Source: an optimization exercise on an open RTL-to-GDS flow (aim: a short achievable clock period and few clock cycles). Production flows keep margins and buffers that such runs may drop.
RTL that was checked went through simulation tests only; none was proved equivalent to the original.
Some runs may be left out. An edit can pass the tests and still lose a function that they never use.
The RTL of runs 2 and 3 was laid out without a check of its function.

==> design/flow/design.v <==
module alu (
	input logic signed [31:0] a,
	input logic signed [31:0] b,
	input logic [4:0] shamt,
	input logic [3:0] op,
	output logic signed [31:0] result,
	output logic cout,
	output logic zero,
	output logic over,
	output logic neg
);
	assign zero = (result == 32'b0);
	assign neg = result[31];
	always_comb begin	
		result = 0;
		cout = 0;
		over = 0;
		case (op)
			4'b0000 : 
			begin
				{cout, result} = {1'b0, a} + {1'b0, b}; 				
				over = (~(a[31] ^ b[31])) & (a[31] ^ result[31]);
			end 
			4'b0001 : 
			begin 
				{cout, result} = {1'b0, a} - {1'b0, b}; 				
				over = (a[31] ^ b[31]) & (a[31] ^ result[31]);
			end
			4'b0010 : 
			 begin 
				result = b << shamt;
				if (shamt != 0) cout = b[32 - shamt];
			end
			4'b0011 : 
			begin 
				result = $unsigned(b) >> shamt;
				if (shamt != 0) cout = b[shamt - 1];
			end
			4'b0100 : 
			begin 
				result = b >>> shamt;
				if (shamt != 0) cout = b[shamt - 1];
			end	
			4'b0101 : result = a & b;   
			4'b0110 : result = a | b;  
			4'b0111 : result = a ^ b;  
			default : 
			begin
				result = 0;
				cout = 0;
				over = 0;
			end
		endcase
	end
endmodule 
module imm_signed(
    input logic [15:0] imm_val,
    input logic upbound,
    output logic signed [31:0] b_val
);
    always_comb begin
        if (upbound)
            b_val = {imm_val, 16'b0};             
        else 
            b_val = {{16{imm_val[15]}}, imm_val};   
    end
endmodule
module program_count(
	input logic clk,
	input logic clr,
	input logic ld,
	input logic [31:0] d,
	output logic [31:0] q
);
	always_ff @ (posedge clk) begin
		if (clr) q <= 0;
		else if (ld) q <= d;
	end
endmodule
module instr_reg(
    input logic clk,
    input logic clr_ir,
    input logic ld_ir,
    input logic [31:0] instr_data,
    output logic [31:0] IR
);
    always_ff @(posedge clk) begin
        if (clr_ir)
            IR <= 0;
        else if (ld_ir)
            IR <= instr_data;
    end
endmodule
module general_reg(
	input logic clk,
	input logic [3:0] dbg_addr,
	input logic up_reg_sel,
	input logic [4:0] rs_addr,
	input logic [4:0] rt_addr,
	input logic [4:0] rd_addr,
	input logic [31:0] data,
	input logic reg_we,
	output logic [15:0] dbg_data,
    output logic [31:0] rs_data,
    output logic [31:0] rt_data
);
    logic [31:0] Register [15:0];
	always_comb begin
	    if (up_reg_sel) dbg_data = (dbg_addr == 0) ? 0 : Register[dbg_addr][31:16];
	    else dbg_data = (dbg_addr == 0) ? 0 : Register[dbg_addr][15:0];
        rs_data = (rs_addr[3:0]==0) ? 0 : Register[rs_addr[3:0]];
        rt_data = (rt_addr[3:0]==0) ? 0 : Register[rt_addr[3:0]];
    end
    always_ff @ (posedge clk) begin
        if (reg_we && rd_addr[3:0] != 0)
            Register[rd_addr[3:0]] <= data; 
    end
endmodule
module multiplier_blk(
    input logic clk,
    input logic rst_n,
    input logic lo_hi,
    input logic valid_in,
    input logic signed [31:0] a,
    input logic signed [31:0] b,
    output logic signed [31:0] result,
    output logic valid_out
);
    logic signed [63:0] prod;
    logic lo_hi_q;
    typedef enum logic [1:0] {
        BUSY,
        DONE,
        IDLE
    }status_t;
    status_t status;
    always_ff @(posedge clk or negedge rst_n) begin
        if (!rst_n) begin
            status <= IDLE;
            prod <= 0;
            result <= 0;
            valid_out <= 0;
            lo_hi_q <= 0;
        end else begin 
            valid_out <= 0;
            if (valid_in && status != BUSY) begin
                prod <= a * b;
                lo_hi_q <= lo_hi;
                status <= BUSY;
            end else if (status == BUSY) begin
                if (lo_hi_q) result <= prod[31:0];
                else result <= prod[63:32];
                valid_out <= 1;
                status <= DONE;
            end else if (status == DONE) begin
                valid_out <= 0;
                status <= IDLE;
            end  
        end
    end
endmodule
module status_flag(
	input logic clk,
	input logic rst_n,
	input logic [3:0] clr_flag,
	input logic flag_en,
	input logic [3:0] flag_val,
	input logic mode,
	output logic [31:0] status_reg
);
	int i;
	logic [3:0] flag_stats;
	assign status_reg = {flag_stats, 27'b0, mode};
	always_ff @(posedge clk or negedge rst_n) begin
		if (!rst_n)
			flag_stats <= 0;
		else begin
			for (i = 0; i < 4; i = i + 1) begin
				if (clr_flag[i])
					flag_stats[i] <= 0;
				else if (flag_en) 
					flag_stats[i] <= flag_val[i];
			end
		end
	end
endmodule 
module datapath_multi (
    input logic clk,
    input logic rst_n,
    input logic mode,
    output logic [12:0] imem_addr,
    input logic [31:0] imem_rdata,
    output logic [12:0] dmem_addr,     
    output logic [31:0] dmem_wdata,
    output logic dmem_wen,  
    output logic dmem_en,
    input logic [31:0] dmem_rdata,
    input logic [4:0] rs_addr,
    input logic [4:0] rt_addr,
    input logic [4:0] rd_addr,
    input logic [15:0] imm_val,
    input logic upbound,
    input logic clr_pc,
    input logic ld_pc,
    input logic [1:0] pc_sel,  
    input logic clr_ir,
    input logic ld_ir,
    input logic ld_a,
    input logic ld_b,
    input logic ld_aluout,
    input logic ld_mdr,
    input logic alu_b_sel,  
    input logic use_slt,
    input logic [3:0] alu_op,
    input logic [4:0] shamt,
    input logic mul_valid_in,
    input logic lo_hi,
    input logic use_mul,  
    output logic mul_valid_out,
    input logic br_sel,  
    input logic mem_en_ctrl,
    input logic mem_wen_ctrl,  
    input logic [1:0] mem_size,
    input logic mem_unsigned,
    input logic reg_we,
    input logic [1:0] waddr_sel,  
    input logic [1:0] wdata_sel,  
    input logic [3:0] clr_flag,
    input logic flag_en,
    input logic up_reg_sel,
    input logic [3:0] dbg_reg_addr,
	output logic [15:0] dbg_reg_data,
    output logic [31:0] IR_dbg,
    output logic [31:0] PC_dbg,
    output logic [31:0] ALUOut_dbg,
    output logic [31:0] status_reg,
    output logic zero,
    output logic neg,
    output logic cout,
    output logic over
);
    logic [31:0] PC_q;
    logic [31:0] pc_d;
    logic [31:0] IR;
    logic signed [31:0] A_q;
    logic signed [31:0] B_q;
    logic signed [31:0] alu_result;
    logic [31:0] ALUOut;
    logic [31:0] register_mem;  
    assign PC_dbg = PC_q;
    assign IR_dbg = IR;
    assign ALUOut_dbg = ALUOut;
    assign imem_addr = PC_q[12:0];
    program_count PC0 (
        .clk (clk),
        .clr (clr_pc),
        .ld (ld_pc),
        .d (pc_d),
        .q (PC_q)
    );
    instr_reg IR0 (
        .clk (clk),
        .clr_ir (clr_ir),
        .ld_ir (ld_ir),
        .instr_data (imem_rdata),
        .IR (IR)
    );
    logic [25:0] jump_target26;
    assign jump_target26 = IR[25:0];
    logic signed [31:0] imm_ext;
    imm_signed IMM0 (
        .imm_val (imm_val),
        .upbound (upbound),
        .b_val (imm_ext)
    );
    logic [31:0] pc_plus4;
    assign pc_plus4 = PC_q + 4;
    logic [31:0] branch_target;
    assign branch_target = {14'b0, imm_val, 2'b00};
    logic [4:0] rs_s, rt_s, wa_s;
    assign rs_s = rs_addr[4:0];
    assign rt_s = rt_addr[4:0];
    localparam logic [4:0] LINK_REG = 5'd15;
    always_comb begin
        unique case (waddr_sel)
            2'd0: wa_s = rd_addr[4:0];
            2'd1: wa_s = rt_addr[4:0];
            2'd2: wa_s = LINK_REG;
            default: wa_s = rd_addr[4:0];
        endcase
    end
    logic [31:0] rs_data_u, rt_data_u;
    logic [31:0] rf_wdata;
    general_reg RF0 (
        .clk (clk),
        .dbg_addr(dbg_reg_addr),
	    .up_reg_sel(up_reg_sel),
        .rs_addr (rs_s),
        .rt_addr (rt_s),
        .rd_addr (wa_s),
        .data (rf_wdata),
        .reg_we (reg_we),
        .dbg_data(dbg_reg_data),
        .rs_data (rs_data_u),
        .rt_data (rt_data_u)
    );
    always_ff @(posedge clk or negedge rst_n) begin
        if (!rst_n) begin
            A_q <= 32'sd0;
            B_q <= 32'sd0;
        end else begin
            if (ld_a) A_q <= $signed(rs_data_u);
            if (ld_b) B_q <= $signed(rt_data_u);
        end
    end
    logic signed [31:0] alu_b_in;
    assign alu_b_in = (alu_b_sel) ? imm_ext : B_q;
    alu ALU0 (
        .a (A_q),
        .b (alu_b_in),
        .shamt (shamt),
        .op (alu_op),
        .result (alu_result),
        .cout (cout),
        .zero (zero),
        .over (over),
        .neg (neg)
    );
    logic signed [31:0] mul_result;
    multiplier_blk MUL0 (
        .clk (clk),
        .rst_n (rst_n),
        .lo_hi (lo_hi),
        .valid_in (mul_valid_in),
        .a (A_q),
        .b (B_q),
        .result (mul_result),
        .valid_out (mul_valid_out)
    );
    logic signed [31:0] exec_result;
    logic slt_bit;
    logic signed [31:0] alu_or_slt;
    always_comb begin
        slt_bit = (neg ^ over);
        alu_or_slt = use_slt ? $signed({31'b0, slt_bit}) : alu_result;
        exec_result = use_mul ? mul_result : alu_or_slt;
    end
    always_ff @(posedge clk or negedge rst_n) begin
        if (!rst_n) ALUOut <= 32'd0;
        else if (ld_aluout) ALUOut <= exec_result;
    end
    always_ff @(posedge clk or negedge rst_n) begin
        if (!rst_n) register_mem <= 32'd0;
        else if (ld_mdr) register_mem <= dmem_rdata;
    end
    assign dmem_en = mem_en_ctrl;
    assign dmem_wen = mem_wen_ctrl;
    assign dmem_addr = ALUOut[12:0];
    logic [1:0] byte_off;
    logic half_sel;
    assign byte_off = ALUOut[1:0];
    assign half_sel = ALUOut[1];
    logic signed [7:0] load_b;
    logic signed [15:0] load_h;
    logic signed [31:0] load_data;
    always_comb begin
        load_b = register_mem[7:0];
        load_h = register_mem[15:0];
        case (byte_off)
            2'b00: load_b = register_mem[7:0];
            2'b01: load_b = register_mem[15:8];
            2'b10: load_b = register_mem[23:16];
            2'b11: load_b = register_mem[31:24];
            default: load_b = register_mem[7:0];
        endcase
        load_h = half_sel ? register_mem[31:16] : register_mem[15:0];
        unique case (mem_size)
            2'b00: load_data = mem_unsigned ? {24'b0, $unsigned(load_b)} : {{24{load_b[7]}}, load_b};
            2'b01: load_data = mem_unsigned ? {16'b0, $unsigned(load_h)} : {{16{load_h[15]}}, load_h};
            2'b10: load_data = register_mem;
            default: load_data = register_mem;
        endcase
    end
    logic [31:0] store_word;
    always_comb begin
        store_word = B_q;
        unique case (mem_size)
            2'b10: store_word = B_q;
            2'b00: begin
                case (byte_off)
                    2'b00: store_word = {register_mem[31:8],  B_q[7:0]};
                    2'b01: store_word = {register_mem[31:16], B_q[7:0], register_mem[7:0]};
                    2'b10: store_word = {register_mem[31:24], B_q[7:0], register_mem[15:0]};
                    2'b11: store_word = {B_q[7:0], register_mem[23:0]};
                    default: store_word = {register_mem[31:8], B_q[7:0]};
                endcase
            end
            2'b01: begin
                store_word = half_sel ? {B_q[15:0], register_mem[15:0]} : {register_mem[31:16], B_q[15:0]};
            end
            default: store_word = B_q;
        endcase
    end
    assign dmem_wdata = store_word;
    status_flag SF0 (
        .clk (clk),
        .rst_n (rst_n),
        .clr_flag (clr_flag),
        .flag_en (flag_en),
        .flag_val ({neg, zero, cout, over}),
        .mode (mode),
        .status_reg (status_reg)
    );
    always_comb begin
        unique case (wdata_sel)
            2'd0: rf_wdata = ALUOut;
            2'd1: rf_wdata = load_data;
            2'd2: rf_wdata = pc_plus4;
            2'd3: rf_wdata = status_reg;
            default: rf_wdata = ALUOut;
        endcase
    end
    logic take_branch;
    assign take_branch = br_sel ? zero : ~zero; 
    always_comb begin
        unique case (pc_sel)
            2'd0: pc_d = pc_plus4;
            2'd1: pc_d = take_branch ? branch_target : pc_plus4;
            2'd2: pc_d = $unsigned(A_q);
            2'd3: pc_d = {jump_target26, 2'b00};
            default: pc_d = pc_plus4;
        endcase
    end
endmodule
module control_unit_multi (
    input logic clk,
    input logic rst_n,
    input logic mode,
    input logic [31:0] IR,
    input logic zero,
    input logic over,
    input logic carry,
    input logic neg,
    input logic mul_valid_out,
    output logic [4:0] rs_addr,
    output logic [4:0] rt_addr,
    output logic [4:0] rd_addr,
    output logic [15:0]imm_val,
    output logic upbound,
    output logic clr_pc,
    output logic ld_pc,
    output logic [1:0] pc_sel,
    output logic clr_ir,
    output logic ld_ir,
    output logic ld_a,
    output logic ld_b,
    output logic ld_aluout,
    output logic ld_mdr,
    output logic alu_b_sel,
    output logic [3:0] alu_op,
    output logic use_slt,
    output logic [4:0] shamt,
    output logic mul_valid_in,
    output logic lo_hi,
    output logic use_mul,
    output logic br_sel,
    output logic mem_en_ctrl,
    output logic mem_wen_ctrl, 
    output logic [1:0] mem_size,
    output logic mem_unsigned,
    output logic reg_we,
    output logic [1:0] waddr_sel,
    output logic [1:0] wdata_sel,
    output logic [3:0] clr_flag,
    output logic flag_en
);
    logic [5:0] opcode, funct;
    logic [4:0] shamt_dec;
    assign opcode = IR[31:26];
    assign rs_addr = IR[25:21];
    assign rt_addr = IR[20:16];
    assign rd_addr = IR[15:11];
    assign shamt_dec = IR[10:6];
    assign funct = IR[5:0];
    assign imm_val = IR[15:0];
    localparam logic [5:0] OP_RTYPE = 6'b000000;
    localparam logic [5:0] OP_JMP = 6'b000001;
    localparam logic [5:0] OP_JAL = 6'b000011;
    localparam logic [5:0] OP_BEQ = 6'b000100;
    localparam logic [5:0] OP_BNE = 6'b000101;
    localparam logic [5:0] OP_LW = 6'b000110;
    localparam logic [5:0] OP_SW = 6'b000111;
    localparam logic [5:0] OP_LB = 6'b001000;
    localparam logic [5:0] OP_LBU = 6'b001001;
    localparam logic [5:0] OP_SB = 6'b001010;
    localparam logic [5:0] OP_LH = 6'b001011;
    localparam logic [5:0] OP_LHU = 6'b001100;
    localparam logic [5:0] OP_SH = 6'b001101;
    localparam logic [5:0] OP_LUI = 6'b001110;
    localparam logic [5:0] OP_SLTI = 6'b001111;
    localparam logic [5:0] OP_ADDI = 6'b010000;
    localparam logic [5:0] OP_ANDI = 6'b010001;
    localparam logic [5:0] OP_ORI = 6'b010010;
    localparam logic [5:0] OP_XORI = 6'b010011;
    localparam logic [5:0] FN_JR = 6'b000010;
    localparam logic [5:0] FN_SLT = 6'b001111;
    localparam logic [5:0] FN_ADD = 6'b010000;
    localparam logic [5:0] FN_AND = 6'b010001;
    localparam logic [5:0] FN_OR = 6'b010010;
    localparam logic [5:0] FN_XOR = 6'b010011;
    localparam logic [5:0] FN_SUB = 6'b010100;
    localparam logic [5:0] FN_SLL = 6'b010101;
    localparam logic [5:0] FN_SRL = 6'b010110;
    localparam logic [5:0] FN_SRA = 6'b010111;
    localparam logic [5:0] FN_MULLO = 6'b011000;
    localparam logic [5:0] FN_MULHI = 6'b011001;
    localparam logic [3:0] ALU_ADD = 4'b0000;
    localparam logic [3:0] ALU_SUB = 4'b0001;
    localparam logic [3:0] ALU_SLL = 4'b0010;
    localparam logic [3:0] ALU_SRL = 4'b0011;
    localparam logic [3:0] ALU_SRA = 4'b0100;
    localparam logic [3:0] ALU_AND = 4'b0101;
    localparam logic [3:0] ALU_OR = 4'b0110;
    localparam logic [3:0] ALU_XOR = 4'b0111;
    logic is_rtype, is_nop;
    logic is_jmp, is_jal, is_branch, is_beq, is_bne, is_jr;
    logic is_alu_imm;
    logic is_load, is_store, is_store_rmw;
    logic is_mul, is_mul_lo, is_mul_hi;
    logic is_slt, is_slti;
    assign is_rtype = (opcode == OP_RTYPE);
    assign is_nop = (IR == 32'd0);
    assign is_jmp = (opcode == OP_JMP);
    assign is_jal = (opcode == OP_JAL);
    assign is_beq = (opcode == OP_BEQ);
    assign is_bne = (opcode == OP_BNE);
    assign is_branch = is_beq | is_bne;
    assign is_jr = is_rtype && (funct == FN_JR);
    assign is_load = (opcode == OP_LW) | (opcode == OP_LB)  | (opcode == OP_LBU) | (opcode == OP_LH)  | (opcode == OP_LHU);
    assign is_store = (opcode == OP_SW) | (opcode == OP_SB)  | (opcode == OP_SH);
    assign is_store_rmw = (opcode == OP_SB) | (opcode == OP_SH);
    assign is_alu_imm = (opcode == OP_ADDI) | (opcode == OP_ANDI) | (opcode == OP_ORI) | (opcode == OP_XORI) | (opcode == OP_LUI) | (opcode == OP_SLTI);
    assign is_mul_lo = is_rtype && (funct == FN_MULLO);
    assign is_mul_hi = is_rtype && (funct == FN_MULHI);
    assign is_mul = is_mul_lo | is_mul_hi;
    assign is_slt = is_rtype && (funct == FN_SLT);
    assign is_slti = (opcode == OP_SLTI);
    assign upbound = (opcode == OP_LUI);
    always_comb begin
        mem_size = 2'b10;
        mem_unsigned = 1'b0;
        unique case (opcode)
            OP_LB: begin mem_size = 2'b00; mem_unsigned = 1'b0; end
            OP_LBU: begin mem_size = 2'b00; mem_unsigned = 1'b1; end
            OP_LH: begin mem_size = 2'b01; mem_unsigned = 1'b0; end
            OP_LHU: begin mem_size = 2'b01; mem_unsigned = 1'b1; end
            OP_LW: begin mem_size = 2'b10; mem_unsigned = 1'b0; end
            OP_SB: begin mem_size = 2'b00; end
            OP_SH: begin mem_size = 2'b01; end
            OP_SW: begin mem_size = 2'b10; end
            default: begin end
        endcase
    end
    typedef enum logic [4:0] {
        S_RESET,
        S_IF,
        S_ID,
        S_EX_R,
        S_EX_I,
        S_EX_ADDR,
        S_EX_BR,
        S_JUMP,
        S_MEM_RD1,
        S_MEM_RD2,
        S_WB_LD,
        S_MEM_WR,
        S_RMW_RD1,
        S_RMW_RD2,
        S_RMW_WR,
        S_MUL_START,
        S_MUL_WAIT1,
        S_MUL_CAP,
        S_WB_R
    } state_t;
    state_t state, state_n;
    always_ff @(posedge clk or negedge rst_n) begin
        if (!rst_n) state <= S_RESET;
        else state <= state_n;
    end
    always_comb begin
        clr_pc = 1'b0;
        ld_pc = 1'b0;
        pc_sel = 2'd0;
        clr_ir = 1'b0;
        ld_ir = 1'b0;
        ld_a = 1'b0;
        ld_b = 1'b0;
        ld_aluout = 1'b0;
        use_slt = 1'b0;
        ld_mdr = 1'b0;
        alu_b_sel = 1'b0;
        alu_op = ALU_ADD;
        shamt = 5'd0;
        mul_valid_in = 1'b0;
        lo_hi = 1'b0;
        use_mul = 1'b0;
        br_sel = 1'b0;
        mem_en_ctrl = 1'b0;
        mem_wen_ctrl = 1'b0;
        reg_we = 1'b0;
        waddr_sel = 2'd0;
        wdata_sel = 2'd0;
        clr_flag = 4'b0000;
        flag_en = 1'b0;
        state_n = state;
        unique case (state)
            S_RESET: begin
                clr_pc  = 1'b1;
                clr_ir  = 1'b1;
                state_n = S_IF;
            end
            S_IF: begin
                ld_ir   = 1'b1;
                state_n = S_ID;
            end
            S_ID: begin
                ld_a = 1'b1;
                ld_b = 1'b1;
                if (is_nop) begin
                    ld_pc = 1'b1;
                    pc_sel = 2'd0;
                    state_n = S_IF;                    
                end else if (is_jmp | is_jal) state_n = S_JUMP;
                else if (is_jr | is_branch) state_n = S_EX_BR;
                else if (is_load | is_store) state_n = S_EX_ADDR;
                else if (is_mul) state_n = S_MUL_START;
                else if (is_alu_imm) state_n = S_EX_I;
                else if (is_rtype) state_n = S_EX_R;
                else begin
                    ld_pc = 1'b1;
                    pc_sel = 2'd0;
                    state_n = S_IF;
                end
            end
            S_EX_R: begin
                alu_b_sel = 1'b0;
                shamt = shamt_dec;
                unique case (funct)
                    FN_ADD: alu_op = ALU_ADD;
                    FN_SUB: alu_op = ALU_SUB;
                    FN_AND: alu_op = ALU_AND;
                    FN_OR : alu_op = ALU_OR;
                    FN_XOR: alu_op = ALU_XOR;
                    FN_SLL: alu_op = ALU_SLL;
                    FN_SRL: alu_op = ALU_SRL;
                    FN_SRA: alu_op = ALU_SRA;
                    FN_SLT: begin
                        alu_op = ALU_SUB;
                        use_slt = 1'b1; 
                    end
                    default: alu_op = ALU_ADD;
                endcase
                use_mul = 1'b0;
                ld_aluout = 1'b1;
                if (!(funct == FN_SLT)) flag_en = 1'b1;
                state_n = S_WB_R;
            end
            S_EX_I: begin
                alu_b_sel = 1'b1;
                shamt = 5'd0;
                unique case (opcode)
                    OP_ADDI: alu_op = ALU_ADD;
                    OP_ANDI: alu_op = ALU_AND;
                    OP_ORI : alu_op = ALU_OR;
                    OP_XORI: alu_op = ALU_XOR;
                    OP_LUI : alu_op = ALU_ADD;
                    OP_SLTI: begin
                        alu_op = ALU_SUB;
                        use_slt = 1'b1;
                    end
                    default: alu_op = ALU_ADD;
                endcase
                use_mul = 1'b0;
                ld_aluout = 1'b1;
                if (opcode != OP_SLTI) flag_en = 1'b1;
                state_n = S_WB_R;
            end
            S_EX_BR: begin
                if (is_jr) begin
                    ld_pc = 1'b1;
                    pc_sel = 2'd2;
                    state_n = S_IF;
                end else begin
                    alu_b_sel = 1'b0;
                    alu_op = ALU_SUB;
                    br_sel = is_beq ? 1'b1 : 1'b0;
                    ld_pc = 1'b1;
                    pc_sel = 2'd1;
                    state_n = S_IF;
                end
            end
            S_JUMP: begin
                ld_pc = 1'b1;
                pc_sel = 2'd3;
                if (is_jal) begin
                    reg_we = 1'b1;
                    waddr_sel = 2'd2;  
                    wdata_sel = 2'd2;  
                end
                state_n = S_IF;
            end
            S_EX_ADDR: begin
                alu_b_sel = 1'b1;
                alu_op = ALU_ADD;
                use_mul = 1'b0;
                ld_aluout = 1'b1;
                if (is_load) state_n = S_MEM_RD1;
                else if (is_store) state_n = (is_store_rmw ? S_RMW_RD1 : S_MEM_WR);
                else state_n = S_IF;
            end
            S_MEM_RD1: begin
                mem_en_ctrl = 1'b1;
                mem_wen_ctrl = 1'b0;
                state_n = S_MEM_RD2;
            end
            S_MEM_RD2: begin
                ld_mdr = 1'b1;
                state_n = S_WB_LD;
            end
            S_WB_LD: begin
                reg_we = 1'b1;
                waddr_sel = 2'd1;  
                wdata_sel = 2'd1;  
                ld_pc = 1'b1;
                pc_sel = 2'd0;
                state_n = S_IF;
            end
            S_MEM_WR: begin
                mem_en_ctrl = 1'b1;
                mem_wen_ctrl = 1'b1;  
                ld_pc = 1'b1;
                pc_sel = 2'd0;
                state_n = S_IF;
            end
            S_RMW_RD1: begin
                mem_en_ctrl = 1'b1;
                mem_wen_ctrl = 1'b0;
                state_n = S_RMW_RD2;
            end
            S_RMW_RD2: begin
                ld_mdr = 1'b1;
                state_n = S_RMW_WR;
            end
            S_RMW_WR: begin
                mem_en_ctrl = 1'b1;
                mem_wen_ctrl = 1'b1;
                ld_pc = 1'b1;
                pc_sel = 2'd0;
                state_n = S_IF;
            end
            S_MUL_START: begin
                use_mul = 1'b1;
                mul_valid_in = 1'b1;
                lo_hi = is_mul_lo ? 1'b1 : 1'b0;
                state_n = S_MUL_WAIT1;
            end
            S_MUL_WAIT1: begin
                use_mul = 1'b1;
                lo_hi = is_mul_lo ? 1'b1 : 1'b0;
                state_n = S_MUL_CAP;
            end
            S_MUL_CAP: begin
                use_mul = 1'b1;
                lo_hi = is_mul_lo ? 1'b1 : 1'b0;
                ld_aluout = 1'b1;
                state_n = S_WB_R;
            end
            S_WB_R: begin
                reg_we = 1'b1;
                wdata_sel = 2'd0;
                if (is_alu_imm) waddr_sel = 2'd1;
                else waddr_sel = 2'd0;
                ld_pc = 1'b1;
                pc_sel = 2'd0;
                state_n = S_IF;
            end
            default: state_n = S_IF;
        endcase
    end
endmodule
module cpu_top (
    input logic clk,
    input logic rst_n,
    input logic mode,
    input logic [3:0] REG_addr_dbg,
    input logic reg_sel_dbg,
    output logic [12:0] imem_addr,
    input logic [31:0] imem_rdata,
    output logic [12:0] dmem_addr,
    output logic [31:0] dmem_wdata,
    output logic dmem_wen,
    output logic dmem_en,
    input logic [31:0] dmem_rdata,
    output logic [31:0] status_reg,
    output logic [15:0] REG_dbg
);
    logic [31:0] PC_dbg;
    logic [31:0] IR_dbg;
    logic [31:0] ALUOut_dbg;
    logic zero, over, carry, neg;
    logic mul_valid_out;
    logic [4:0] rs_addr, rt_addr, rd_addr;
    logic [15:0] imm_val;
    logic upbound;
    logic clr_pc, ld_pc;
    logic [1:0] pc_sel;
    logic clr_ir, ld_ir;
    logic ld_a, ld_b, ld_aluout, ld_mdr;
    logic alu_b_sel;
    logic [3:0] alu_op;
    logic use_slt;
    logic [4:0] shamt;
    logic mul_valid_in;
    logic lo_hi;
    logic use_mul;
    logic br_sel;
    logic mem_en_ctrl;
    logic mem_wen_ctrl;
    logic [1:0]  mem_size;
    logic mem_unsigned;
    logic reg_we;
    logic [1:0] waddr_sel;
    logic [1:0] wdata_sel;
    logic [3:0] clr_flag;
    logic flag_en;
    datapath_multi DP (
        .clk (clk),
        .rst_n (rst_n),
        .mode (mode),
        .imem_addr (imem_addr),
        .imem_rdata (imem_rdata),
        .dmem_addr (dmem_addr),
        .dmem_wdata (dmem_wdata),
        .dmem_wen (dmem_wen),
        .dmem_en (dmem_en),
        .dmem_rdata (dmem_rdata),
        .rs_addr (rs_addr),
        .rt_addr (rt_addr),
        .rd_addr (rd_addr),
        .imm_val (imm_val),
        .upbound (upbound),
        .clr_pc (clr_pc),
        .ld_pc (ld_pc),
        .pc_sel (pc_sel),
        .clr_ir (clr_ir),
        .ld_ir (ld_ir),
        .ld_a (ld_a),
        .ld_b (ld_b),
        .ld_aluout (ld_aluout),
        .ld_mdr (ld_mdr),
        .alu_b_sel (alu_b_sel),
        .use_slt (use_slt),
        .alu_op (alu_op),
        .shamt (shamt),
        .mul_valid_in (mul_valid_in),
        .lo_hi (lo_hi),
        .use_mul (use_mul),
        .mul_valid_out (mul_valid_out),
        .br_sel (br_sel),
        .mem_en_ctrl (mem_en_ctrl),
        .mem_wen_ctrl (mem_wen_ctrl),
        .mem_size (mem_size),
        .mem_unsigned (mem_unsigned),
        .reg_we (reg_we),
        .waddr_sel (waddr_sel),
        .wdata_sel (wdata_sel),
        .clr_flag (clr_flag),
        .flag_en (flag_en),
        .up_reg_sel(reg_sel_dbg),
        .dbg_reg_addr(REG_addr_dbg),
        .dbg_reg_data(REG_dbg),
        .IR_dbg (IR_dbg),
        .PC_dbg (PC_dbg),
        .ALUOut_dbg (ALUOut_dbg),
        .status_reg (status_reg),
        .zero (zero),
        .neg (neg),
        .cout (carry),
        .over (over)
    );
    control_unit_multi CU (
        .clk (clk),
        .rst_n (rst_n),
        .mode (mode),
        .IR (IR_dbg),
        .zero (zero),
        .over (over),
        .carry (carry),
        .neg (neg),
        .mul_valid_out (mul_valid_out),
        .rs_addr (rs_addr),
        .rt_addr (rt_addr),
        .rd_addr (rd_addr),
        .imm_val (imm_val),
        .upbound (upbound),
        .clr_pc (clr_pc),
        .ld_pc (ld_pc),
        .pc_sel (pc_sel),
        .clr_ir (clr_ir),
        .ld_ir (ld_ir),
        .ld_a (ld_a),
        .ld_b (ld_b), 
        .ld_aluout (ld_aluout),
        .ld_mdr (ld_mdr),
        .alu_b_sel (alu_b_sel),
        .alu_op (alu_op),
        .use_slt (use_slt),
        .shamt (shamt),
        .mul_valid_in (mul_valid_in),
        .lo_hi (lo_hi),
        .use_mul (use_mul),
        .br_sel (br_sel),
        .mem_en_ctrl (mem_en_ctrl),
        .mem_wen_ctrl (mem_wen_ctrl),
        .mem_size (mem_size),
        .mem_unsigned (mem_unsigned),
        .reg_we (reg_we),
        .waddr_sel (waddr_sel),
        .wdata_sel (wdata_sel),
        .clr_flag (clr_flag),
        .flag_en (flag_en)
    );
endmodule
==> design/flow/run.sh <==
#!/bin/bash
# synth_recipe.tcl (not shown) runs the flow's synth.tcl, then flattens the netlist and writes it again
# the make line also repeats each setting of config.mk as NAME=value (left out here)
make -C /OpenROAD-flow-scripts/flow DESIGN_CONFIG=/design/flow/config.mk WORK_HOME=/design/flow/orfs CLKGATE_MAP_FILE= SYNTH_SCRIPT=/design/flow/synth_recipe.tcl finish
==> design/flow/config.mk <==
export PLATFORM = sky130hd
export DESIGN_NAME = cpu_top
export DESIGN_NICKNAME = cpu_top
export VERILOG_FILES = /design/flow/design.v
export SDC_FILE = /design/flow/constraint.sdc
export NUM_CORES = 4
export LEC_CHECK = 0
export CAP_MARGIN = 20
export CORE_MARGIN = 2
export CORE_UTILIZATION = 40
export SLEW_MARGIN = 20
==> design/flow/constraint.sdc <==
create_clock -name core_clock -period 12.0 [get_ports {clk}]
set_input_delay 2.4000 -clock core_clock [delete_from_list [all_inputs] [get_ports {clk}]]
set_output_delay 2.4000 -clock core_clock [all_outputs]
set_load 0.01 [all_outputs]
==> run_1/pdn.png <==
The bar under the picture is 100 microns long. Pins as bars on the die edge.
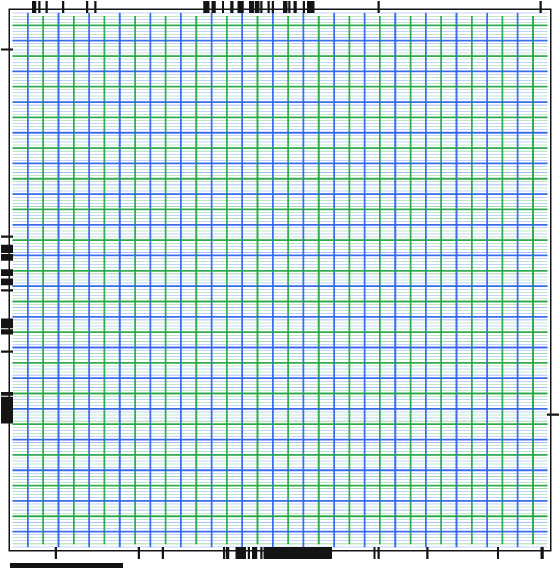
VSS: drawn in blue. VDD: drawn in green.
The core has 174 rows. 34 straps on met5. 180 signal pins sit on the boundary. 34 straps on met4.
core region area: 224500 sq um
floorplan die height: 478.7 microns

==> run_1/cell_classes.png <==
The bar under the picture is 100 microns long.
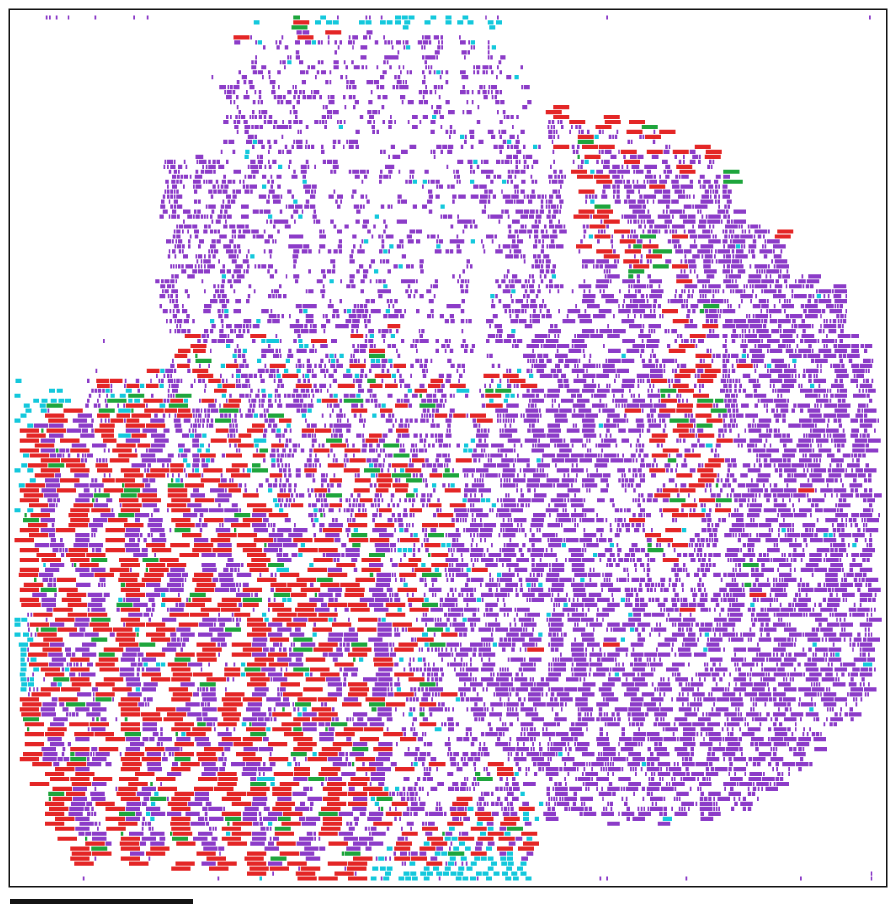
clock drivers and dummy loads: drawn in green, cells 176. all other logic: drawn in purple, cells 7405. other buffers and delay cells: drawn in cyan, cells 414. flip-flops: drawn in red, cells 827.
sequential portion of the cell area: 23.24%
final design utilization: 43.91%
final instance area: 98560 sq um

==> results.rst, run 1 <==
.. list-table::
   :header-rows: 1

   * - Metric
     - Value
   * - Result of the run
     - complete, no violations
   * - Max-area cell class
     - multi-input combinational cells
   * - Post-synth design cell area
     - 90150 sq um
   * - Setup TNS
     - 0 ns
   * - Count of standard-cell rows
     - 174
   * - Nonclk buf count
     - 414
   * - Number of levels in the clock H-tree
     - 3
   * - Starting density of the core
     - 40.16%
   * - Most frequent cells after synthesis
     - sky130_fd_sc_hd__inv_1 (1175), sky130_fd_sc_hd__fa_1 (1084), sky130_fd_sc_hd__nand2_1 (934)
   * - Drt first-iter violations
     - 9178
   * - Num CTS Buffers
     - 94
   * - Via Count
     - 73582
   * - Antenna violations before repair
     - 27
   * - Arithmetic-cell share of the synthesized area counting full adders, half adders and majority gates
     - 28.07%
   * - Largest family of logic cells by synthesized area
     - adder cells
   * - Most common cell after layout, fill and taps aside
     - sky130_fd_sc_hd__inv_1
   * - Root buffer cell
     - sky130_fd_sc_hd__clkbuf_16
   * - R2R Path End
     - DP.MUL0.prod[63]
   * - Clock transition at the register clock pins on the worst setup and hold paths after CTS
     - 0.07 ns
   * - Synth top area cells
     - sky130_fd_sc_hd__fa_1 (24%), sky130_fd_sc_hd__edfxtp_1 (17%), sky130_fd_sc_hd__mux4_2 (9.9%)
   * - Most numerous cell on the critical path
     - sky130_fd_sc_hd__fa_1
   * - Number of setup buffers added after CTS
     - 0
   * - Worst-Margin Slew
     - 1.204 ns
   * - Sum of overflow across all layers after global routing
     - 0
   * - Slew Viols, Final
     - 0
   * - Biggest fanout along the worst timing path
     - 17
Testbench counts for the RTL of run 1, summed over its fixed seeds: cycles 178,520.
==> run_1/clock_map.png <==
The bar under the picture is 100 microns long.
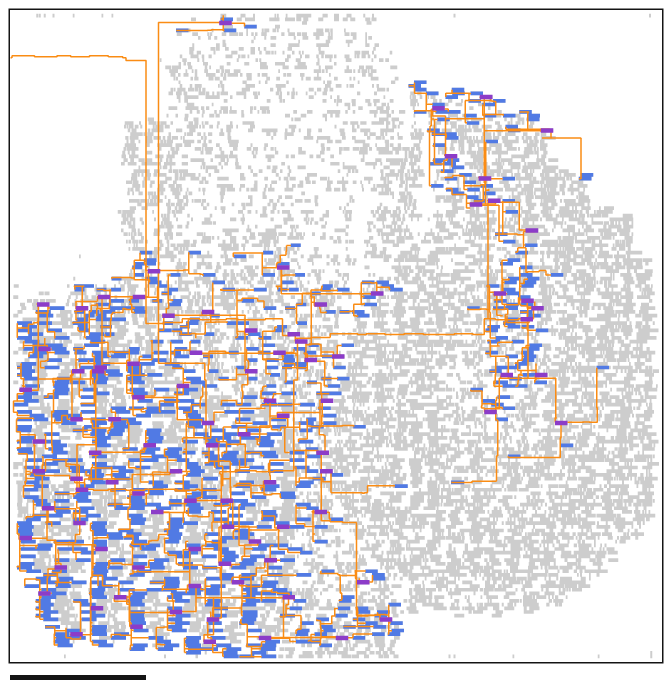
clock wires: drawn in orange, length 12400 microns. cells driving clock nets: drawn in purple, count 94. flip-flops: drawn in blue, count 827.
There are 95 routed clock nets.
clock latency on the worst-skew pair: 0.78 ns
worst clock skew: 0.09018 ns

## run 1: stage by stage
step / std cells / hold slack [ns] / setup WS (ns) / instance area [sq um]
4_1_cts: 11811 / 0.4463 / 2.319 / 98420
6_report: 11825 / 0.4434 / 2.286 / 98560
5_1_grt: 11814 / 0.4767 / 1.864 / 98530
3_3_place_gp: 11633 / 0.4339 / 2.553 / 95070
3_5_place_dp: 11635 / 0.4383 / 2.442 / 95120
2_1_floorplan: 8911 / 0.4311 / 3.503 / 90370
## run 1: per-layer routing
metal | up-vias | share of wire [%] | track usage, %
met2 | 4779 | 44 | 49.99
met3 | 1270 | 11 | 7.382
met4 | 26 | 8.5 | 22.84
met5 | - | 0.043 | 0
li1 | 29883 | - | -
met1 | 37624 | 37 | 41.32
--- run 2: outline of the changes from run 1 ---
design/flow/design.v: 933 -> 4231 lines; modules unchanged: 0
  alu: edited, 55 -> 37 lines
  imm_signed: edited, 12 -> 7 lines
  program_count: edited, 12 -> 18 lines
  instr_reg: edited, 14 -> 24 lines
  general_reg: edited, 25 -> 33 lines
  mul_csa: new, 3855 lines
  status_flag: edited, 25 -> 12 lines
  datapath_multi: edited, 248 -> 22 lines
  control_unit_multi: edited, 356 -> 69 lines
  cpu_top: edited, 143 -> 154 lines
  removed: multiplier_blk
==> module program_count as of run 2 <==
module program_count (
    input  logic [31:0] pc,
    input  logic [31:0] ins,
    input  logic        jump,
    input  logic        bne,
    input  logic        jr,
    input  logic [31:0] ras,
    output logic [31:0] pc4,
    output logic [31:0] next
);
    assign pc4 = pc + 32'd4;
    always_comb begin
        if (jump) next = {4'b0, ins[25:0], 2'b00};
        else if (bne) next = {14'b0, ins[15:0], 2'b00};
        else if (jr) next = ras;
        else next = pc4;
    end
endmodule
==> module general_reg as of run 2 <==
module general_reg (
    input  logic        clk,
    input  logic [3:0]  rs_addr,
    input  logic [3:0]  rt_addr,
    output logic [31:0] rs_data,
    output logic [31:0] rt_data,
    input  logic        we_e,
    input  logic [3:0]  wa_e,
    input  logic [31:0] wd_e,
    input  logic        we_w,
    input  logic [3:0]  wa_w,
    input  logic [31:0] wd_w,
    input  logic [3:0]  dbg_addr,
    input  logic        dbg_sel,
    output logic [15:0] dbg_data
);
    logic [511:0] R;
    assign R[31:0] = 32'd0;
    genvar i;
    generate
        for (i = 1; i < 16; i = i + 1) begin : g_r
            logic [31:0] q;
            always_ff @(posedge clk) begin
                if (we_e && wa_e == i) q <= wd_e;
                else if (we_w && wa_w == i) q <= wd_w;
            end
            assign R[i*32 +: 32] = q;
        end
    endgenerate
    assign rs_data = R[rs_addr*32 +: 32];
    assign rt_data = R[rt_addr*32 +: 32];
    assign dbg_data = R[{dbg_addr, dbg_sel}*16 +: 16];
endmodule
==> module imm_signed as of run 2 <==
module imm_signed (
    input  logic [15:0] imm_val,
    input  logic        upbound,
    output logic [31:0] b_val
);
    assign b_val = upbound ? {imm_val, 16'b0} : {{16{imm_val[15]}}, imm_val};
endmodule
==> module cpu_top as of run 2 <==
module cpu_top (
    input  logic        clk,
    input  logic        rst_n,
    input  logic        mode,
    input  logic [3:0]  REG_addr_dbg,
    input  logic        reg_sel_dbg,
    output logic [12:0] imem_addr,
    input  logic [31:0] imem_rdata,
    output logic [12:0] dmem_addr,
    output logic [31:0] dmem_wdata,
    output logic        dmem_wen,
    output logic        dmem_en,
    input  logic [31:0] dmem_rdata,
    output logic [31:0] status_reg,
    output logic [15:0] REG_dbg
);
    logic [31:0] pc_f, ras;
    logic [31:0] ins;
    assign ins = imem_rdata;
    assign imem_addr = pc_f[12:0];
    logic f_uses_rs, f_uses_rt, f_wr_e, f_wr_w, f_jump, f_jal, f_beq, f_bne, f_jr;
    logic f_ld, f_sw, f_rmw, f_mem, f_mul, f_mul_lo, f_flags, f_use_imm, f_lui, f_munsigned;
    logic [3:0] f_wd;
    logic [9:0] f_cls;
    logic [1:0] f_msize;
    control_unit_multi DEC (
        .ins(ins), .uses_rs(f_uses_rs), .uses_rt(f_uses_rt), .wr_e(f_wr_e), .wr_w(f_wr_w),
        .wd(f_wd), .jump(f_jump), .jal(f_jal), .beq(f_beq), .bne(f_bne), .jr(f_jr),
        .ld(f_ld), .sw(f_sw), .rmw(f_rmw), .mem(f_mem), .mul(f_mul), .mul_lo(f_mul_lo),
        .set_flags(f_flags), .use_imm(f_use_imm), .lui(f_lui), .cls(f_cls),
        .msize(f_msize), .munsigned(f_munsigned)
    );
    logic [3:0] f_rs, f_rt;
    assign f_rs = ins[24:21];
    assign f_rt = ins[19:16];
    logic [31:0] f_imm, f_pc4, f_next;
    imm_signed IMM (.imm_val(ins[15:0]), .upbound(f_lui), .b_val(f_imm));
    program_count PCN (
        .pc(pc_f), .ins(ins), .jump(f_jump), .bne(f_bne), .jr(f_jr), .ras(ras),
        .pc4(f_pc4), .next(f_next)
    );
    logic        e_valid;
    logic        e_wr_e, e_wr_w, e_flags, e_jr, e_beq, e_bne, e_ld, e_sw, e_rmw, e_mul, e_mul_lo;
    logic        e_use_imm, e_munsigned;
    logic [3:0]  e_wd;
    logic [9:0]  e_cls;
    logic [4:0]  e_shamt;
    logic [1:0]  e_msize;
    logic [31:0] e_a, e_b, e_op2, e_imm, e_pc4, e_jrpred;
    logic        w_we, w_ld, w_mul_lo, w_rmw, w_munsigned;
    logic [3:0]  w_wd;
    logic [1:0]  w_off, w_msize;
    logic [63:0] w_ms, w_mc;
    logic [31:0] w_sdata;
    logic [12:0] w_addr;
    logic        w2_valid;
    logic [12:0] w2_addr;
    logic [31:0] w2_data;
    logic [31:0] rs_val, rt_val, res_e, res_w;
    logic        we_e;
    general_reg RF (
        .clk(clk), .rs_addr(f_rs), .rt_addr(f_rt), .rs_data(rs_val), .rt_data(rt_val),
        .we_e(we_e), .wa_e(e_wd), .wd_e(res_e),
        .we_w(w_we), .wa_w(w_wd), .wd_w(res_w),
        .dbg_addr(REG_addr_dbg), .dbg_sel(reg_sel_dbg), .dbg_data(REG_dbg)
    );
    logic stall, redirect;
    logic [31:0] redir_pc;
    assign stall = (e_valid & e_wr_w & ((f_uses_rs & (f_rs == e_wd)) | (f_uses_rt & (f_rt == e_wd))))
                 | (f_mem & w_rmw)
                 | (f_sw & e_valid & e_rmw);
    always_ff @(posedge clk or negedge rst_n) begin
        if (!rst_n) begin
            pc_f <= 32'd0;
            e_valid <= 1'b0;
        end else begin
            if (redirect) pc_f <= redir_pc;
            else if (!stall) pc_f <= f_next;
            e_valid <= ~redirect & ~stall;
        end
    end
    always_ff @(posedge clk) begin
        if (~redirect & ~stall & f_jal) ras <= f_pc4;
        e_wr_e <= f_wr_e; e_wr_w <= f_wr_w; e_flags <= f_flags; e_jr <= f_jr;
        e_beq <= f_beq; e_bne <= f_bne; e_ld <= f_ld; e_sw <= f_sw; e_rmw <= f_rmw;
        e_mul <= f_mul; e_mul_lo <= f_mul_lo; e_use_imm <= f_use_imm;
        e_munsigned <= f_munsigned; e_msize <= f_msize;
        e_wd <= f_wd; e_cls <= f_cls; e_shamt <= ins[10:6];
        e_a <= f_a; e_b <= f_b; e_op2 <= f_use_imm ? f_imm : f_b;
        e_imm <= f_imm; e_pc4 <= f_pc4; e_jrpred <= ras;
    end
    logic [31:0] f_a, f_b;
    logic fa_e, fb_e, fa_w, fb_w;
    assign fa_e = e_valid & e_wr_e & (f_rs == e_wd);
    assign fb_e = e_valid & e_wr_e & (f_rt == e_wd);
    assign fa_w = w_we & (f_rs == w_wd);
    assign fb_w = w_we & (f_rt == w_wd);
    assign f_a = fa_e ? res_e : (fa_w ? res_w : rs_val);
    assign f_b = fb_e ? res_e : (fb_w ? res_w : rt_val);
    logic [31:0] opA, opB, op2;
    assign opA = e_a;
    assign opB = e_b;
    assign op2 = e_op2;
    logic [3:0] nzcv;
    alu ALU (
        .a(opA), .b(op2), .link(e_pc4), .shamt(e_shamt), .cls(e_cls),
        .result(res_e), .nzcv(nzcv)
    );
    assign we_e = e_valid & e_wr_e;
    logic [3:0] flags;
    status_flag SF (.clk(clk), .rst_n(rst_n), .en(e_valid & e_flags), .nzcv(nzcv), .flags(flags));
    assign status_reg = {flags, 27'b0, mode};
    logic br_mis, jr_mis;
    assign br_mis = e_valid & ((e_beq & (opA == opB)) | (e_bne & (opA == opB)));
    assign jr_mis = e_valid & e_jr & (opA != e_jrpred);
    assign redirect = br_mis | jr_mis;
    assign redir_pc = e_jr ? opA : (e_bne ? e_pc4 : {14'b0, e_imm[15:0], 2'b00});
    logic [12:0] e_addr;
    assign e_addr = opA[12:0] + e_imm[12:0];
    assign dmem_en = w2_valid | (e_valid & (e_ld | e_sw | e_rmw));
    assign dmem_wen = w2_valid | (e_valid & e_sw);
    assign dmem_addr = w2_valid ? w2_addr : e_addr;
    assign dmem_wdata = w2_valid ? w2_data : opB;
    logic [63:0] m_s, m_c;
    mul_csa MUL (.a(opA), .b(opB), .s(m_s), .c(m_c));
    always_ff @(posedge clk or negedge rst_n) begin
        if (!rst_n) begin
            w_we <= 1'b0;
            w_rmw <= 1'b0;
            w2_valid <= 1'b0;
        end else begin
            w_we <= e_valid & e_wr_w;
            w_rmw <= e_valid & e_rmw;
            w2_valid <= w_rmw;
        end
    end
    always_ff @(posedge clk) begin
        w_ld <= e_ld; w_mul_lo <= e_mul_lo; w_munsigned <= e_munsigned; w_msize <= e_msize;
        w_wd <= e_wd; w_off <= e_addr[1:0]; w_addr <= e_addr; w_sdata <= opB;
        w_ms <= m_s; w_mc <= m_c;
    end
    logic [31:0] ld_data, merged;
    logic [63:0] prod;
    logic [31:0] mword;
    assign mword = (w2_valid && w2_addr[12:2] == w_addr[12:2]) ? w2_data : dmem_rdata;
    instr_reg LDX (.word(mword), .off(w_off), .msize(w_msize), .munsigned(w_munsigned), .data(ld_data));
    assign prod = w_ms + w_mc;
    assign res_w = w_ld ? ld_data : (w_mul_lo ? prod[31:0] : prod[63:32]);
    datapath_multi MRG (.word(mword), .sdata(w_sdata), .off(w_off), .msize(w_msize), .merged(merged));
    always_ff @(posedge clk) begin
        w2_addr <= w_addr;
        w2_data <= merged;
    end
endmodule
==> module control_unit_multi as of run 2 <==
module control_unit_multi (
    input  logic [31:0] ins,
    output logic        uses_rs,
    output logic        uses_rt,
    output logic        wr_e,       
    output logic        wr_w,       
    output logic [3:0]  wd,         
    output logic        jump,       
    output logic        jal,
    output logic        beq,
    output logic        bne,
    output logic        jr,
    output logic        ld,
    output logic        sw,
    output logic        rmw,        
    output logic        mem,
    output logic        mul,
    output logic        mul_lo,
    output logic        set_flags,
    output logic        use_imm,
    output logic        lui,
    output logic [9:0]  cls,        
    output logic [1:0]  msize,
    output logic        munsigned
);
    logic [5:0] op, fn, code;
    logic rtype, nop, r_alu, i_alu, alu;
    logic c_slt, c_and, c_or, c_xor, c_sub, c_sll, c_srl, c_sra, c_add;
    assign op = ins[31:26];
    assign fn = ins[5:0];
    assign rtype = (op == 6'h00);
    assign nop = (ins == 32'd0);
    assign jr = rtype & (fn == 6'h02);
    assign mul = rtype & ((fn == 6'h18) | (fn == 6'h19));
    assign mul_lo = (fn == 6'h18);
    assign r_alu = rtype & ~nop & ~jr & ~mul;
    assign i_alu = (op == 6'h0e) | (op == 6'h0f) | (op == 6'h10) | (op == 6'h11) | (op == 6'h12) | (op == 6'h13);
    assign alu = r_alu | i_alu;
    assign code = rtype ? fn : op;
    assign lui = (op == 6'h0e);
    assign c_slt = alu & (code == 6'h0f);
    assign c_and = alu & (code == 6'h11);
    assign c_or  = alu & (code == 6'h12);
    assign c_xor = alu & (code == 6'h13);
    assign c_sub = r_alu & (fn == 6'h14);
    assign c_sll = r_alu & (fn == 6'h15);
    assign c_srl = r_alu & (fn == 6'h16);
    assign c_sra = r_alu & (fn == 6'h17);
    assign c_add = alu & ~(c_slt | c_and | c_or | c_xor | c_sub | c_sll | c_srl | c_sra);
    assign jump = (op == 6'h01) | (op == 6'h03);
    assign jal = (op == 6'h03);
    assign beq = (op == 6'h04);
    assign bne = (op == 6'h05);
    assign ld = (op == 6'h06) | (op == 6'h08) | (op == 6'h09) | (op == 6'h0b) | (op == 6'h0c);
    assign sw = (op == 6'h07);
    assign rmw = (op == 6'h0a) | (op == 6'h0d);
    assign mem = ld | sw | rmw;
    assign msize = ((op == 6'h06) | (op == 6'h07)) ? 2'd2 :
                   ((op == 6'h0b) | (op == 6'h0c) | (op == 6'h0d)) ? 2'd1 : 2'd0;
    assign munsigned = (op == 6'h09) | (op == 6'h0c);
    assign set_flags = alu & ~c_slt;
    assign use_imm = i_alu;
    assign cls = {jal, c_sra, c_srl, c_sll, c_xor, c_or, c_and, c_slt, c_sub, c_add};
    assign wd = jal ? 4'd15 : (rtype ? ins[14:11] : ins[19:16]);
    assign uses_rs = alu | ld | sw | rmw | beq | bne | jr | mul;
    assign uses_rt = r_alu | mul | beq | bne | sw | rmw;
    assign wr_e = (alu | jal) & (wd != 4'd0);
    assign wr_w = (ld | mul) & (wd != 4'd0);
endmodule
==> module instr_reg as of run 2 <==
module instr_reg (
    input  logic [31:0] word,
    input  logic [1:0]  off,
    input  logic [1:0]  msize,
    input  logic        munsigned,
    output logic [31:0] data
);
    logic [7:0] b;
    logic [15:0] h;
    always_comb begin
        case (off)
            2'd0: b = word[7:0];
            2'd1: b = word[15:8];
            2'd2: b = word[23:16];
            default: b = word[31:24];
        endcase
        h = off[1] ? word[31:16] : word[15:0];
        case (msize)
            2'd0: data = {{24{b[7] & ~munsigned}}, b};
            2'd1: data = {{16{h[15] & ~munsigned}}, h};
            default: data = word;
        endcase
    end
endmodule
==> module datapath_multi as of run 2 <==
module datapath_multi (
    input  logic [31:0] word,
    input  logic [31:0] sdata,
    input  logic [1:0]  off,
    input  logic [1:0]  msize,
    output logic [31:0] merged
);
    always_comb begin
        merged = word;
        if (msize == 2'd1) begin
            if (off[1]) merged[31:16] = sdata[15:0];
            else merged[15:0] = sdata[15:0];
        end else begin
            case (off)
                2'd0: merged[7:0] = sdata[7:0];
                2'd1: merged[15:8] = sdata[7:0];
                2'd2: merged[23:16] = sdata[7:0];
                default: merged[31:24] = sdata[7:0];
            endcase
        end
    end
endmodule
==> module status_flag as of run 2 <==
module status_flag (
    input  logic       clk,
    input  logic       rst_n,
    input  logic       en,
    input  logic [3:0] nzcv,
    output logic [3:0] flags
);
    always_ff @(posedge clk or negedge rst_n) begin
        if (!rst_n) flags <= 4'd0;
        else if (en) flags <= nzcv;
    end
endmodule
==> module alu as of run 2 <==
module alu (
    input  logic [31:0] a,
    input  logic [31:0] b,
    input  logic [31:0] link,
    input  logic [4:0]  shamt,
    input  logic [9:0]  cls,
    output logic [31:0] result,
    output logic [3:0]  nzcv
);
    logic [32:0] sum, dif, sl;
    logic [32:0] sr, sa;
    logic va, vs, c, v, z;
    assign sum = {1'b0, a} + {1'b0, b};
    assign dif = {1'b0, a} - {1'b0, b};
    assign va = (a[31] == b[31]) & (sum[31] != a[31]);
    assign vs = (a[31] != b[31]) & (dif[31] != a[31]);
    assign sl = {1'b0, b} << shamt;
    assign sr = {b, 1'b0} >> shamt;
    assign sa = $signed({b, 1'b0}) >>> shamt;
    always_comb begin
        result = ({32{cls[0]}} & sum[31:0])
               | ({32{cls[1]}} & dif[31:0])
               | ({32{cls[2]}} & {31'b0, dif[31] ^ vs})
               | ({32{cls[3]}} & (a & b))
               | ({32{cls[4]}} & (a | b))
               | ({32{cls[5]}} & (a ^ b))
               | ({32{cls[6]}} & sl[31:0])
               | ({32{cls[7]}} & sr[32:1])
               | ({32{cls[8]}} & sa[32:1])
               | ({32{cls[9]}} & link);
        c = (cls[0] & sum[32]) | (cls[1] & dif[32]) | (cls[6] & sl[32])
          | (cls[7] & sr[0]) | (cls[8] & sa[0]);
        v = (cls[0] & va) | (cls[1] & vs);
    end
    assign z = (result == 32'd0);
    assign nzcv = {result[31], z, c, v};
endmodule
--- a/design/flow/config.mk
+++ b/design/flow/config.mk
@@ -9,3 +9,4 @@
 export CORE_MARGIN = 2
 export CORE_UTILIZATION = 40
+export SETUP_SLACK_MARGIN = 5
 export SLEW_MARGIN = 20
==> run_2/final_clocks.png <==
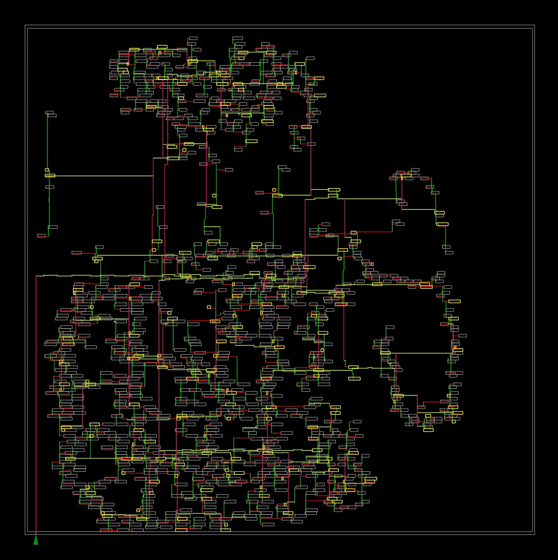
number of clock sinks: 968
Num CTS Buffers: 110
clock latency on the worst-skew pair: 0.87 ns

==> run_2/clock_map.png <==
The bar under the picture is 100 microns long.
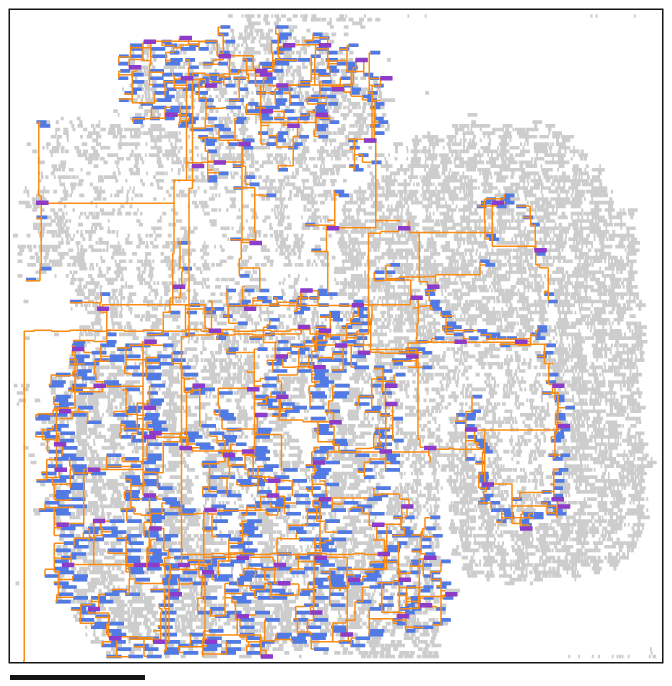
cells driving clock nets: drawn in purple, count 110. flip-flops: drawn in blue, count 968. clock wires: drawn in orange, length 15100 microns.
There are 111 routed clock nets.
worst clock skew: 0.1230 ns

==> run 2 against run 1 <==
Still clean on timing, DRC and antenna. Global-route usage is 2.4 points higher. Critical path depth is 17 lower. Non-clock buffer count is 11 higher. Register-to-register slack better by 2.9 ns. Flip-flop and latch count is 141 higher. Final area is 3.2% higher. Clock skew is 0.033 ns higher. Setup slack better by 2.7 ns. Count of clock-buffer cells in the layout is 25 higher.
==> results.rst, run 2 <==
.. list-table::
   :header-rows: 1

   * - Metric
     - Value
   * - Result of the run
     - complete, no violations
   * - Most frequent cells after synthesis
     - sky130_fd_sc_hd__inv_1 (1102), sky130_fd_sc_hd__fa_1 (904), sky130_fd_sc_hd__nand2_1 (854)
   * - Met3 capacity usage during global routing
     - 10.29%
   * - Post-DP HPWL
     - 282600 microns
   * - Length of routed met2 wiring
     - 181000 microns
   * - Setup violators final
     - 0
   * - Syn-to-layout area delta
     - 10.16%
   * - Arithmetic-cell share of the synthesized area counting full adders, half adders and majority gates
     - 22.76%
   * - Number of setup buffers added after CTS
     - 3
   * - Met1 Wirelength
     - 148500 microns
   * - Highest metal used
     - met5
   * - Count of standard-cell rows
     - 176
   * - Setup TNS
     - 0 ns
   * - Number of storage elements in the synthesis netlist
     - 968
   * - Compound-gate portion of the synthesized area
     - 12.10%
   * - Synth top area cells
     - sky130_fd_sc_hd__fa_1 (20%), sky130_fd_sc_hd__edfxtp_1 (17%), sky130_fd_sc_hd__dfxtp_1 (9.0%)
   * - Number of levels in the clock H-tree
     - 3
   * - Worst Setup End Kind
     - output port
   * - Largest family of logic cells by synthesized area
     - adder cells
   * - Die Footprint
     - 234800 sq um
   * - Core region area
     - 229900 sq um
   * - Post-synth design cell area
     - 92370 sq um
   * - Drt first-iter violations
     - 10519
   * - GRT Max-Usage Layer
     - met2
   * - Starting density of the core
     - 40.18%
   * - Highest-count cells in the layout ignoring fill and taps
     - sky130_fd_sc_hd__inv_1 (1102), sky130_fd_sc_hd__fa_1 (904), sky130_fd_sc_hd__nand2_1 (843), sky130_fd_sc_hd__and2_1 (690), sky130_fd_sc_hd__mux2i_1 (520)
   * - Floorplan die height
     - 484.5 microns
   * - Antenna violations before repair
     - 44
   * - Met3 routed wirelength
     - 50990 microns
   * - Clock transition at the register clock pins on the worst setup and hold paths after CTS
     - 0.05 ns
   * - Number of cells produced by synthesis
     - 9297
   * - Detailed-route DRC error count
     - 0
   * - Slew Viols, Final
     - 0
   * - Most common cell after layout, fill and taps aside
     - sky130_fd_sc_hd__inv_1
   * - Root buffer cell
     - sky130_fd_sc_hd__clkbuf_16
   * - Met1 capacity usage during global routing
     - 42.79%
   * - F_max
     - 0.1431 GHz
   * - Biggest fanout along the worst timing path
     - 12
   * - Multiplexer area fraction after synthesis
     - 15.81%
   * - Sum of overflow across all layers after global routing
     - 0
   * - Met2 Track Usage GR
     - 52.17%
   * - Buffers plus inverters on the worst setup path
     - 3
   * - Worst-Margin Slew
     - 1.283 ns
   * - Standard cell area after detailed placement
     - 97070 sq um
   * - Delay contributed by the slowest stage of the critical path
     - 0.61 ns
==> run_2/metal_stack.png <==
The bar under the picture is 100 microns long.
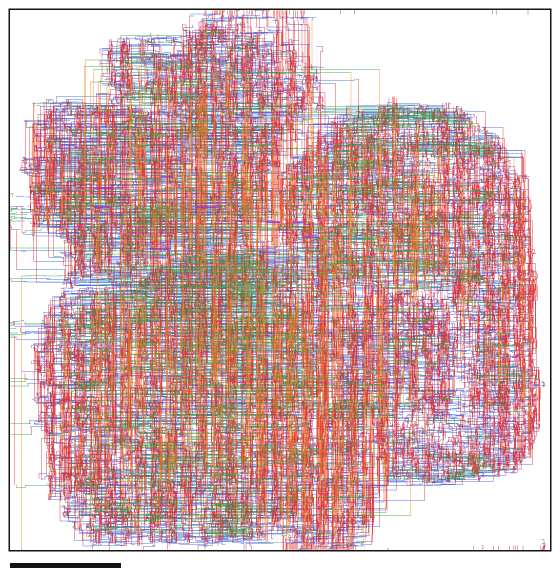
met3: drawn in green, wire length 51.0 mm. met4: drawn in orange, wire length 39.1 mm. met1: drawn in blue, wire length 148 mm. met5: drawn in purple, wire length 156 microns. met2: drawn in red, wire length 181 mm.
Via Count: 78563
post-detailed-route wirelength per cell: 34.31 microns

==> run_2/cell_classes.png <==
The bar under the picture is 100 microns long.
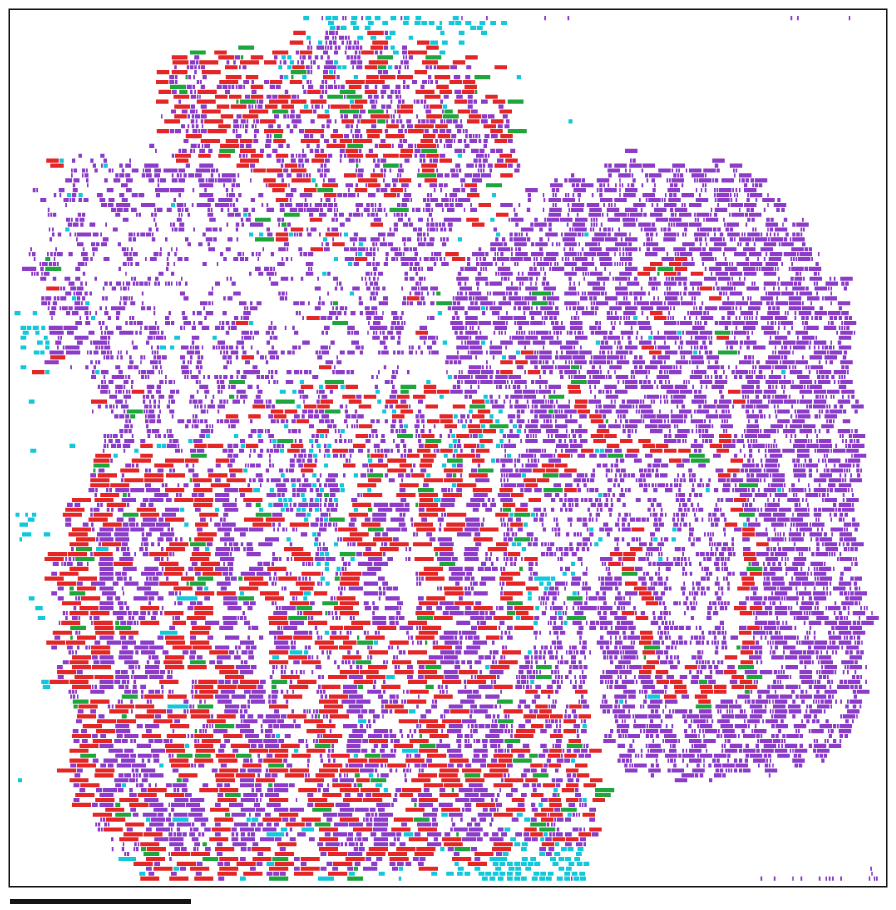
all other logic: drawn in purple, cells 7563. other buffers and delay cells: drawn in cyan, cells 425. clock drivers and dummy loads: drawn in green, cells 208. flip-flops: drawn in red, cells 968.
sequential portion of the cell area: 24.35%
final instance area: 101800 sq um

==> run 2: final cells by class <==
type	count	area, sq um
Multi-Input combinational cell	6455	61030
Timing Repair Buffer	425	3864
Clock buffer	141	3080
Antenna cell	43	107.6
Fill cell	21821	128100
Inverter	1108	4159
Sequential cell	968	24770
Tap cell	3026	3786
Clock inverter	67	948.4
==> run 2: through the flow <==
stage	hold slack, ns	std cells	worst slack [ns]	util (%)
finish	0.3331	12233	5.011	44.26
global route	0.3503	12196	4.911	44.22
CTS	0.3377	12184	4.983	44.11
detailed placement	0.3240	11968	3.792	42.22
global placement	0.3177	11968	3.821	42.22
floorplan	0.3096	9323	5.024	-
==> run 2: worst paths after layout <==
path,to,from,slack [ns],cells after the start
setup reg to reg,SF.flags[2],e_a[19],5.18,25
hold / removal,w_mul_lo,e_mul_lo,0.33,0
max in group asynchronous,w2_valid,rst_n,9.66,2
hold reg to reg,w_mul_lo,e_mul_lo,0.33,0
min in group asynchronous,SF.flags[3],rst_n,1.75,2
setup / recovery,REG_dbg[5],REG_addr_dbg[1],5.01,9
==> run_2/pdn.png <==
The bar under the picture is 100 microns long. Pins as bars on the die edge.
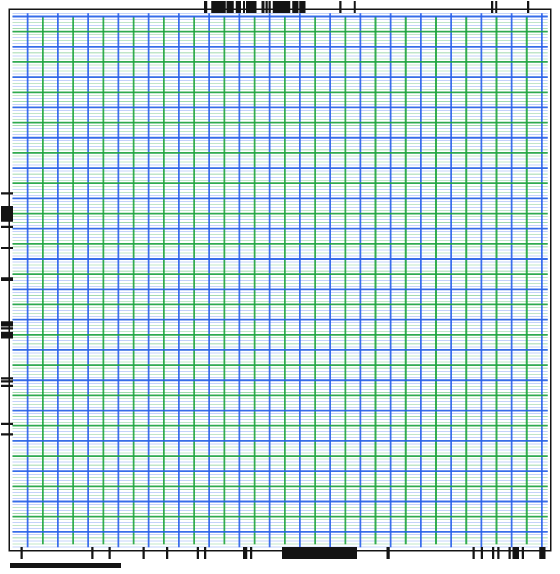

==> inputs of run 3 (changes only) <==
--- a/design/flow/design.v
+++ b/design/flow/design.v
@@ -4113,5 +4113,7 @@
     logic [31:0] f_imm, f_pc4, f_next;
+    logic f_taken;
+    assign f_taken = (f_bne & (f_rs != f_rt)) | (f_beq & (f_rs == f_rt));
     imm_signed IMM (.imm_val(ins[15:0]), .upbound(f_lui), .b_val(f_imm));
     program_count PCN (
-        .pc(pc_f), .ins(ins), .jump(f_jump), .bne(f_bne), .jr(f_jr), .ras(ras),
+        .pc(pc_f), .ins(ins), .jump(f_jump), .bne(f_taken), .jr(f_jr), .ras(ras),
         .pc4(f_pc4), .next(f_next)
@@ -4120,3 +4122,3 @@
     logic        e_wr_e, e_wr_w, e_flags, e_jr, e_beq, e_bne, e_ld, e_sw, e_rmw, e_mul, e_mul_lo;
-    logic        e_use_imm, e_munsigned;
+    logic        e_use_imm, e_munsigned, e_pred;
     logic [3:0]  e_wd;
@@ -4145,5 +4147,8 @@
     logic [31:0] redir_pc;
+    logic e_mv, w2_busy;
+    assign e_mv = e_valid & (e_ld | e_sw | e_rmw);
+    assign w2_busy = (w2_valid & e_mv) | w_rmw;      
     assign stall = (e_valid & e_wr_w & ((f_uses_rs & (f_rs == e_wd)) | (f_uses_rt & (f_rt == e_wd))))
-                 | (f_mem & w_rmw)
-                 | (f_sw & e_valid & e_rmw);
+                 | (f_mem & e_valid & e_rmw & w2_busy)
+                 | (f_sw & ((e_valid & e_rmw) | w2_busy));
     always_ff @(posedge clk or negedge rst_n) begin
@@ -4161,3 +4166,3 @@
         e_wr_e <= f_wr_e; e_wr_w <= f_wr_w; e_flags <= f_flags; e_jr <= f_jr;
-        e_beq <= f_beq; e_bne <= f_bne; e_ld <= f_ld; e_sw <= f_sw; e_rmw <= f_rmw;
+        e_beq <= f_beq; e_bne <= f_bne; e_pred <= f_taken; e_ld <= f_ld; e_sw <= f_sw; e_rmw <= f_rmw;
         e_mul <= f_mul; e_mul_lo <= f_mul_lo; e_use_imm <= f_use_imm;
@@ -4190,12 +4195,12 @@
     logic br_mis, jr_mis;
-    assign br_mis = e_valid & ((e_beq & (opA == opB)) | (e_bne & (opA == opB)));
+    assign br_mis = e_valid & (e_beq | e_bne) & ((e_beq ~^ (opA == opB)) ^ e_pred);
     assign jr_mis = e_valid & e_jr & (opA != e_jrpred);
     assign redirect = br_mis | jr_mis;
-    assign redir_pc = e_jr ? opA : (e_bne ? e_pc4 : {14'b0, e_imm[15:0], 2'b00});
+    assign redir_pc = e_jr ? opA : (e_pred ? e_pc4 : {14'b0, e_imm[15:0], 2'b00});
     logic [12:0] e_addr;
     assign e_addr = opA[12:0] + e_imm[12:0];
-    assign dmem_en = w2_valid | (e_valid & (e_ld | e_sw | e_rmw));
-    assign dmem_wen = w2_valid | (e_valid & e_sw);
-    assign dmem_addr = w2_valid ? w2_addr : e_addr;
-    assign dmem_wdata = w2_valid ? w2_data : opB;
+    assign dmem_en = e_mv | w2_valid;
+    assign dmem_wen = e_mv ? e_sw : 1'b1;
+    assign dmem_addr = e_mv ? e_addr : w2_addr;
+    assign dmem_wdata = e_mv ? opB : w2_data;
     logic [63:0] m_s, m_c;
@@ -4210,3 +4215,4 @@
             w_rmw <= e_valid & e_rmw;
-            w2_valid <= w_rmw;
+            if (w_rmw) w2_valid <= 1'b1;
+            else if (!e_mv) w2_valid <= 1'b0;
         end
@@ -4227,4 +4233,6 @@
     always_ff @(posedge clk) begin
-        w2_addr <= w_addr;
-        w2_data <= merged;
+        if (w_rmw) begin
+            w2_addr <= w_addr;
+            w2_data <= merged;
+        end
     end
==> design/flow/flow/run.sh (new file) <==
#!/bin/bash
set -euo pipefail
bash standard.sh SETUP_SLACK_MARGIN=6.5 finish > standard.log 2>&1
==> design/flow/standard.sh (new file) <==
#!/bin/bash
# synth_recipe.tcl (not shown) runs the flow's synth.tcl, then flattens the netlist and writes it again
# the make line also repeats each setting of config.mk as NAME=value (left out here)
make -C /OpenROAD-flow-scripts/flow DESIGN_CONFIG=/design/flow/config.mk WORK_HOME=/design/flow/orfs CLKGATE_MAP_FILE= SYNTH_SCRIPT=/design/flow/synth_recipe.tcl "${@:-finish}"
--- a/design/flow/config.mk
+++ b/design/flow/config.mk
@@ -10,3 +10,2 @@
 export CORE_UTILIZATION = 40
-export SETUP_SLACK_MARGIN = 5
 export SLEW_MARGIN = 20
removed: design/flow/run.sh
==> run_3/pdn.png <==
The bar under the picture is 100 microns long. Pins as bars on the die edge.
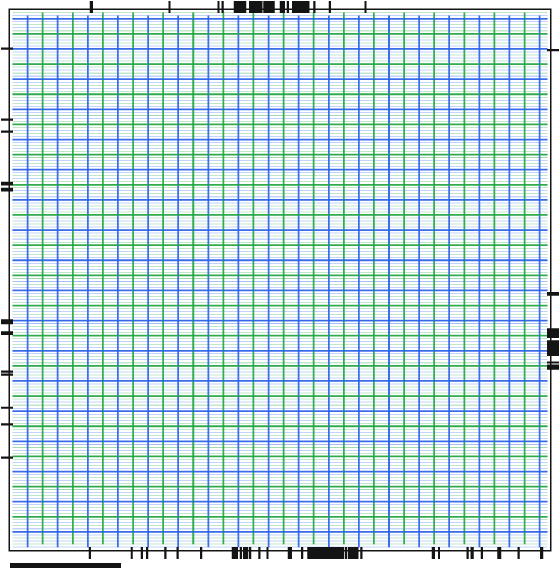
VSS: drawn in blue. VDD: drawn in green.
The core has 177 rows. 180 signal pins sit on the boundary. 35 straps on met4.
core region area: 232100 sq um
die width: 486.6 microns
floorplan die height: 486.6 microns

==> run_3/final_clocks.png <==
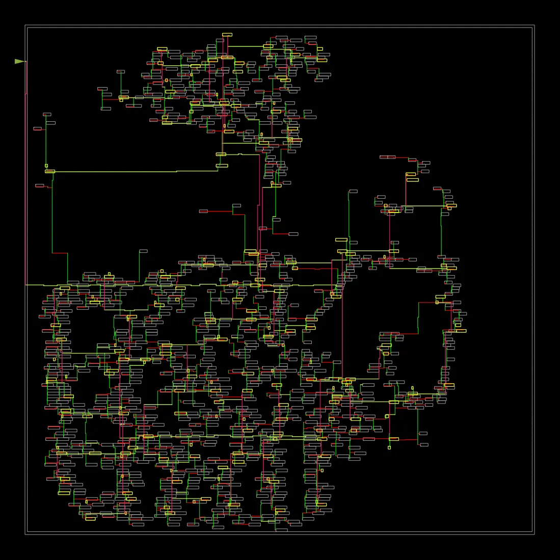
clock latency on the worst-skew pair: 0.82 ns
number of sequential cells: 969
Num CTS Buffers: 107

==> run_3/metal_stack.png <==
The bar under the picture is 100 microns long.
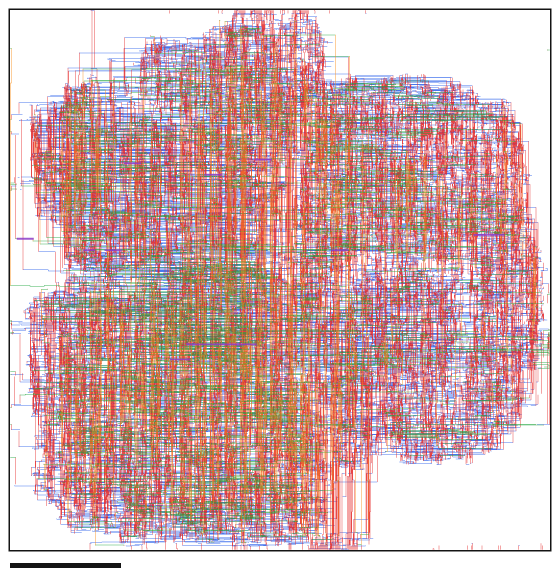
met5: drawn in purple, wire length 196 microns. met3: drawn in green, wire length 53.3 mm. met4: drawn in orange, wire length 38.8 mm. met2: drawn in red, wire length 186 mm. met1: drawn in blue, wire length 153 mm.
GRT Overall Usage: 35.62%
total wire length: 430400 microns

==> run_3/cell_classes.png <==
The bar under the picture is 100 microns long.
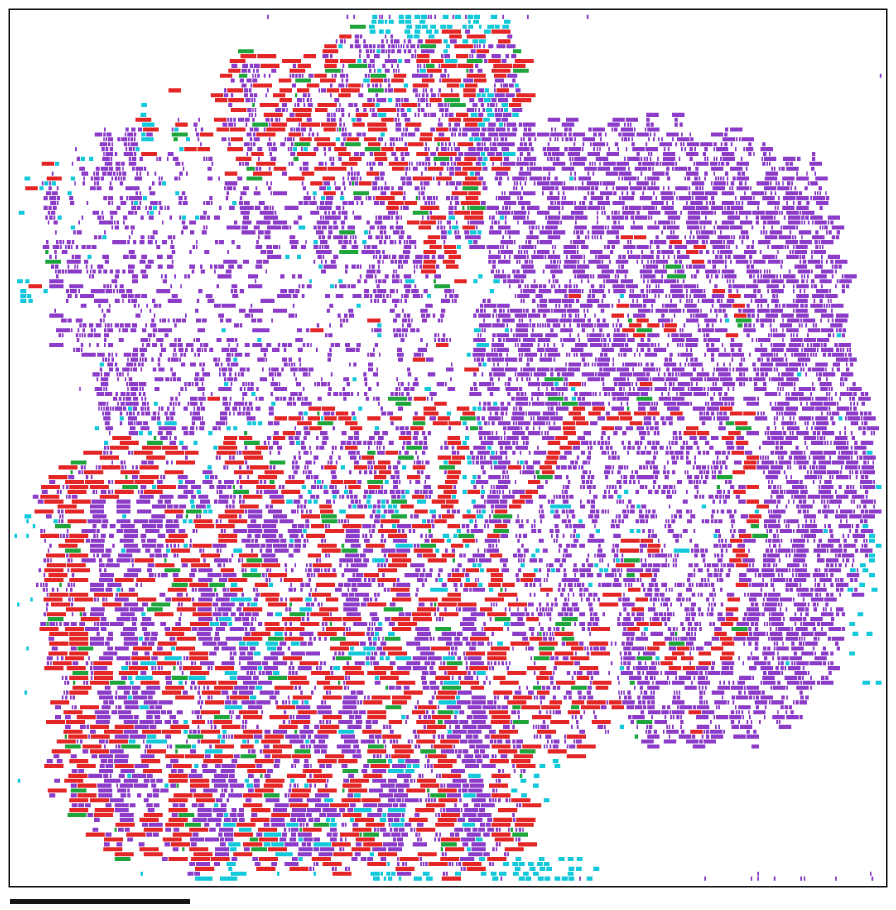
all other logic: drawn in purple, cells 7696. clock drivers and dummy loads: drawn in green, cells 202. other buffers and delay cells: drawn in cyan, cells 552. flip-flops: drawn in red, cells 969.
sequential portion of the cell area: 24.10%
final design utilization: 45.19%
count of standard-cell rows: 177
final instance area: 104900 sq um

==> run 3 against run 2 <==
First-iteration DRC count increased by 5.9%. Final area increased by 3.1%. Via count increased by 1.8%. Flip-flop and latch count increased by 1. Sequential share of layout area decreased by 0.24 points. Core utilization increased by 0.93 points. Largest cell class unchanged. Non-clock buffer count increased by 127. Synthesized cell count increased by 1.5%. Critical path type unchanged.
==> results.rst, run 3 <==
.. list-table::
   :header-rows: 1

   * - Metric
     - Value
   * - Cell depth of the worst flop-to-flop path
     - 11
   * - Layout clock buffers
     - 153
   * - R2R Path End
     - SF.flags[2]
   * - Starting density of the core
     - 40.15%
   * - Die Footprint
     - 236800 sq um
   * - Delay contributed by the slowest stage of the critical path
     - 0.51 ns
   * - Nonclk buf count
     - 552
   * - Post-detailed-route wirelength per cell
     - 34.47 microns
   * - Filler cells
     - 21621
   * - Most common cell after layout, fill and taps aside
     - sky130_fd_sc_hd__inv_1
   * - Arithmetic-cell share of the synthesized area counting full adders, half adders and majority gates
     - 22.56%
   * - Worst Setup End Kind
     - output port
   * - Signal buf overhead
     - 5.255%
   * - Syn-to-layout area delta
     - 12.57%
   * - Non-Clock Inverter Count
     - 1117
   * - Clock transition at the register clock pins on the worst setup and hold paths after CTS
     - 0.06 ns
   * - Post-synth design cell area
     - 93180 sq um
   * - Multi-input combinational area share
     - 59.41%
   * - Number of setup buffers added after CTS
     - 91
   * - Count of placed standard cells including taps
     - 12113
   * - Detailed-route DRC error count
     - 0
   * - Area used by multi-input combinational logic
     - 62310 sq um
   * - Standard cell area after detailed placement
     - 98010 sq um
   * - Via Count
     - 80011
   * - Worst-Margin Slew
     - 1.358 ns
   * - Antenna violations before repair
     - 41
   * - Clock-cell share of area
     - 3.544%
   * - Register-to-Register Setup Slack
     - 6.31 ns
   * - Start point of the critical path
     - REG_addr_dbg[0]
   * - Multiplexer area fraction after synthesis
     - 15.14%
   * - RR Startpoint
     - e_shamt[0]
   * - Setup crit end
     - REG_dbg[7]
   * - Root buffer cell
     - sky130_fd_sc_hd__clkbuf_16
   * - Worst Slack Setup Final
     - 5.508 ns
   * - Worst hold path stage count
     - 0
   * - Most numerous cell on the critical path
     - sky130_fd_sc_hd__buf_12
   * - Number of storage elements in the synthesis netlist
     - 969
   * - Multi-input combinational cell count
     - 6579
   * - Well-tap cell count
     - 3043
   * - F_max
     - 0.1540 GHz
   * - Result of the run
     - complete, no violations
   * - Number of clock sinks
     - 969
   * - Slew Viols, Final
     - 0
   * - Sum of overflow across all layers after global routing
     - 0
   * - Sequential Area
     - 25280 sq um
   * - Place WS
     - 3.899 ns
   * - Number of cells produced by synthesis
     - 9432
   * - Worst clock skew
     - 0.08439 ns
   * - Number of levels in the clock H-tree
     - 3
   * - Origin of the worst min-delay path
     - e_msize[0]
   * - Setup violators final
     - 0
==> run 3: cell count changes after synthesis, moves of 20 or more <==
| cell | previous run | this run |
|---|---|---|
| sky130_fd_sc_hd__nand2_1 | 854 | 1035 |
| sky130_fd_sc_hd__a21oi_1 | 466 | 369 |
| sky130_fd_sc_hd__mux2i_1 | 520 | 426 |
| sky130_fd_sc_hd__o21ai_0 | 426 | 477 |
| sky130_fd_sc_hd__edfxtp_1 | 512 | 557 |
| sky130_fd_sc_hd__dfxtp_1 | 416 | 372 |
| sky130_fd_sc_hd__a22o_1 | 36 | 79 |
| sky130_fd_sc_hd__xnor2_1 | 134 | 95 |
| sky130_fd_sc_hd__xor2_1 | 44 | 74 |
| sky130_fd_sc_hd__a211oi_1 | 40 | 66 |
| sky130_fd_sc_hd__a22oi_1 | 63 | 41 |
| sky130_fd_sc_hd__o21ai_1 | 19 | 40 |
| sky130_fd_sc_hd__o211ai_1 | 40 | 60 |
==> run 3: routing by layer <==
metal | track usage (%) | vias up | wire length, microns
met4 | 26.40 | 20 | 38760
li1 | - | 32029 | -
met1 | 43.80 | 40262 | 152500
met3 | 10.26 | 1649 | 53310
met5 | 0 | - | 195
met2 | 53.19 | 6051 | 185600
==> inputs of run 4 (changes only) <==
--- a/design/flow/design.v
+++ b/design/flow/design.v
@@ -4113,7 +4113,5 @@
     logic [31:0] f_imm, f_pc4, f_next;
-    logic f_taken;
-    assign f_taken = (f_bne & (f_rs != f_rt)) | (f_beq & (f_rs == f_rt));
     imm_signed IMM (.imm_val(ins[15:0]), .upbound(f_lui), .b_val(f_imm));
     program_count PCN (
-        .pc(pc_f), .ins(ins), .jump(f_jump), .bne(f_taken), .jr(f_jr), .ras(ras),
+        .pc(pc_f), .ins(ins), .jump(f_jump), .bne(f_bne), .jr(f_jr), .ras(ras),
         .pc4(f_pc4), .next(f_next)
@@ -4122,3 +4120,3 @@
     logic        e_wr_e, e_wr_w, e_flags, e_jr, e_beq, e_bne, e_ld, e_sw, e_rmw, e_mul, e_mul_lo;
-    logic        e_use_imm, e_munsigned, e_pred;
+    logic        e_use_imm, e_munsigned;
     logic [3:0]  e_wd;
@@ -4127,3 +4125,5 @@
     logic [1:0]  e_msize;
-    logic [31:0] e_a, e_b, e_op2, e_imm, e_pc4, e_jrpred;
+    logic [31:0] e_a, e_b, e_imm, e_pc4, e_jrpred;
+    logic        e_fa_e, e_fa_w, e_fb_e, e_fb_w;
+    logic [31:0] r_e, r_w;           
     logic        w_we, w_ld, w_mul_lo, w_rmw, w_munsigned;
@@ -4147,8 +4147,4 @@
     logic [31:0] redir_pc;
-    logic e_mv, w2_busy;
-    assign e_mv = e_valid & (e_ld | e_sw | e_rmw);
-    assign w2_busy = (w2_valid & e_mv) | w_rmw;      
     assign stall = (e_valid & e_wr_w & ((f_uses_rs & (f_rs == e_wd)) | (f_uses_rt & (f_rt == e_wd))))
-                 | (f_mem & e_valid & e_rmw & w2_busy)
-                 | (f_sw & ((e_valid & e_rmw) | w2_busy));
+                 | (f_mem & ((e_valid & e_rmw) | w_rmw));
     always_ff @(posedge clk or negedge rst_n) begin
@@ -4166,3 +4162,3 @@
         e_wr_e <= f_wr_e; e_wr_w <= f_wr_w; e_flags <= f_flags; e_jr <= f_jr;
-        e_beq <= f_beq; e_bne <= f_bne; e_pred <= f_taken; e_ld <= f_ld; e_sw <= f_sw; e_rmw <= f_rmw;
+        e_beq <= f_beq; e_bne <= f_bne; e_ld <= f_ld; e_sw <= f_sw; e_rmw <= f_rmw;
         e_mul <= f_mul; e_mul_lo <= f_mul_lo; e_use_imm <= f_use_imm;
@@ -4170,17 +4166,12 @@
         e_wd <= f_wd; e_cls <= f_cls; e_shamt <= ins[10:6];
-        e_a <= f_a; e_b <= f_b; e_op2 <= f_use_imm ? f_imm : f_b;
-        e_imm <= f_imm; e_pc4 <= f_pc4; e_jrpred <= ras;
+        e_a <= rs_val; e_b <= rt_val; e_imm <= f_imm; e_pc4 <= f_pc4; e_jrpred <= ras;
+        e_fa_e <= e_valid & e_wr_e & (f_rs == e_wd);
+        e_fb_e <= e_valid & e_wr_e & (f_rt == e_wd);
+        e_fa_w <= w_we & (f_rs == w_wd);
+        e_fb_w <= w_we & (f_rt == w_wd);
     end
-    logic [31:0] f_a, f_b;
-    logic fa_e, fb_e, fa_w, fb_w;
-    assign fa_e = e_valid & e_wr_e & (f_rs == e_wd);
-    assign fb_e = e_valid & e_wr_e & (f_rt == e_wd);
-    assign fa_w = w_we & (f_rs == w_wd);
-    assign fb_w = w_we & (f_rt == w_wd);
-    assign f_a = fa_e ? res_e : (fa_w ? res_w : rs_val);
-    assign f_b = fb_e ? res_e : (fb_w ? res_w : rt_val);
     logic [31:0] opA, opB, op2;
-    assign opA = e_a;
-    assign opB = e_b;
-    assign op2 = e_op2;
+    assign opA = e_fa_e ? r_e : (e_fa_w ? r_w : e_a);
+    assign opB = e_fb_e ? r_e : (e_fb_w ? r_w : e_b);
+    assign op2 = e_use_imm ? e_imm : opB;
     logic [3:0] nzcv;
@@ -4195,12 +4186,12 @@
     logic br_mis, jr_mis;
-    assign br_mis = e_valid & (e_beq | e_bne) & ((e_beq ~^ (opA == opB)) ^ e_pred);
+    assign br_mis = e_valid & ((e_beq & (opA == opB)) | (e_bne & (opA == opB)));
     assign jr_mis = e_valid & e_jr & (opA != e_jrpred);
     assign redirect = br_mis | jr_mis;
-    assign redir_pc = e_jr ? opA : (e_pred ? e_pc4 : {14'b0, e_imm[15:0], 2'b00});
+    assign redir_pc = e_jr ? opA : (e_bne ? e_pc4 : {14'b0, e_imm[15:0], 2'b00});
     logic [12:0] e_addr;
     assign e_addr = opA[12:0] + e_imm[12:0];
-    assign dmem_en = e_mv | w2_valid;
-    assign dmem_wen = e_mv ? e_sw : 1'b1;
-    assign dmem_addr = e_mv ? e_addr : w2_addr;
-    assign dmem_wdata = e_mv ? opB : w2_data;
+    assign dmem_en = w2_valid | (e_valid & (e_ld | e_sw | e_rmw));
+    assign dmem_wen = w2_valid | (e_valid & e_sw);
+    assign dmem_addr = w2_valid ? w2_addr : e_addr;
+    assign dmem_wdata = w2_valid ? w2_data : opB;
     logic [63:0] m_s, m_c;
@@ -4215,4 +4206,3 @@
             w_rmw <= e_valid & e_rmw;
-            if (w_rmw) w2_valid <= 1'b1;
-            else if (!e_mv) w2_valid <= 1'b0;
+            w2_valid <= w_rmw;
         end
@@ -4223,2 +4213,4 @@
         w_ms <= m_s; w_mc <= m_c;
+        r_e <= res_e;
+        r_w <= res_w;
     end
@@ -4226,13 +4218,9 @@
     logic [63:0] prod;
-    logic [31:0] mword;
-    assign mword = (w2_valid && w2_addr[12:2] == w_addr[12:2]) ? w2_data : dmem_rdata;
-    instr_reg LDX (.word(mword), .off(w_off), .msize(w_msize), .munsigned(w_munsigned), .data(ld_data));
+    instr_reg LDX (.word(dmem_rdata), .off(w_off), .msize(w_msize), .munsigned(w_munsigned), .data(ld_data));
     assign prod = w_ms + w_mc;
     assign res_w = w_ld ? ld_data : (w_mul_lo ? prod[31:0] : prod[63:32]);
-    datapath_multi MRG (.word(mword), .sdata(w_sdata), .off(w_off), .msize(w_msize), .merged(merged));
+    datapath_multi MRG (.word(dmem_rdata), .sdata(w_sdata), .off(w_off), .msize(w_msize), .merged(merged));
     always_ff @(posedge clk) begin
-        if (w_rmw) begin
-            w2_addr <= w_addr;
-            w2_data <= merged;
-        end
+        w2_addr <= w_addr;
+        w2_data <= merged;
     end
==> design/flow/run.sh (new file) <==
#!/bin/bash
# synth_recipe.tcl (not shown) runs the flow's synth.tcl, then flattens the netlist and writes it again
# the make line also repeats each setting of config.mk as NAME=value (left out here)
make -C /OpenROAD-flow-scripts/flow DESIGN_CONFIG=/design/flow/config.mk WORK_HOME=/design/flow/orfs CLKGATE_MAP_FILE= SYNTH_SCRIPT=/design/flow/synth_recipe.tcl finish
removed: design/flow/flow/run.sh
removed: design/flow/standard.sh
==> run 4 against run 3 <==
Still clean on timing, DRC and antenna. Critical path depth is 19 higher. Flip-flop and latch count is 52 higher. Sequential share of layout area is 1.1 points higher. Die area decreased by 0.74%. Worst hold slack worse by 0.013 ns. Final area down 2.3%. Count of clock-buffer cells in the layout increased by 26. Final cell count rose by 0.57%. Critical path type is now reg -> reg.
==> results.rst, run 4 <==
.. list-table::
   :header-rows: 1

   * - Metric
     - Value
   * - Synth top area cells
     - sky130_fd_sc_hd__fa_1 (20%), sky130_fd_sc_hd__edfxtp_1 (17%), sky130_fd_sc_hd__dfxtp_1 (10%)
   * - Post-DP HPWL
     - 333900 microns
   * - Setup violators final
     - 0
   * - Delay contributed by the slowest stage of the critical path
     - 1.07 ns
   * - Die Footprint
     - 235100 sq um
   * - F_max
     - 0.1023 GHz
   * - Cell depth of the worst flop-to-flop path
     - 27
   * - Root buffer cell
     - sky130_fd_sc_hd__clkbuf_16
   * - Start point of the critical path
     - e_fb_w
   * - Worst-Margin Slew
     - 1.279 ns
   * - Final Hold Slack
     - 0.3158 ns
   * - Setup crit end
     - RF.g_r[11].q[31]
   * - Detailed-route DRC error count
     - 0
   * - Non-filler cells in the finished layout
     - 12557
   * - Drt first-iter violations
     - 12025
   * - Total wire length
     - 459800 microns
   * - Biggest fanout along the worst timing path
     - 30
   * - Highest-count cells in the layout ignoring fill and taps
     - sky130_fd_sc_hd__inv_1 (1139), sky130_fd_sc_hd__nor2_1 (1105), sky130_fd_sc_hd__fa_1 (904), sky130_fd_sc_hd__nand2_1 (869), sky130_fd_sc_hd__edfxtp_1 (512)
   * - Worst Setup End Kind
     - register
   * - Result of the run
     - complete, no violations
   * - Number of storage elements in the synthesis netlist
     - 1021
   * - RR Startpoint
     - e_fb_w
   * - Worst hold path stage count
     - 0
   * - Origin of the worst min-delay path
     - w_addr[2]
   * - Standard cell area after detailed placement
     - 97750 sq um
   * - R2R Path End
     - RF.g_r[11].q[31]
   * - Sum of overflow across all layers after global routing
     - 0
   * - Clock transition at the register clock pins on the worst setup and hold paths after CTS
     - 0.06 ns
   * - Post-synth design cell area
     - 92480 sq um
   * - Slew Viols, Final
     - 0
   * - Starting density of the core
     - 40.23%
   * - Hold Path Sink
     - w2_addr[2]
   * - Number of cells produced by synthesis
     - 9531
Testbench counts for the RTL of run 4, summed over its fixed seeds: cycles 46,008.
## run 4: cell type report
class,instances,area [sq um]
tap,3026,3786
fill,21845,127500
clock buffer,179,3696
multi-input combinational,6576,59940
inverter,1183,4443
sequential,1021,25780
timing repair buffer,464,3845
antenna,47,117.6
clock inverter,61,824.5
## run 4: routing by layer
layer | part of all wire, % | track usage (%) | up-vias | wire [microns]
met4 | 10 | 31.60 | 32 | 46360
met3 | 13 | 11.83 | 1746 | 58090
met5 | 0.047 | 0 | - | 215
met1 | 35 | 47.34 | 40561 | 162500
met2 | 42 | 55.26 | 6482 | 192600
li1 | - | - | 32151 | -
## run 4: kinds of logic (layout without fill, tap and decap cells)
family,Yosys count,in the layout,synth area share (%)
AND/OR/NAND/NOR,2535,2535,11.79
multiplexers,911,911,15.19
flip-flops,1021,1021,27.86
buffers and inverters,1960,1887,8.257
adder cells (fa/ha/maj),1138,1138,22.73
other,1,74,0.004055
AO/OA/AOI/OAI,1795,1795,12.55
XOR/XNOR,170,170,1.610
==> run_4/cell_classes.png <==
The bar under the picture is 100 microns long.
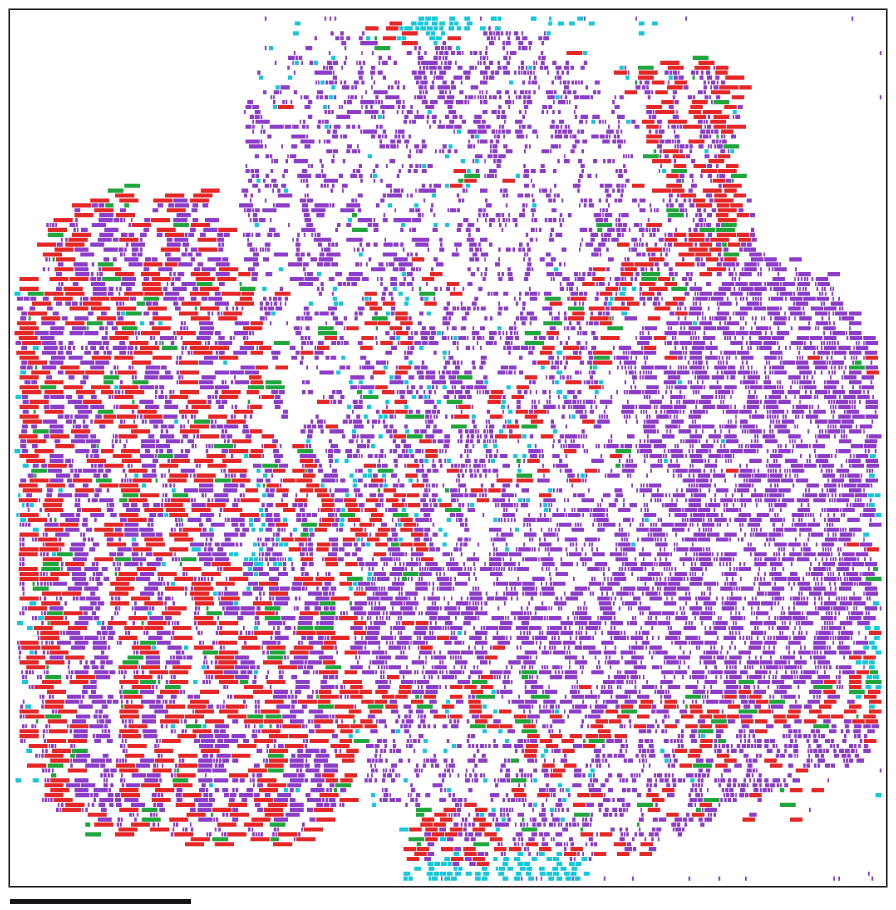
clock drivers and dummy loads: drawn in green, cells 240. other buffers and delay cells: drawn in cyan, cells 464. flip-flops: drawn in red, cells 1021. all other logic: drawn in purple, cells 7759.
count of standard-cell rows: 176
core region area: 229900 sq um
sequential portion of the cell area: 25.17%
final instance area: 102400 sq um
final design utilization: 44.56%

==> run_4/metal_stack.png <==
The bar under the picture is 100 microns long.
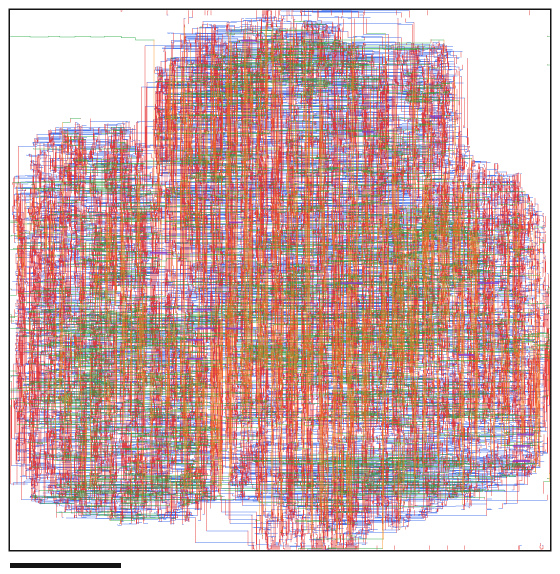
met2: drawn in red, wire length 193 mm. met1: drawn in blue, wire length 162 mm. met5: drawn in purple, wire length 216 microns. met3: drawn in green, wire length 58.1 mm. met4: drawn in orange, wire length 46.4 mm.
Via Count: 80972
GRT Overall Usage: 38.42%

==> run_4/clock_map.png <==
The bar under the picture is 100 microns long.
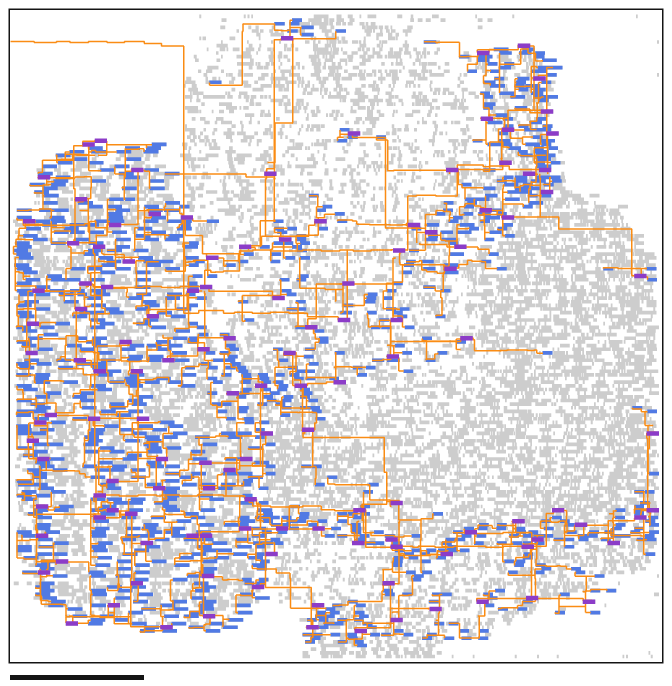
cells driving clock nets: drawn in purple, count 130. flip-flops: drawn in blue, count 1021. clock wires: drawn in orange, length 16500 microns.
There are 131 routed clock nets. Position of the flops: all over the die.
clock latency on the worst-skew pair: 0.85 ns

==> run_4/pdn.png <==
The bar under the picture is 100 microns long. Pins as bars on the die edge.
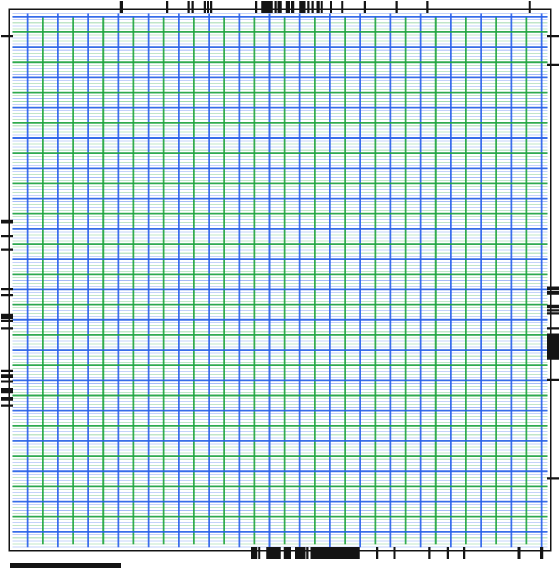
VDD: drawn in green. VSS: drawn in blue.
35 straps on met5. 180 signal pins sit on the boundary. 177 met1 rails follow the rows.
floorplan die height: 484.8 microns
die width: 484.8 microns

==> inputs of run 5 (changes only) <==
--- a/design/flow/design.v
+++ b/design/flow/design.v
@@ -34,3 +34,14 @@
     end
-    assign z = (result == 32'd0);
+    logic z_add, z_sub, z_and, z_or, z_xor, z_sh;
+    logic [31:0] lmask, rmask;
+    assign z_add = &(~(a ^ b ^ {a[30:0] | b[30:0], 1'b0}));
+    assign z_sub = (a == b);
+    assign z_and = ~|(a & b);
+    assign z_or  = ~|(a | b);
+    assign z_xor = (a == b);
+    assign lmask = 32'hffffffff >> shamt;           
+    assign rmask = 32'hffffffff << shamt;           
+    assign z_sh = cls[6] ? ~|(b & lmask) : (~|(b & rmask) & ~(cls[8] & b[31]));
+    assign z = (cls[0] & z_add) | (cls[1] & z_sub) | (cls[3] & z_and) | (cls[4] & z_or)
+             | (cls[5] & z_xor) | ((cls[6] | cls[7] | cls[8]) & z_sh);
     assign nzcv = {result[31], z, c, v};
@@ -117,3 +128,65 @@
     assign rt_data = R[rt_addr*32 +: 32];
-    assign dbg_data = R[{dbg_addr, dbg_sel}*16 +: 16];
+    dbg_mux DBG (.regs(R), .addr(dbg_addr), .sel(dbg_sel), .data(dbg_data));
+endmodule
+module dbg_mux (
+    input  logic [511:0] regs,
+    input  logic [3:0]   addr,
+    input  logic         sel,
+    output logic [15:0]  data
+);
+    logic [4:0] a, an;
+    assign a = {addr, sel};
+    genvar i, j, k;
+    generate
+        for (i = 0; i < 5; i = i + 1) begin : g_inv
+            g_inv u (.a(a[i]), .y(an[i]));
+        end
+        logic [3:0] pa_n;
+        logic [7:0] pb_n;
+        for (k = 0; k < 4; k = k + 1) begin : g_pa
+            g_nand2 u (.a(k[0] ? a[1] : an[1]), .b(k[1] ? a[2] : an[2]), .y(pa_n[k]));
+        end
+        for (k = 0; k < 8; k = k + 1) begin : g_pb
+            g_nand3 u (.a(k[0] ? a[0] : an[0]), .b(k[1] ? a[3] : an[3]), .c(k[2] ? a[4] : an[4]), .y(pb_n[k]));
+        end
+        logic [31:0] dsel;
+        for (k = 2; k < 32; k = k + 1) begin : g_dsel
+            g_nor2 u (.a(pa_n[(k >> 1) & 3]), .b(pb_n[((k >> 3) << 1) | (k & 1)]), .y(dsel[k]));
+        end
+        assign dsel[1:0] = 2'b00;
+        for (j = 0; j < 16; j = j + 1) begin : g_bit
+            logic [14:0] p_n;    
+            logic [3:0]  q;      
+            logic [1:0]  r_n;
+            for (i = 0; i < 15; i = i + 1) begin : g_p
+                g_aoi22 u (.a(dsel[2 + 2*i]), .b(regs[(2 + 2*i)*16 + j]),
+                           .c(dsel[3 + 2*i]), .d(regs[(3 + 2*i)*16 + j]), .y(p_n[i]));
+            end
+            g_nand4 u_q0 (.a(p_n[0]), .b(p_n[1]), .c(p_n[2]), .d(p_n[3]), .y(q[0]));
+            g_nand4 u_q1 (.a(p_n[4]), .b(p_n[5]), .c(p_n[6]), .d(p_n[7]), .y(q[1]));
+            g_nand4 u_q2 (.a(p_n[8]), .b(p_n[9]), .c(p_n[10]), .d(p_n[11]), .y(q[2]));
+            g_nand3 u_q3 (.a(p_n[12]), .b(p_n[13]), .c(p_n[14]), .y(q[3]));
+            g_nor2 u_r0 (.a(q[0]), .b(q[1]), .y(r_n[0]));
+            g_nor2 u_r1 (.a(q[2]), .b(q[3]), .y(r_n[1]));
+            g_nand2 u_o (.a(r_n[0]), .b(r_n[1]), .y(data[j]));
+        end
+    endgenerate
+endmodule
+module g_inv (input logic a, output logic y);
+    assign y = ~a;
+endmodule
+module g_nand2 (input logic a, b, output logic y);
+    assign y = ~(a & b);
+endmodule
+module g_nand3 (input logic a, b, c, output logic y);
+    assign y = ~(a & b & c);
+endmodule
+module g_nand4 (input logic a, b, c, d, output logic y);
+    assign y = ~(a & b & c & d);
+endmodule
+module g_nor2 (input logic a, b, output logic y);
+    assign y = ~(a | b);
+endmodule
+module g_aoi22 (input logic a, b, c, d, output logic y);
+    assign y = ~((a & b) | (c & d));
 endmodule
@@ -4113,5 +4186,13 @@
     logic [31:0] f_imm, f_pc4, f_next;
+    logic f_taken, f_zpred, f_zval, e_zadd, e_zsub;
+    assign e_zadd = &(~(e_a ^ e_op2 ^ {e_a[30:0] | e_op2[30:0], 1'b0}));
+    assign e_zsub = (e_a == e_op2);
+    assign f_zpred = e_valid & e_wr_e & (e_cls[0] | e_cls[1])
+                   & (((f_rs == e_wd) & (f_rt == 4'd0)) | ((f_rt == e_wd) & (f_rs == 4'd0)));
+    assign f_zval = e_cls[0] ? e_zadd : e_zsub;
+    assign f_taken = f_zpred ? ((f_bne & ~f_zval) | (f_beq & f_zval))
+                             : ((f_bne & (f_rs != f_rt)) | (f_beq & (f_rs == f_rt)));
     imm_signed IMM (.imm_val(ins[15:0]), .upbound(f_lui), .b_val(f_imm));
     program_count PCN (
-        .pc(pc_f), .ins(ins), .jump(f_jump), .bne(f_bne), .jr(f_jr), .ras(ras),
+        .pc(pc_f), .ins(ins), .jump(f_jump), .bne(f_taken), .jr(f_jr), .ras(ras),
         .pc4(f_pc4), .next(f_next)
@@ -4120,3 +4201,3 @@
     logic        e_wr_e, e_wr_w, e_flags, e_jr, e_beq, e_bne, e_ld, e_sw, e_rmw, e_mul, e_mul_lo;
-    logic        e_use_imm, e_munsigned;
+    logic        e_use_imm, e_munsigned, e_pred;
     logic [3:0]  e_wd;
@@ -4125,5 +4206,3 @@
     logic [1:0]  e_msize;
-    logic [31:0] e_a, e_b, e_imm, e_pc4, e_jrpred;
-    logic        e_fa_e, e_fa_w, e_fb_e, e_fb_w;
-    logic [31:0] r_e, r_w;           
+    logic [31:0] e_a, e_b, e_op2, e_imm, e_pc, e_pc4, e_jrpred;
     logic        w_we, w_ld, w_mul_lo, w_rmw, w_munsigned;
@@ -4147,4 +4226,7 @@
     logic [31:0] redir_pc;
+    logic e_mv, w2_busy;
+    assign e_mv = e_valid & (e_ld | e_sw | e_rmw);
+    assign w2_busy = (w2_valid & e_mv) | w_rmw;      
     assign stall = (e_valid & e_wr_w & ((f_uses_rs & (f_rs == e_wd)) | (f_uses_rt & (f_rt == e_wd))))
-                 | (f_mem & ((e_valid & e_rmw) | w_rmw));
+                 | (f_mem & e_valid & e_rmw & w2_busy);
     always_ff @(posedge clk or negedge rst_n) begin
@@ -4162,3 +4244,3 @@
         e_wr_e <= f_wr_e; e_wr_w <= f_wr_w; e_flags <= f_flags; e_jr <= f_jr;
-        e_beq <= f_beq; e_bne <= f_bne; e_ld <= f_ld; e_sw <= f_sw; e_rmw <= f_rmw;
+        e_beq <= f_beq; e_bne <= f_bne; e_pred <= f_taken; e_ld <= f_ld; e_sw <= f_sw; e_rmw <= f_rmw;
         e_mul <= f_mul; e_mul_lo <= f_mul_lo; e_use_imm <= f_use_imm;
@@ -4166,12 +4248,17 @@
         e_wd <= f_wd; e_cls <= f_cls; e_shamt <= ins[10:6];
-        e_a <= rs_val; e_b <= rt_val; e_imm <= f_imm; e_pc4 <= f_pc4; e_jrpred <= ras;
-        e_fa_e <= e_valid & e_wr_e & (f_rs == e_wd);
-        e_fb_e <= e_valid & e_wr_e & (f_rt == e_wd);
-        e_fa_w <= w_we & (f_rs == w_wd);
-        e_fb_w <= w_we & (f_rt == w_wd);
+        e_a <= f_a; e_b <= f_b; e_op2 <= f_use_imm ? f_imm : f_b;
+        e_imm <= f_imm; e_pc <= pc_f; e_pc4 <= f_pc4; e_jrpred <= ras;
     end
+    logic [31:0] f_a, f_b;
+    logic fa_e, fb_e, fa_w, fb_w;
+    assign fa_e = e_valid & e_wr_e & (f_rs == e_wd);
+    assign fb_e = e_valid & e_wr_e & (f_rt == e_wd);
+    assign fa_w = w_we & (f_rs == w_wd);
+    assign fb_w = w_we & (f_rt == w_wd);
+    assign f_a = fa_e ? res_e : (fa_w ? res_w : rs_val);
+    assign f_b = fb_e ? res_e : (fb_w ? res_w : rt_val);
     logic [31:0] opA, opB, op2;
-    assign opA = e_fa_e ? r_e : (e_fa_w ? r_w : e_a);
-    assign opB = e_fb_e ? r_e : (e_fb_w ? r_w : e_b);
-    assign op2 = e_use_imm ? e_imm : opB;
+    assign opA = e_a;
+    assign opB = e_b;
+    assign op2 = e_op2;
     logic [3:0] nzcv;
@@ -4186,12 +4273,21 @@
     logic br_mis, jr_mis;
-    assign br_mis = e_valid & ((e_beq & (opA == opB)) | (e_bne & (opA == opB)));
+    assign br_mis = e_valid & (e_beq | e_bne) & ((e_beq ~^ (opA == opB)) ^ e_pred);
     assign jr_mis = e_valid & e_jr & (opA != e_jrpred);
-    assign redirect = br_mis | jr_mis;
-    assign redir_pc = e_jr ? opA : (e_bne ? e_pc4 : {14'b0, e_imm[15:0], 2'b00});
+    assign redirect = br_mis | jr_mis | replay;
+    assign redir_pc = e_sw ? e_pc : e_jr ? opA : (e_pred ? e_pc4 : {14'b0, e_imm[15:0], 2'b00});
     logic [12:0] e_addr;
     assign e_addr = opA[12:0] + e_imm[12:0];
-    assign dmem_en = w2_valid | (e_valid & (e_ld | e_sw | e_rmw));
-    assign dmem_wen = w2_valid | (e_valid & e_sw);
-    assign dmem_addr = w2_valid ? w2_addr : e_addr;
-    assign dmem_wdata = w2_valid ? w2_data : opB;
+    logic mbox, replay, pend;
+    logic [12:2] mb_c;
+    assign pend = w_rmw | w2_valid;
+    assign mb_c = {e_a[11:2] & e_imm[11:2],
+                   (e_a[1] & e_imm[1]) | ((e_a[1] | e_imm[1]) & e_a[0] & e_imm[0])};
+    assign mbox = &(e_a[12:2] ^ e_imm[12:2] ^ mb_c);
+    assign replay = e_valid & e_sw & mbox & pend;
+    assign dmem_en = e_mv ? ~(e_sw & mbox & pend) : w2_valid;
+    assign dmem_wen = e_mv ? e_sw : 1'b1;
+    assign dmem_addr = e_mv ? e_addr : w2_addr;
+    assign dmem_wdata = e_mv ? opB : w2_data;
+    logic sw_now;
+    assign sw_now = e_valid & e_sw & ~(mbox & pend);
     logic [63:0] m_s, m_c;
@@ -4206,3 +4302,4 @@
             w_rmw <= e_valid & e_rmw;
-            w2_valid <= w_rmw;
+            if (w_rmw) w2_valid <= ~(sw_now & (e_addr[12:2] == w_addr[12:2]));
+            else if (!e_mv || (sw_now && e_addr[12:2] == w2_addr[12:2])) w2_valid <= 1'b0;
         end
@@ -4213,4 +4310,2 @@
         w_ms <= m_s; w_mc <= m_c;
-        r_e <= res_e;
-        r_w <= res_w;
     end
@@ -4218,9 +4313,13 @@
     logic [63:0] prod;
-    instr_reg LDX (.word(dmem_rdata), .off(w_off), .msize(w_msize), .munsigned(w_munsigned), .data(ld_data));
+    logic [31:0] mword;
+    assign mword = (w2_valid && w2_addr[12:2] == w_addr[12:2]) ? w2_data : dmem_rdata;
+    instr_reg LDX (.word(mword), .off(w_off), .msize(w_msize), .munsigned(w_munsigned), .data(ld_data));
     assign prod = w_ms + w_mc;
     assign res_w = w_ld ? ld_data : (w_mul_lo ? prod[31:0] : prod[63:32]);
-    datapath_multi MRG (.word(dmem_rdata), .sdata(w_sdata), .off(w_off), .msize(w_msize), .merged(merged));
+    datapath_multi MRG (.word(mword), .sdata(w_sdata), .off(w_off), .msize(w_msize), .merged(merged));
     always_ff @(posedge clk) begin
-        w2_addr <= w_addr;
-        w2_data <= merged;
+        if (w_rmw) begin
+            w2_addr <= w_addr;
+            w2_data <= merged;
+        end
     end
==> design/flow/flow/run.sh (new file) <==
#!/bin/bash
set -euo pipefail
bash standard.sh SETUP_SLACK_MARGIN=6.5 finish > standard.log 2>&1
==> design/flow/standard.sh (new file) <==
#!/bin/bash
# synth_recipe.tcl (not shown) runs the flow's synth.tcl, then flattens the netlist and writes it again
# the make line also repeats each setting of config.mk as NAME=value (left out here)
make -C /OpenROAD-flow-scripts/flow DESIGN_CONFIG=/design/flow/config.mk WORK_HOME=/design/flow/orfs CLKGATE_MAP_FILE= SYNTH_SCRIPT=/design/flow/synth_recipe.tcl "${@:-finish}"
--- a/design/flow/config.mk
+++ b/design/flow/config.mk
@@ -11 +11,2 @@
 export SLEW_MARGIN = 20
+export SYNTH_HIERARCHICAL = 1
removed: design/flow/run.sh
==> run 5 against run 4 <==
Core utilization increased by 0.68 points. Critical path type is now in -> out. Worst hold slack improved by 0.014 ns. Fmax increased by 52%. Area after synthesis increased by 7.6%. First-iteration DRC count increased by 12%. Critical path depth decreased by 16.
==> results.rst, run 5 <==
.. list-table::
   :header-rows: 1

   * - Metric
     - Value
   * - Register-to-Register Setup Slack
     - 6.31 ns
   * - Hold Path Sink
     - w_msize[1]
   * - Post-DP HPWL
     - 342600 microns
   * - Final design utilization
     - 45.23%
   * - Most numerous cell on the critical path
     - sky130_fd_sc_hd__buf_6
   * - Count of standard-cell rows
     - 183
   * - F_max
     - 0.1559 GHz
   * - Number of levels in the clock H-tree
     - 3
   * - Die Footprint
     - 252900 sq um
   * - Final Hold Slack
     - 0.3293 ns
   * - Final instance area
     - 112200 sq um
   * - Worst hold path stage count
     - 0
   * - Non-filler cells in the finished layout
     - 13469
   * - Worst Setup End Kind
     - output port
   * - RR Startpoint
     - e_a[0]
   * - Clock transition at the register clock pins on the worst setup and hold paths after CTS
     - 0.06 ns
   * - Buffers plus inverters on the worst setup path
     - 5
   * - Detailed-route DRC error count
     - 0
   * - Standard cell area after detailed placement
     - 103800 sq um
   * - Post-synth design cell area
     - 99550 sq um
   * - Filler cells
     - 23299
   * - Required time at the worst-slack endpoint
     - 9.60 ns
   * - Number of cells produced by synthesis
     - 10018
   * - Worst-Margin Slew
     - 1.252 ns
   * - Origin of the worst min-delay path
     - e_msize[1]
   * - Start point of the critical path
     - reg_sel_dbg
   * - Syn-to-layout area delta
     - 12.67%
   * - Antenna violations before repair
     - 63
   * - Post-detailed-route wirelength per cell
     - 37.96 microns
   * - Most common cell after layout, fill and taps aside
     - sky130_fd_sc_hd__inv_1
   * - GRT Overall Usage
     - 39.60%
   * - Number of vias per cell after detailed routing
     - 6.538
   * - Count of placed standard cells including taps
     - 12945
   * - Result of the run
     - complete, no violations
   * - R2R Path End
     - e_op2[31]
   * - Drt first-iter violations
     - 13408
   * - Cell depth of the worst flop-to-flop path
     - 24
   * - Die width
     - 502.9 microns
   * - Highest-count cells in the layout ignoring fill and taps
     - sky130_fd_sc_hd__inv_1 (1144), sky130_fd_sc_hd__fa_1 (897), sky130_fd_sc_hd__nand2_1 (868), sky130_fd_sc_hd__and2_1 (655), sky130_fd_sc_hd__mux2_2 (599)
   * - Place WS
     - 3.956 ns
   * - Setup violators final
     - 0
   * - Slew Viols, Final
     - 0
Testbench counts for the RTL of run 5, summed over its fixed seeds: cycles 42,690.
-- run 5: worst max-delay path by stage --
stage / end / slack, ns / depth (start not counted)
2_1_floorplan: REG_dbg[0] / 6.17 / 7
3_3_place_gp: REG_dbg[14] / 4.00 / 9
3_5_place_dp: REG_dbg[8] / 3.96 / 9
4_1_cts: REG_dbg[10] / 5.66 / 11
5_1_grt: REG_dbg[13] / 5.53 / 12
6_report: REG_dbg[14] / 5.59 / 11
-- run 5: layout make-up --
class	instances	area, sq um	area share (%)
timing repair buffer	662	6968	6.212
clock buffer	152	3212	2.863
tap	3330	4167	3.714
inverter	1169	4436	3.954
clock inverter	75	795.8	0.7094
antenna	76	190.2	0.1695
multi-input combinational	7001	66430	59.22
sequential	1004	25980	23.16
-- run 5: timing repair --
| action | in CTS | in global routing |
|---|---|---|
| buffers inserted | 173 | 36 |
| setup endpoints to repair | 235 | 170 |
| pin swaps | 124 | 95 |
| resized for setup | 416 | 129 |
| gates cloned | 6 | 5 |
-- run 5: per-layer routing --
layer	part of all wire (%)	GRT usage, %	vias to the layer above
met5	0.042	0	-
met4	8.5	27.80	28
met3	13	12.01	1850
met2	41	56.79	7363
met1	37	50.78	44578
li1	-	-	34238
==> run_5/metal_stack.png <==
The bar under the picture is 200 microns long.
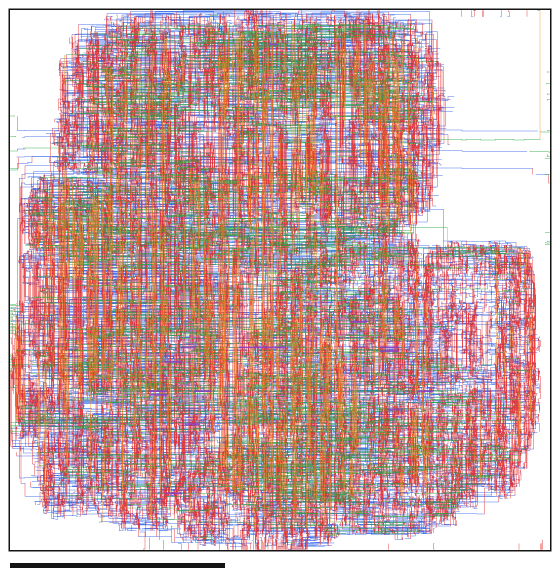
met5: drawn in purple, wire length 214 microns. met4: drawn in orange, wire length 43.7 mm. met3: drawn in green, wire length 68.1 mm. met2: drawn in red, wire length 212 mm. met1: drawn in blue, wire length 188 mm.
total wire length: 511300 microns
Via Count: 88057

==> run_5/pdn.png <==
The bar under the picture is 200 microns long. Pins as bars on the die edge.
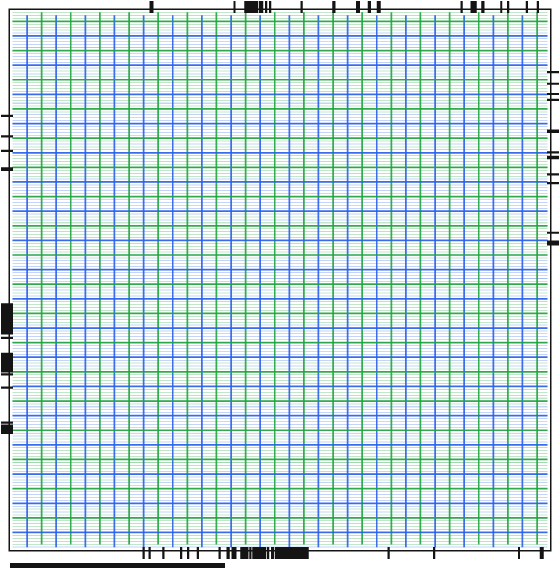
VDD: drawn in green. VSS: drawn in blue.
180 signal pins sit on the boundary. 184 met1 rails follow the rows. 36 straps on met4. The core has 183 rows.
floorplan die height: 502.9 microns
core region area: 248000 sq um

==> run_5/final_clocks.png <==
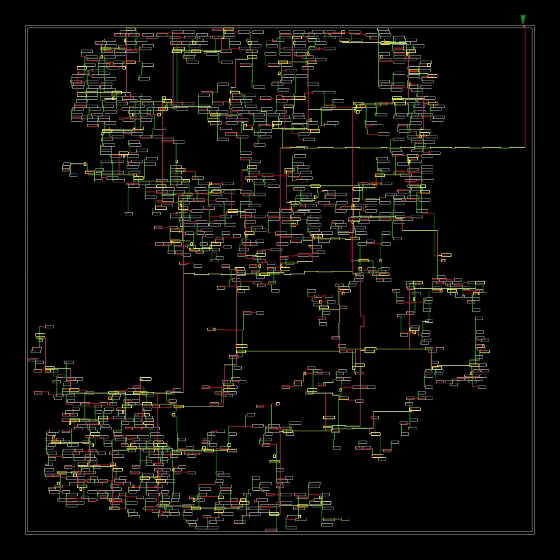
Num CTS Buffers: 119
number of clock sinks: 1004
number of sequential cells: 1004
clock latency on the worst-skew pair: 0.86 ns

==> run_5/clock_map.png <==
The bar under the picture is 200 microns long.
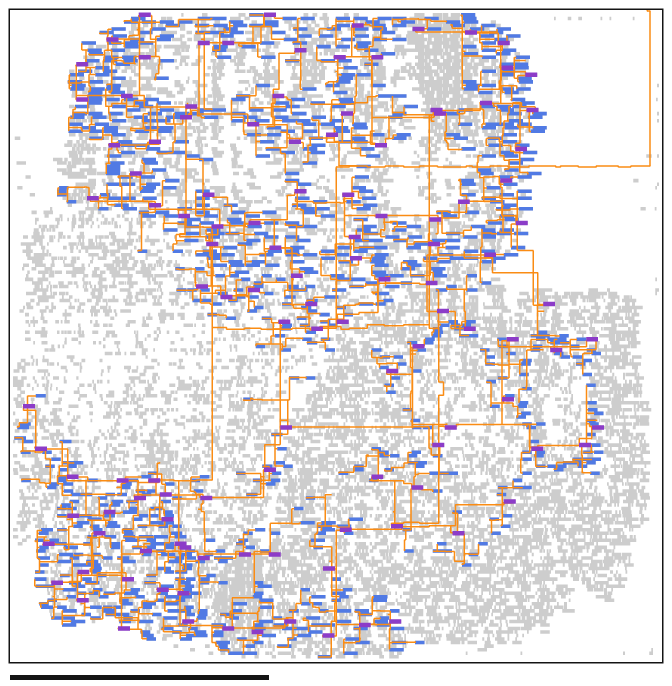
clock wires: drawn in orange, length 16400 microns. flip-flops: drawn in blue, count 1004. cells driving clock nets: drawn in purple, count 119.
Position of the flops: all over the die.
worst clock skew: 0.07796 ns

==> inputs of run 6 (changes only) <==
--- a/design/flow/design.v
+++ b/design/flow/design.v
@@ -109,5 +109,3 @@
     input  logic [31:0] wd_w,
-    input  logic [3:0]  dbg_addr,
-    input  logic        dbg_sel,
-    output logic [15:0] dbg_data
+    output logic [511:0] regs
 );
@@ -128,3 +126,3 @@
     assign rt_data = R[rt_addr*32 +: 32];
-    dbg_mux DBG (.regs(R), .addr(dbg_addr), .sel(dbg_sel), .data(dbg_data));
+    assign regs = R;
 endmodule
@@ -4059,2 +4057,31 @@
 endmodule
+module dbg_regs (
+    input  logic        clk,
+    input  logic        rst_n,
+    input  logic        we_e,
+    input  logic [3:0]  wa_e,
+    input  logic [31:0] wd_e,
+    input  logic        we_w,
+    input  logic [3:0]  wa_w,
+    input  logic [31:0] wd_w,
+    input  logic [3:0]  dbg_addr,
+    input  logic        dbg_sel,
+    output logic [15:0] dbg_data
+);
+    logic [511:0] D;
+    assign D[31:0] = 32'd0;
+    genvar i;
+    generate
+        for (i = 1; i < 16; i = i + 1) begin : g_d
+            logic [31:0] q;
+            always_ff @(posedge clk or negedge rst_n) begin
+                if (!rst_n) q <= 32'd0;
+                else if (we_e && wa_e == i) q <= wd_e;
+                else if (we_w && wa_w == i) q <= wd_w;
+            end
+            assign D[i*32 +: 32] = q;
+        end
+    endgenerate
+    dbg_mux DBG (.regs(D), .addr(dbg_addr), .sel(dbg_sel), .data(dbg_data));
+endmodule
 module datapath_multi (
@@ -4221,2 +4248,7 @@
         .we_e(we_e), .wa_e(e_wd), .wd_e(res_e),
+        .we_w(w_we), .wa_w(w_wd), .wd_w(res_w), .regs()
+    );
+    dbg_regs DRF (
+        .clk(clk), .rst_n(rst_n),
+        .we_e(we_e), .wa_e(e_wd), .wd_e(res_e),
         .we_w(w_we), .wa_w(w_wd), .wd_w(res_w),
==> run 6 against run 5 <==
Count of clock-buffer cells in the layout rose by 98. Fmax rose by 0.23%. Via count rose by 26%. Synthesized cell count rose by 29%. Final area rose by 24%. Sequential share of layout area rose by 4.2 points.
==> results.rst, run 6 <==
.. list-table::
   :header-rows: 1

   * - Metric
     - Value
   * - Starting density of the core
     - 40.18%
   * - Die Footprint
     - 314700 sq um
   * - Via Count
     - 110540
   * - Most common cell after layout, fill and taps aside
     - sky130_fd_sc_hd__inv_1
   * - Number of cells produced by synthesis
     - 12882
   * - RR Startpoint
     - e_op2[3]
   * - Post-synth design cell area
     - 124100 sq um
   * - Clock transition at the register clock pins on the worst setup and hold paths after CTS
     - 0.06 ns
   * - Place WS
     - 4.110 ns
   * - Setup TNS
     - 0 ns
   * - Number of setup buffers added after CTS
     - 140
   * - Result of the run
     - complete, no violations
   * - Worst Slack Setup Final
     - 5.600 ns
   * - Most numerous cell on the critical path
     - sky130_fd_sc_hd__buf_12
   * - F_max
     - 0.1563 GHz
   * - Standard cell area after detailed placement
     - 128800 sq um
   * - Hold Path Sink
     - w_msize[0]
   * - Filler cells
     - 29381
   * - Origin of the worst min-delay path
     - e_msize[0]
   * - Delay contributed by the slowest stage of the critical path
     - 0.21 ns
   * - Slew Viols, Final
     - 0
   * - Register-to-Register Setup Slack
     - 6.31 ns
   * - Syn-to-layout area delta
     - 11.92%
   * - Post-detailed-route wirelength per cell
     - 36.82 microns
   * - Number of levels in the clock H-tree
     - 4
   * - Biggest fanout along the worst timing path
     - 7
   * - Setup violators final
     - 0
   * - Non-filler cells in the finished layout
     - 16843
   * - Sum of overflow across all layers after global routing
     - 0
   * - Worst Setup End Kind
     - output port
   * - Worst-Margin Slew
     - 1.305 ns
Testbench counts for the RTL of run 6, summed over its fixed seeds: cycles 42,690.
[run 6: area by class of cell]
cell class              count  share of cell area (%)
clock inverters            68                  0.5442
repair inverters            2                 0.01081
flip-flops and latches   1484                   27.38
clock buffers             250                   3.719
multi-input cells        8993                   55.88
inverters                1169                   3.198
well taps                4120                   3.712
diodes                     25                 0.04505
repair buffers            732                   5.510
[run 6: layer usage]
| layer | vias to the layer above | global-route usage (%) | part of all wire [%] |
|---|---|---|---|
| met2 | 8489 | 56.71 | 42 |
| met5 | - | 0 | 0.0092 |
| met1 | 55570 | 47.53 | 36 |
| met3 | 2235 | 10.79 | 12 |
| met4 | 12 | 29.12 | 9.6 |
| li1 | 44234 | - | - |
[run 6: how the worst max path moves through the flow]
stage	endpoint	start	cells after the start
6_report	REG_dbg[7]	REG_addr_dbg[3]	11
5_1_grt	REG_dbg[4]	REG_addr_dbg[2]	12
4_1_cts	REG_dbg[13]	reg_sel_dbg	11
3_5_place_dp	REG_dbg[1]	REG_addr_dbg[2]	9
3_3_place_gp	REG_dbg[1]	REG_addr_dbg[2]	9
2_1_floorplan	REG_dbg[0]	reg_sel_dbg	7
==> run_6/clock_map.png <==
The bar under the picture is 200 microns long.
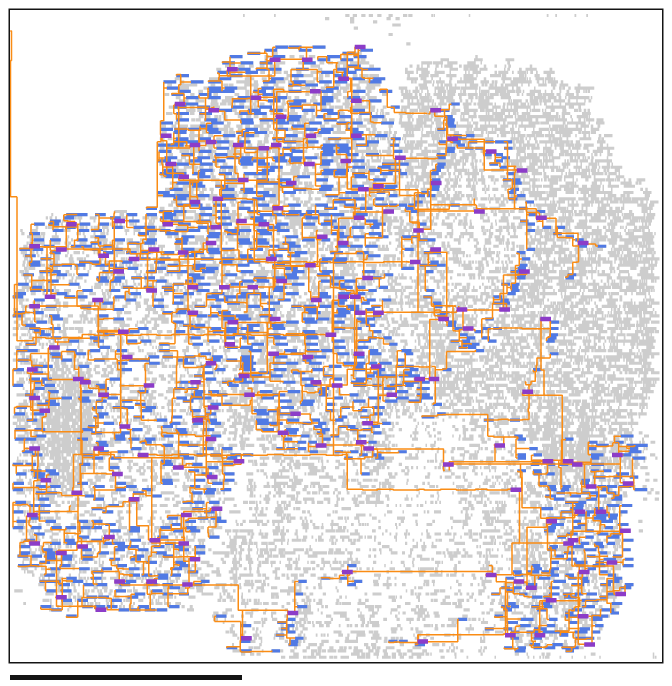
flip-flops: drawn in blue, count 1484. cells driving clock nets: drawn in purple, count 176. clock wires: drawn in orange, length 23.1 mm.
Position of the flops: all over the die.
clock latency on the worst-skew pair: 0.94 ns
worst clock skew: 0.08968 ns

==> run_6/cell_classes.png <==
The bar under the picture is 200 microns long.
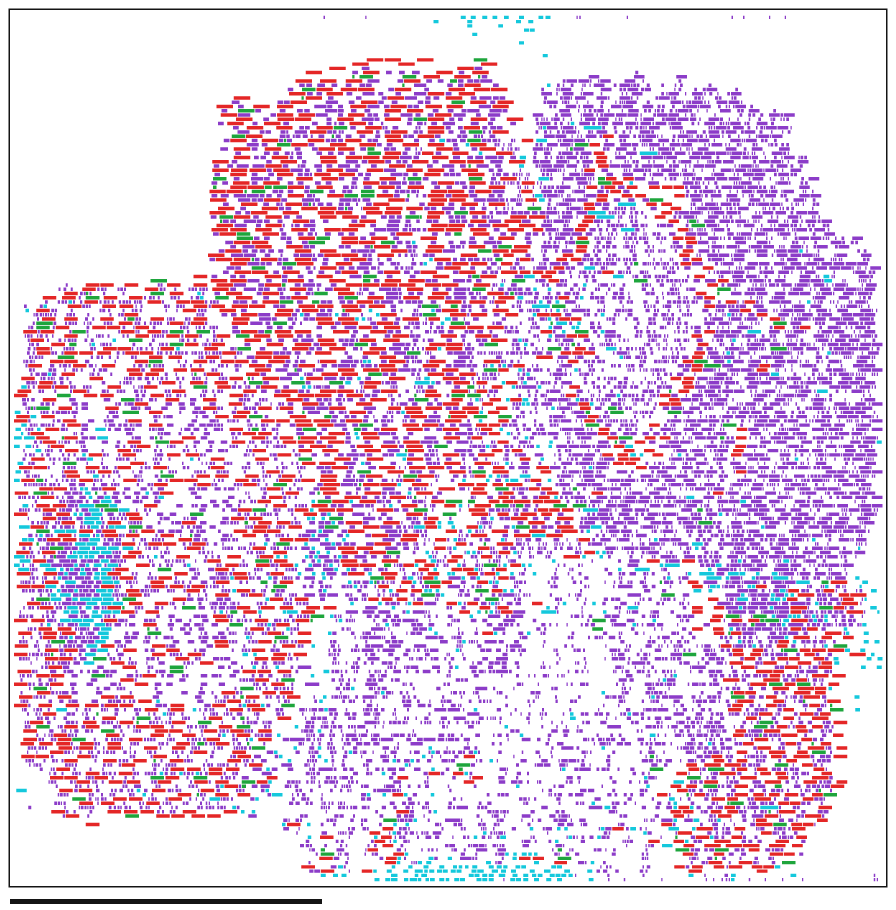
clock drivers and dummy loads: drawn in green, cells 318. flip-flops: drawn in red, cells 1484. other buffers and delay cells: drawn in cyan, cells 732. all other logic: drawn in purple, cells 10164.
sequential portion of the cell area: 27.38%
final instance area: 138900 sq um
final design utilization: 44.97%
count of standard-cell rows: 204

==> run_6/pdn.png <==
The bar under the picture is 200 microns long. Pins as bars on the die edge.
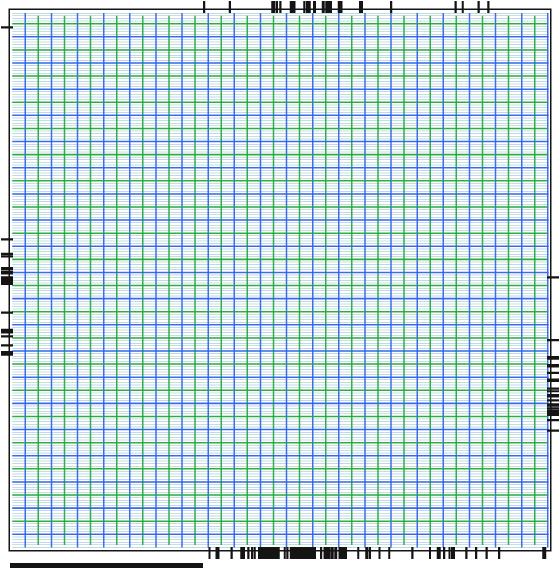
VSS: drawn in blue. VDD: drawn in green.
40 straps on met5. 180 signal pins sit on the boundary. The core has 204 rows. 205 met1 rails follow the rows.
die width: 561.0 microns
floorplan die height: 561.0 microns
core region area: 308800 sq um

==> run_6/final_clocks.png <==
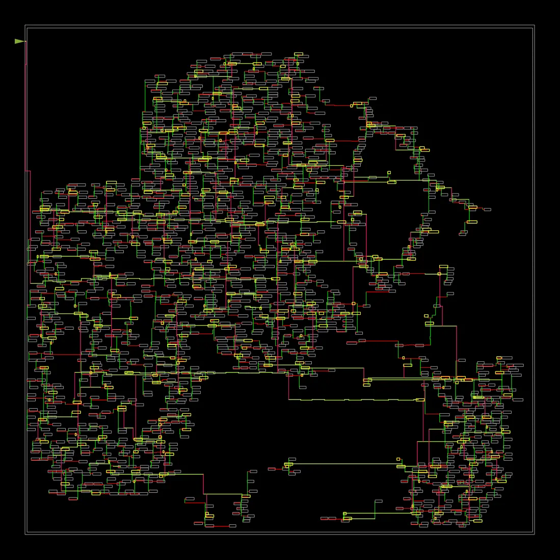
Layout clock buffers: 250
number of clock sinks: 1484

[static timing again, ports no longer ideal]
Ports are ideal in the flow. The routed layouts listed here were re-timed in OpenROAD. Step 1 (the two cells are an assumption about what drives the block):
set clk [get_ports {clk}]
set_driving_cell -lib_cell sky130_fd_sc_hd__clkbuf_16 $clk
set_driving_cell -lib_cell sky130_fd_sc_hd__buf_2 [delete_from_list [all_inputs] $clk]
Step 2 moves the port delays by t, midway between the first and last clock arrival at a register: inputs arrive t later, outputs are due t later. That takes back most of the time a late clock gives input paths. Slacks: ideal ports / drivers / drivers and shift; pairs: ideal ports / drivers.
| run | t, ns | setup WS [ns] | worst setup path after step 2 | slew at the worst register clock pin (ns) | worst slew at a driven data input, ns |
|---|---|---|---|---|---|
| run 1 | 0.831 | 2.286 / 2.286 / 2.286 | register to register | 0.07 / 0.07 | 0.10 |
| run 2 | 0.903 | 5.011 / 4.759 / 4.759 | input to output | 0.07 / 0.07 | 0.29 |
| run 3 | 0.863 | 5.508 / 5.174 / 5.174 | input to output | 0.07 / 0.07 | 0.37 |
| run 4 | 0.901 | 2.222 / 2.222 / 2.222 | register to register | 0.09 / 0.09 | 0.14 |
| run 5 | 0.928 | 5.586 / 5.534 / 5.512 | input to register | 0.07 / 0.07 | 0.08 |
| run 6 | 1.009 | 5.600 / 5.525 / 5.430 | input to register | 0.07 / 0.07 | 0.08 |
After both steps setup and hold are still met in every run listed. The setup slack of run 3, which loses most, moves by -0.334 ns with the drivers and by -0.334 ns with both steps.
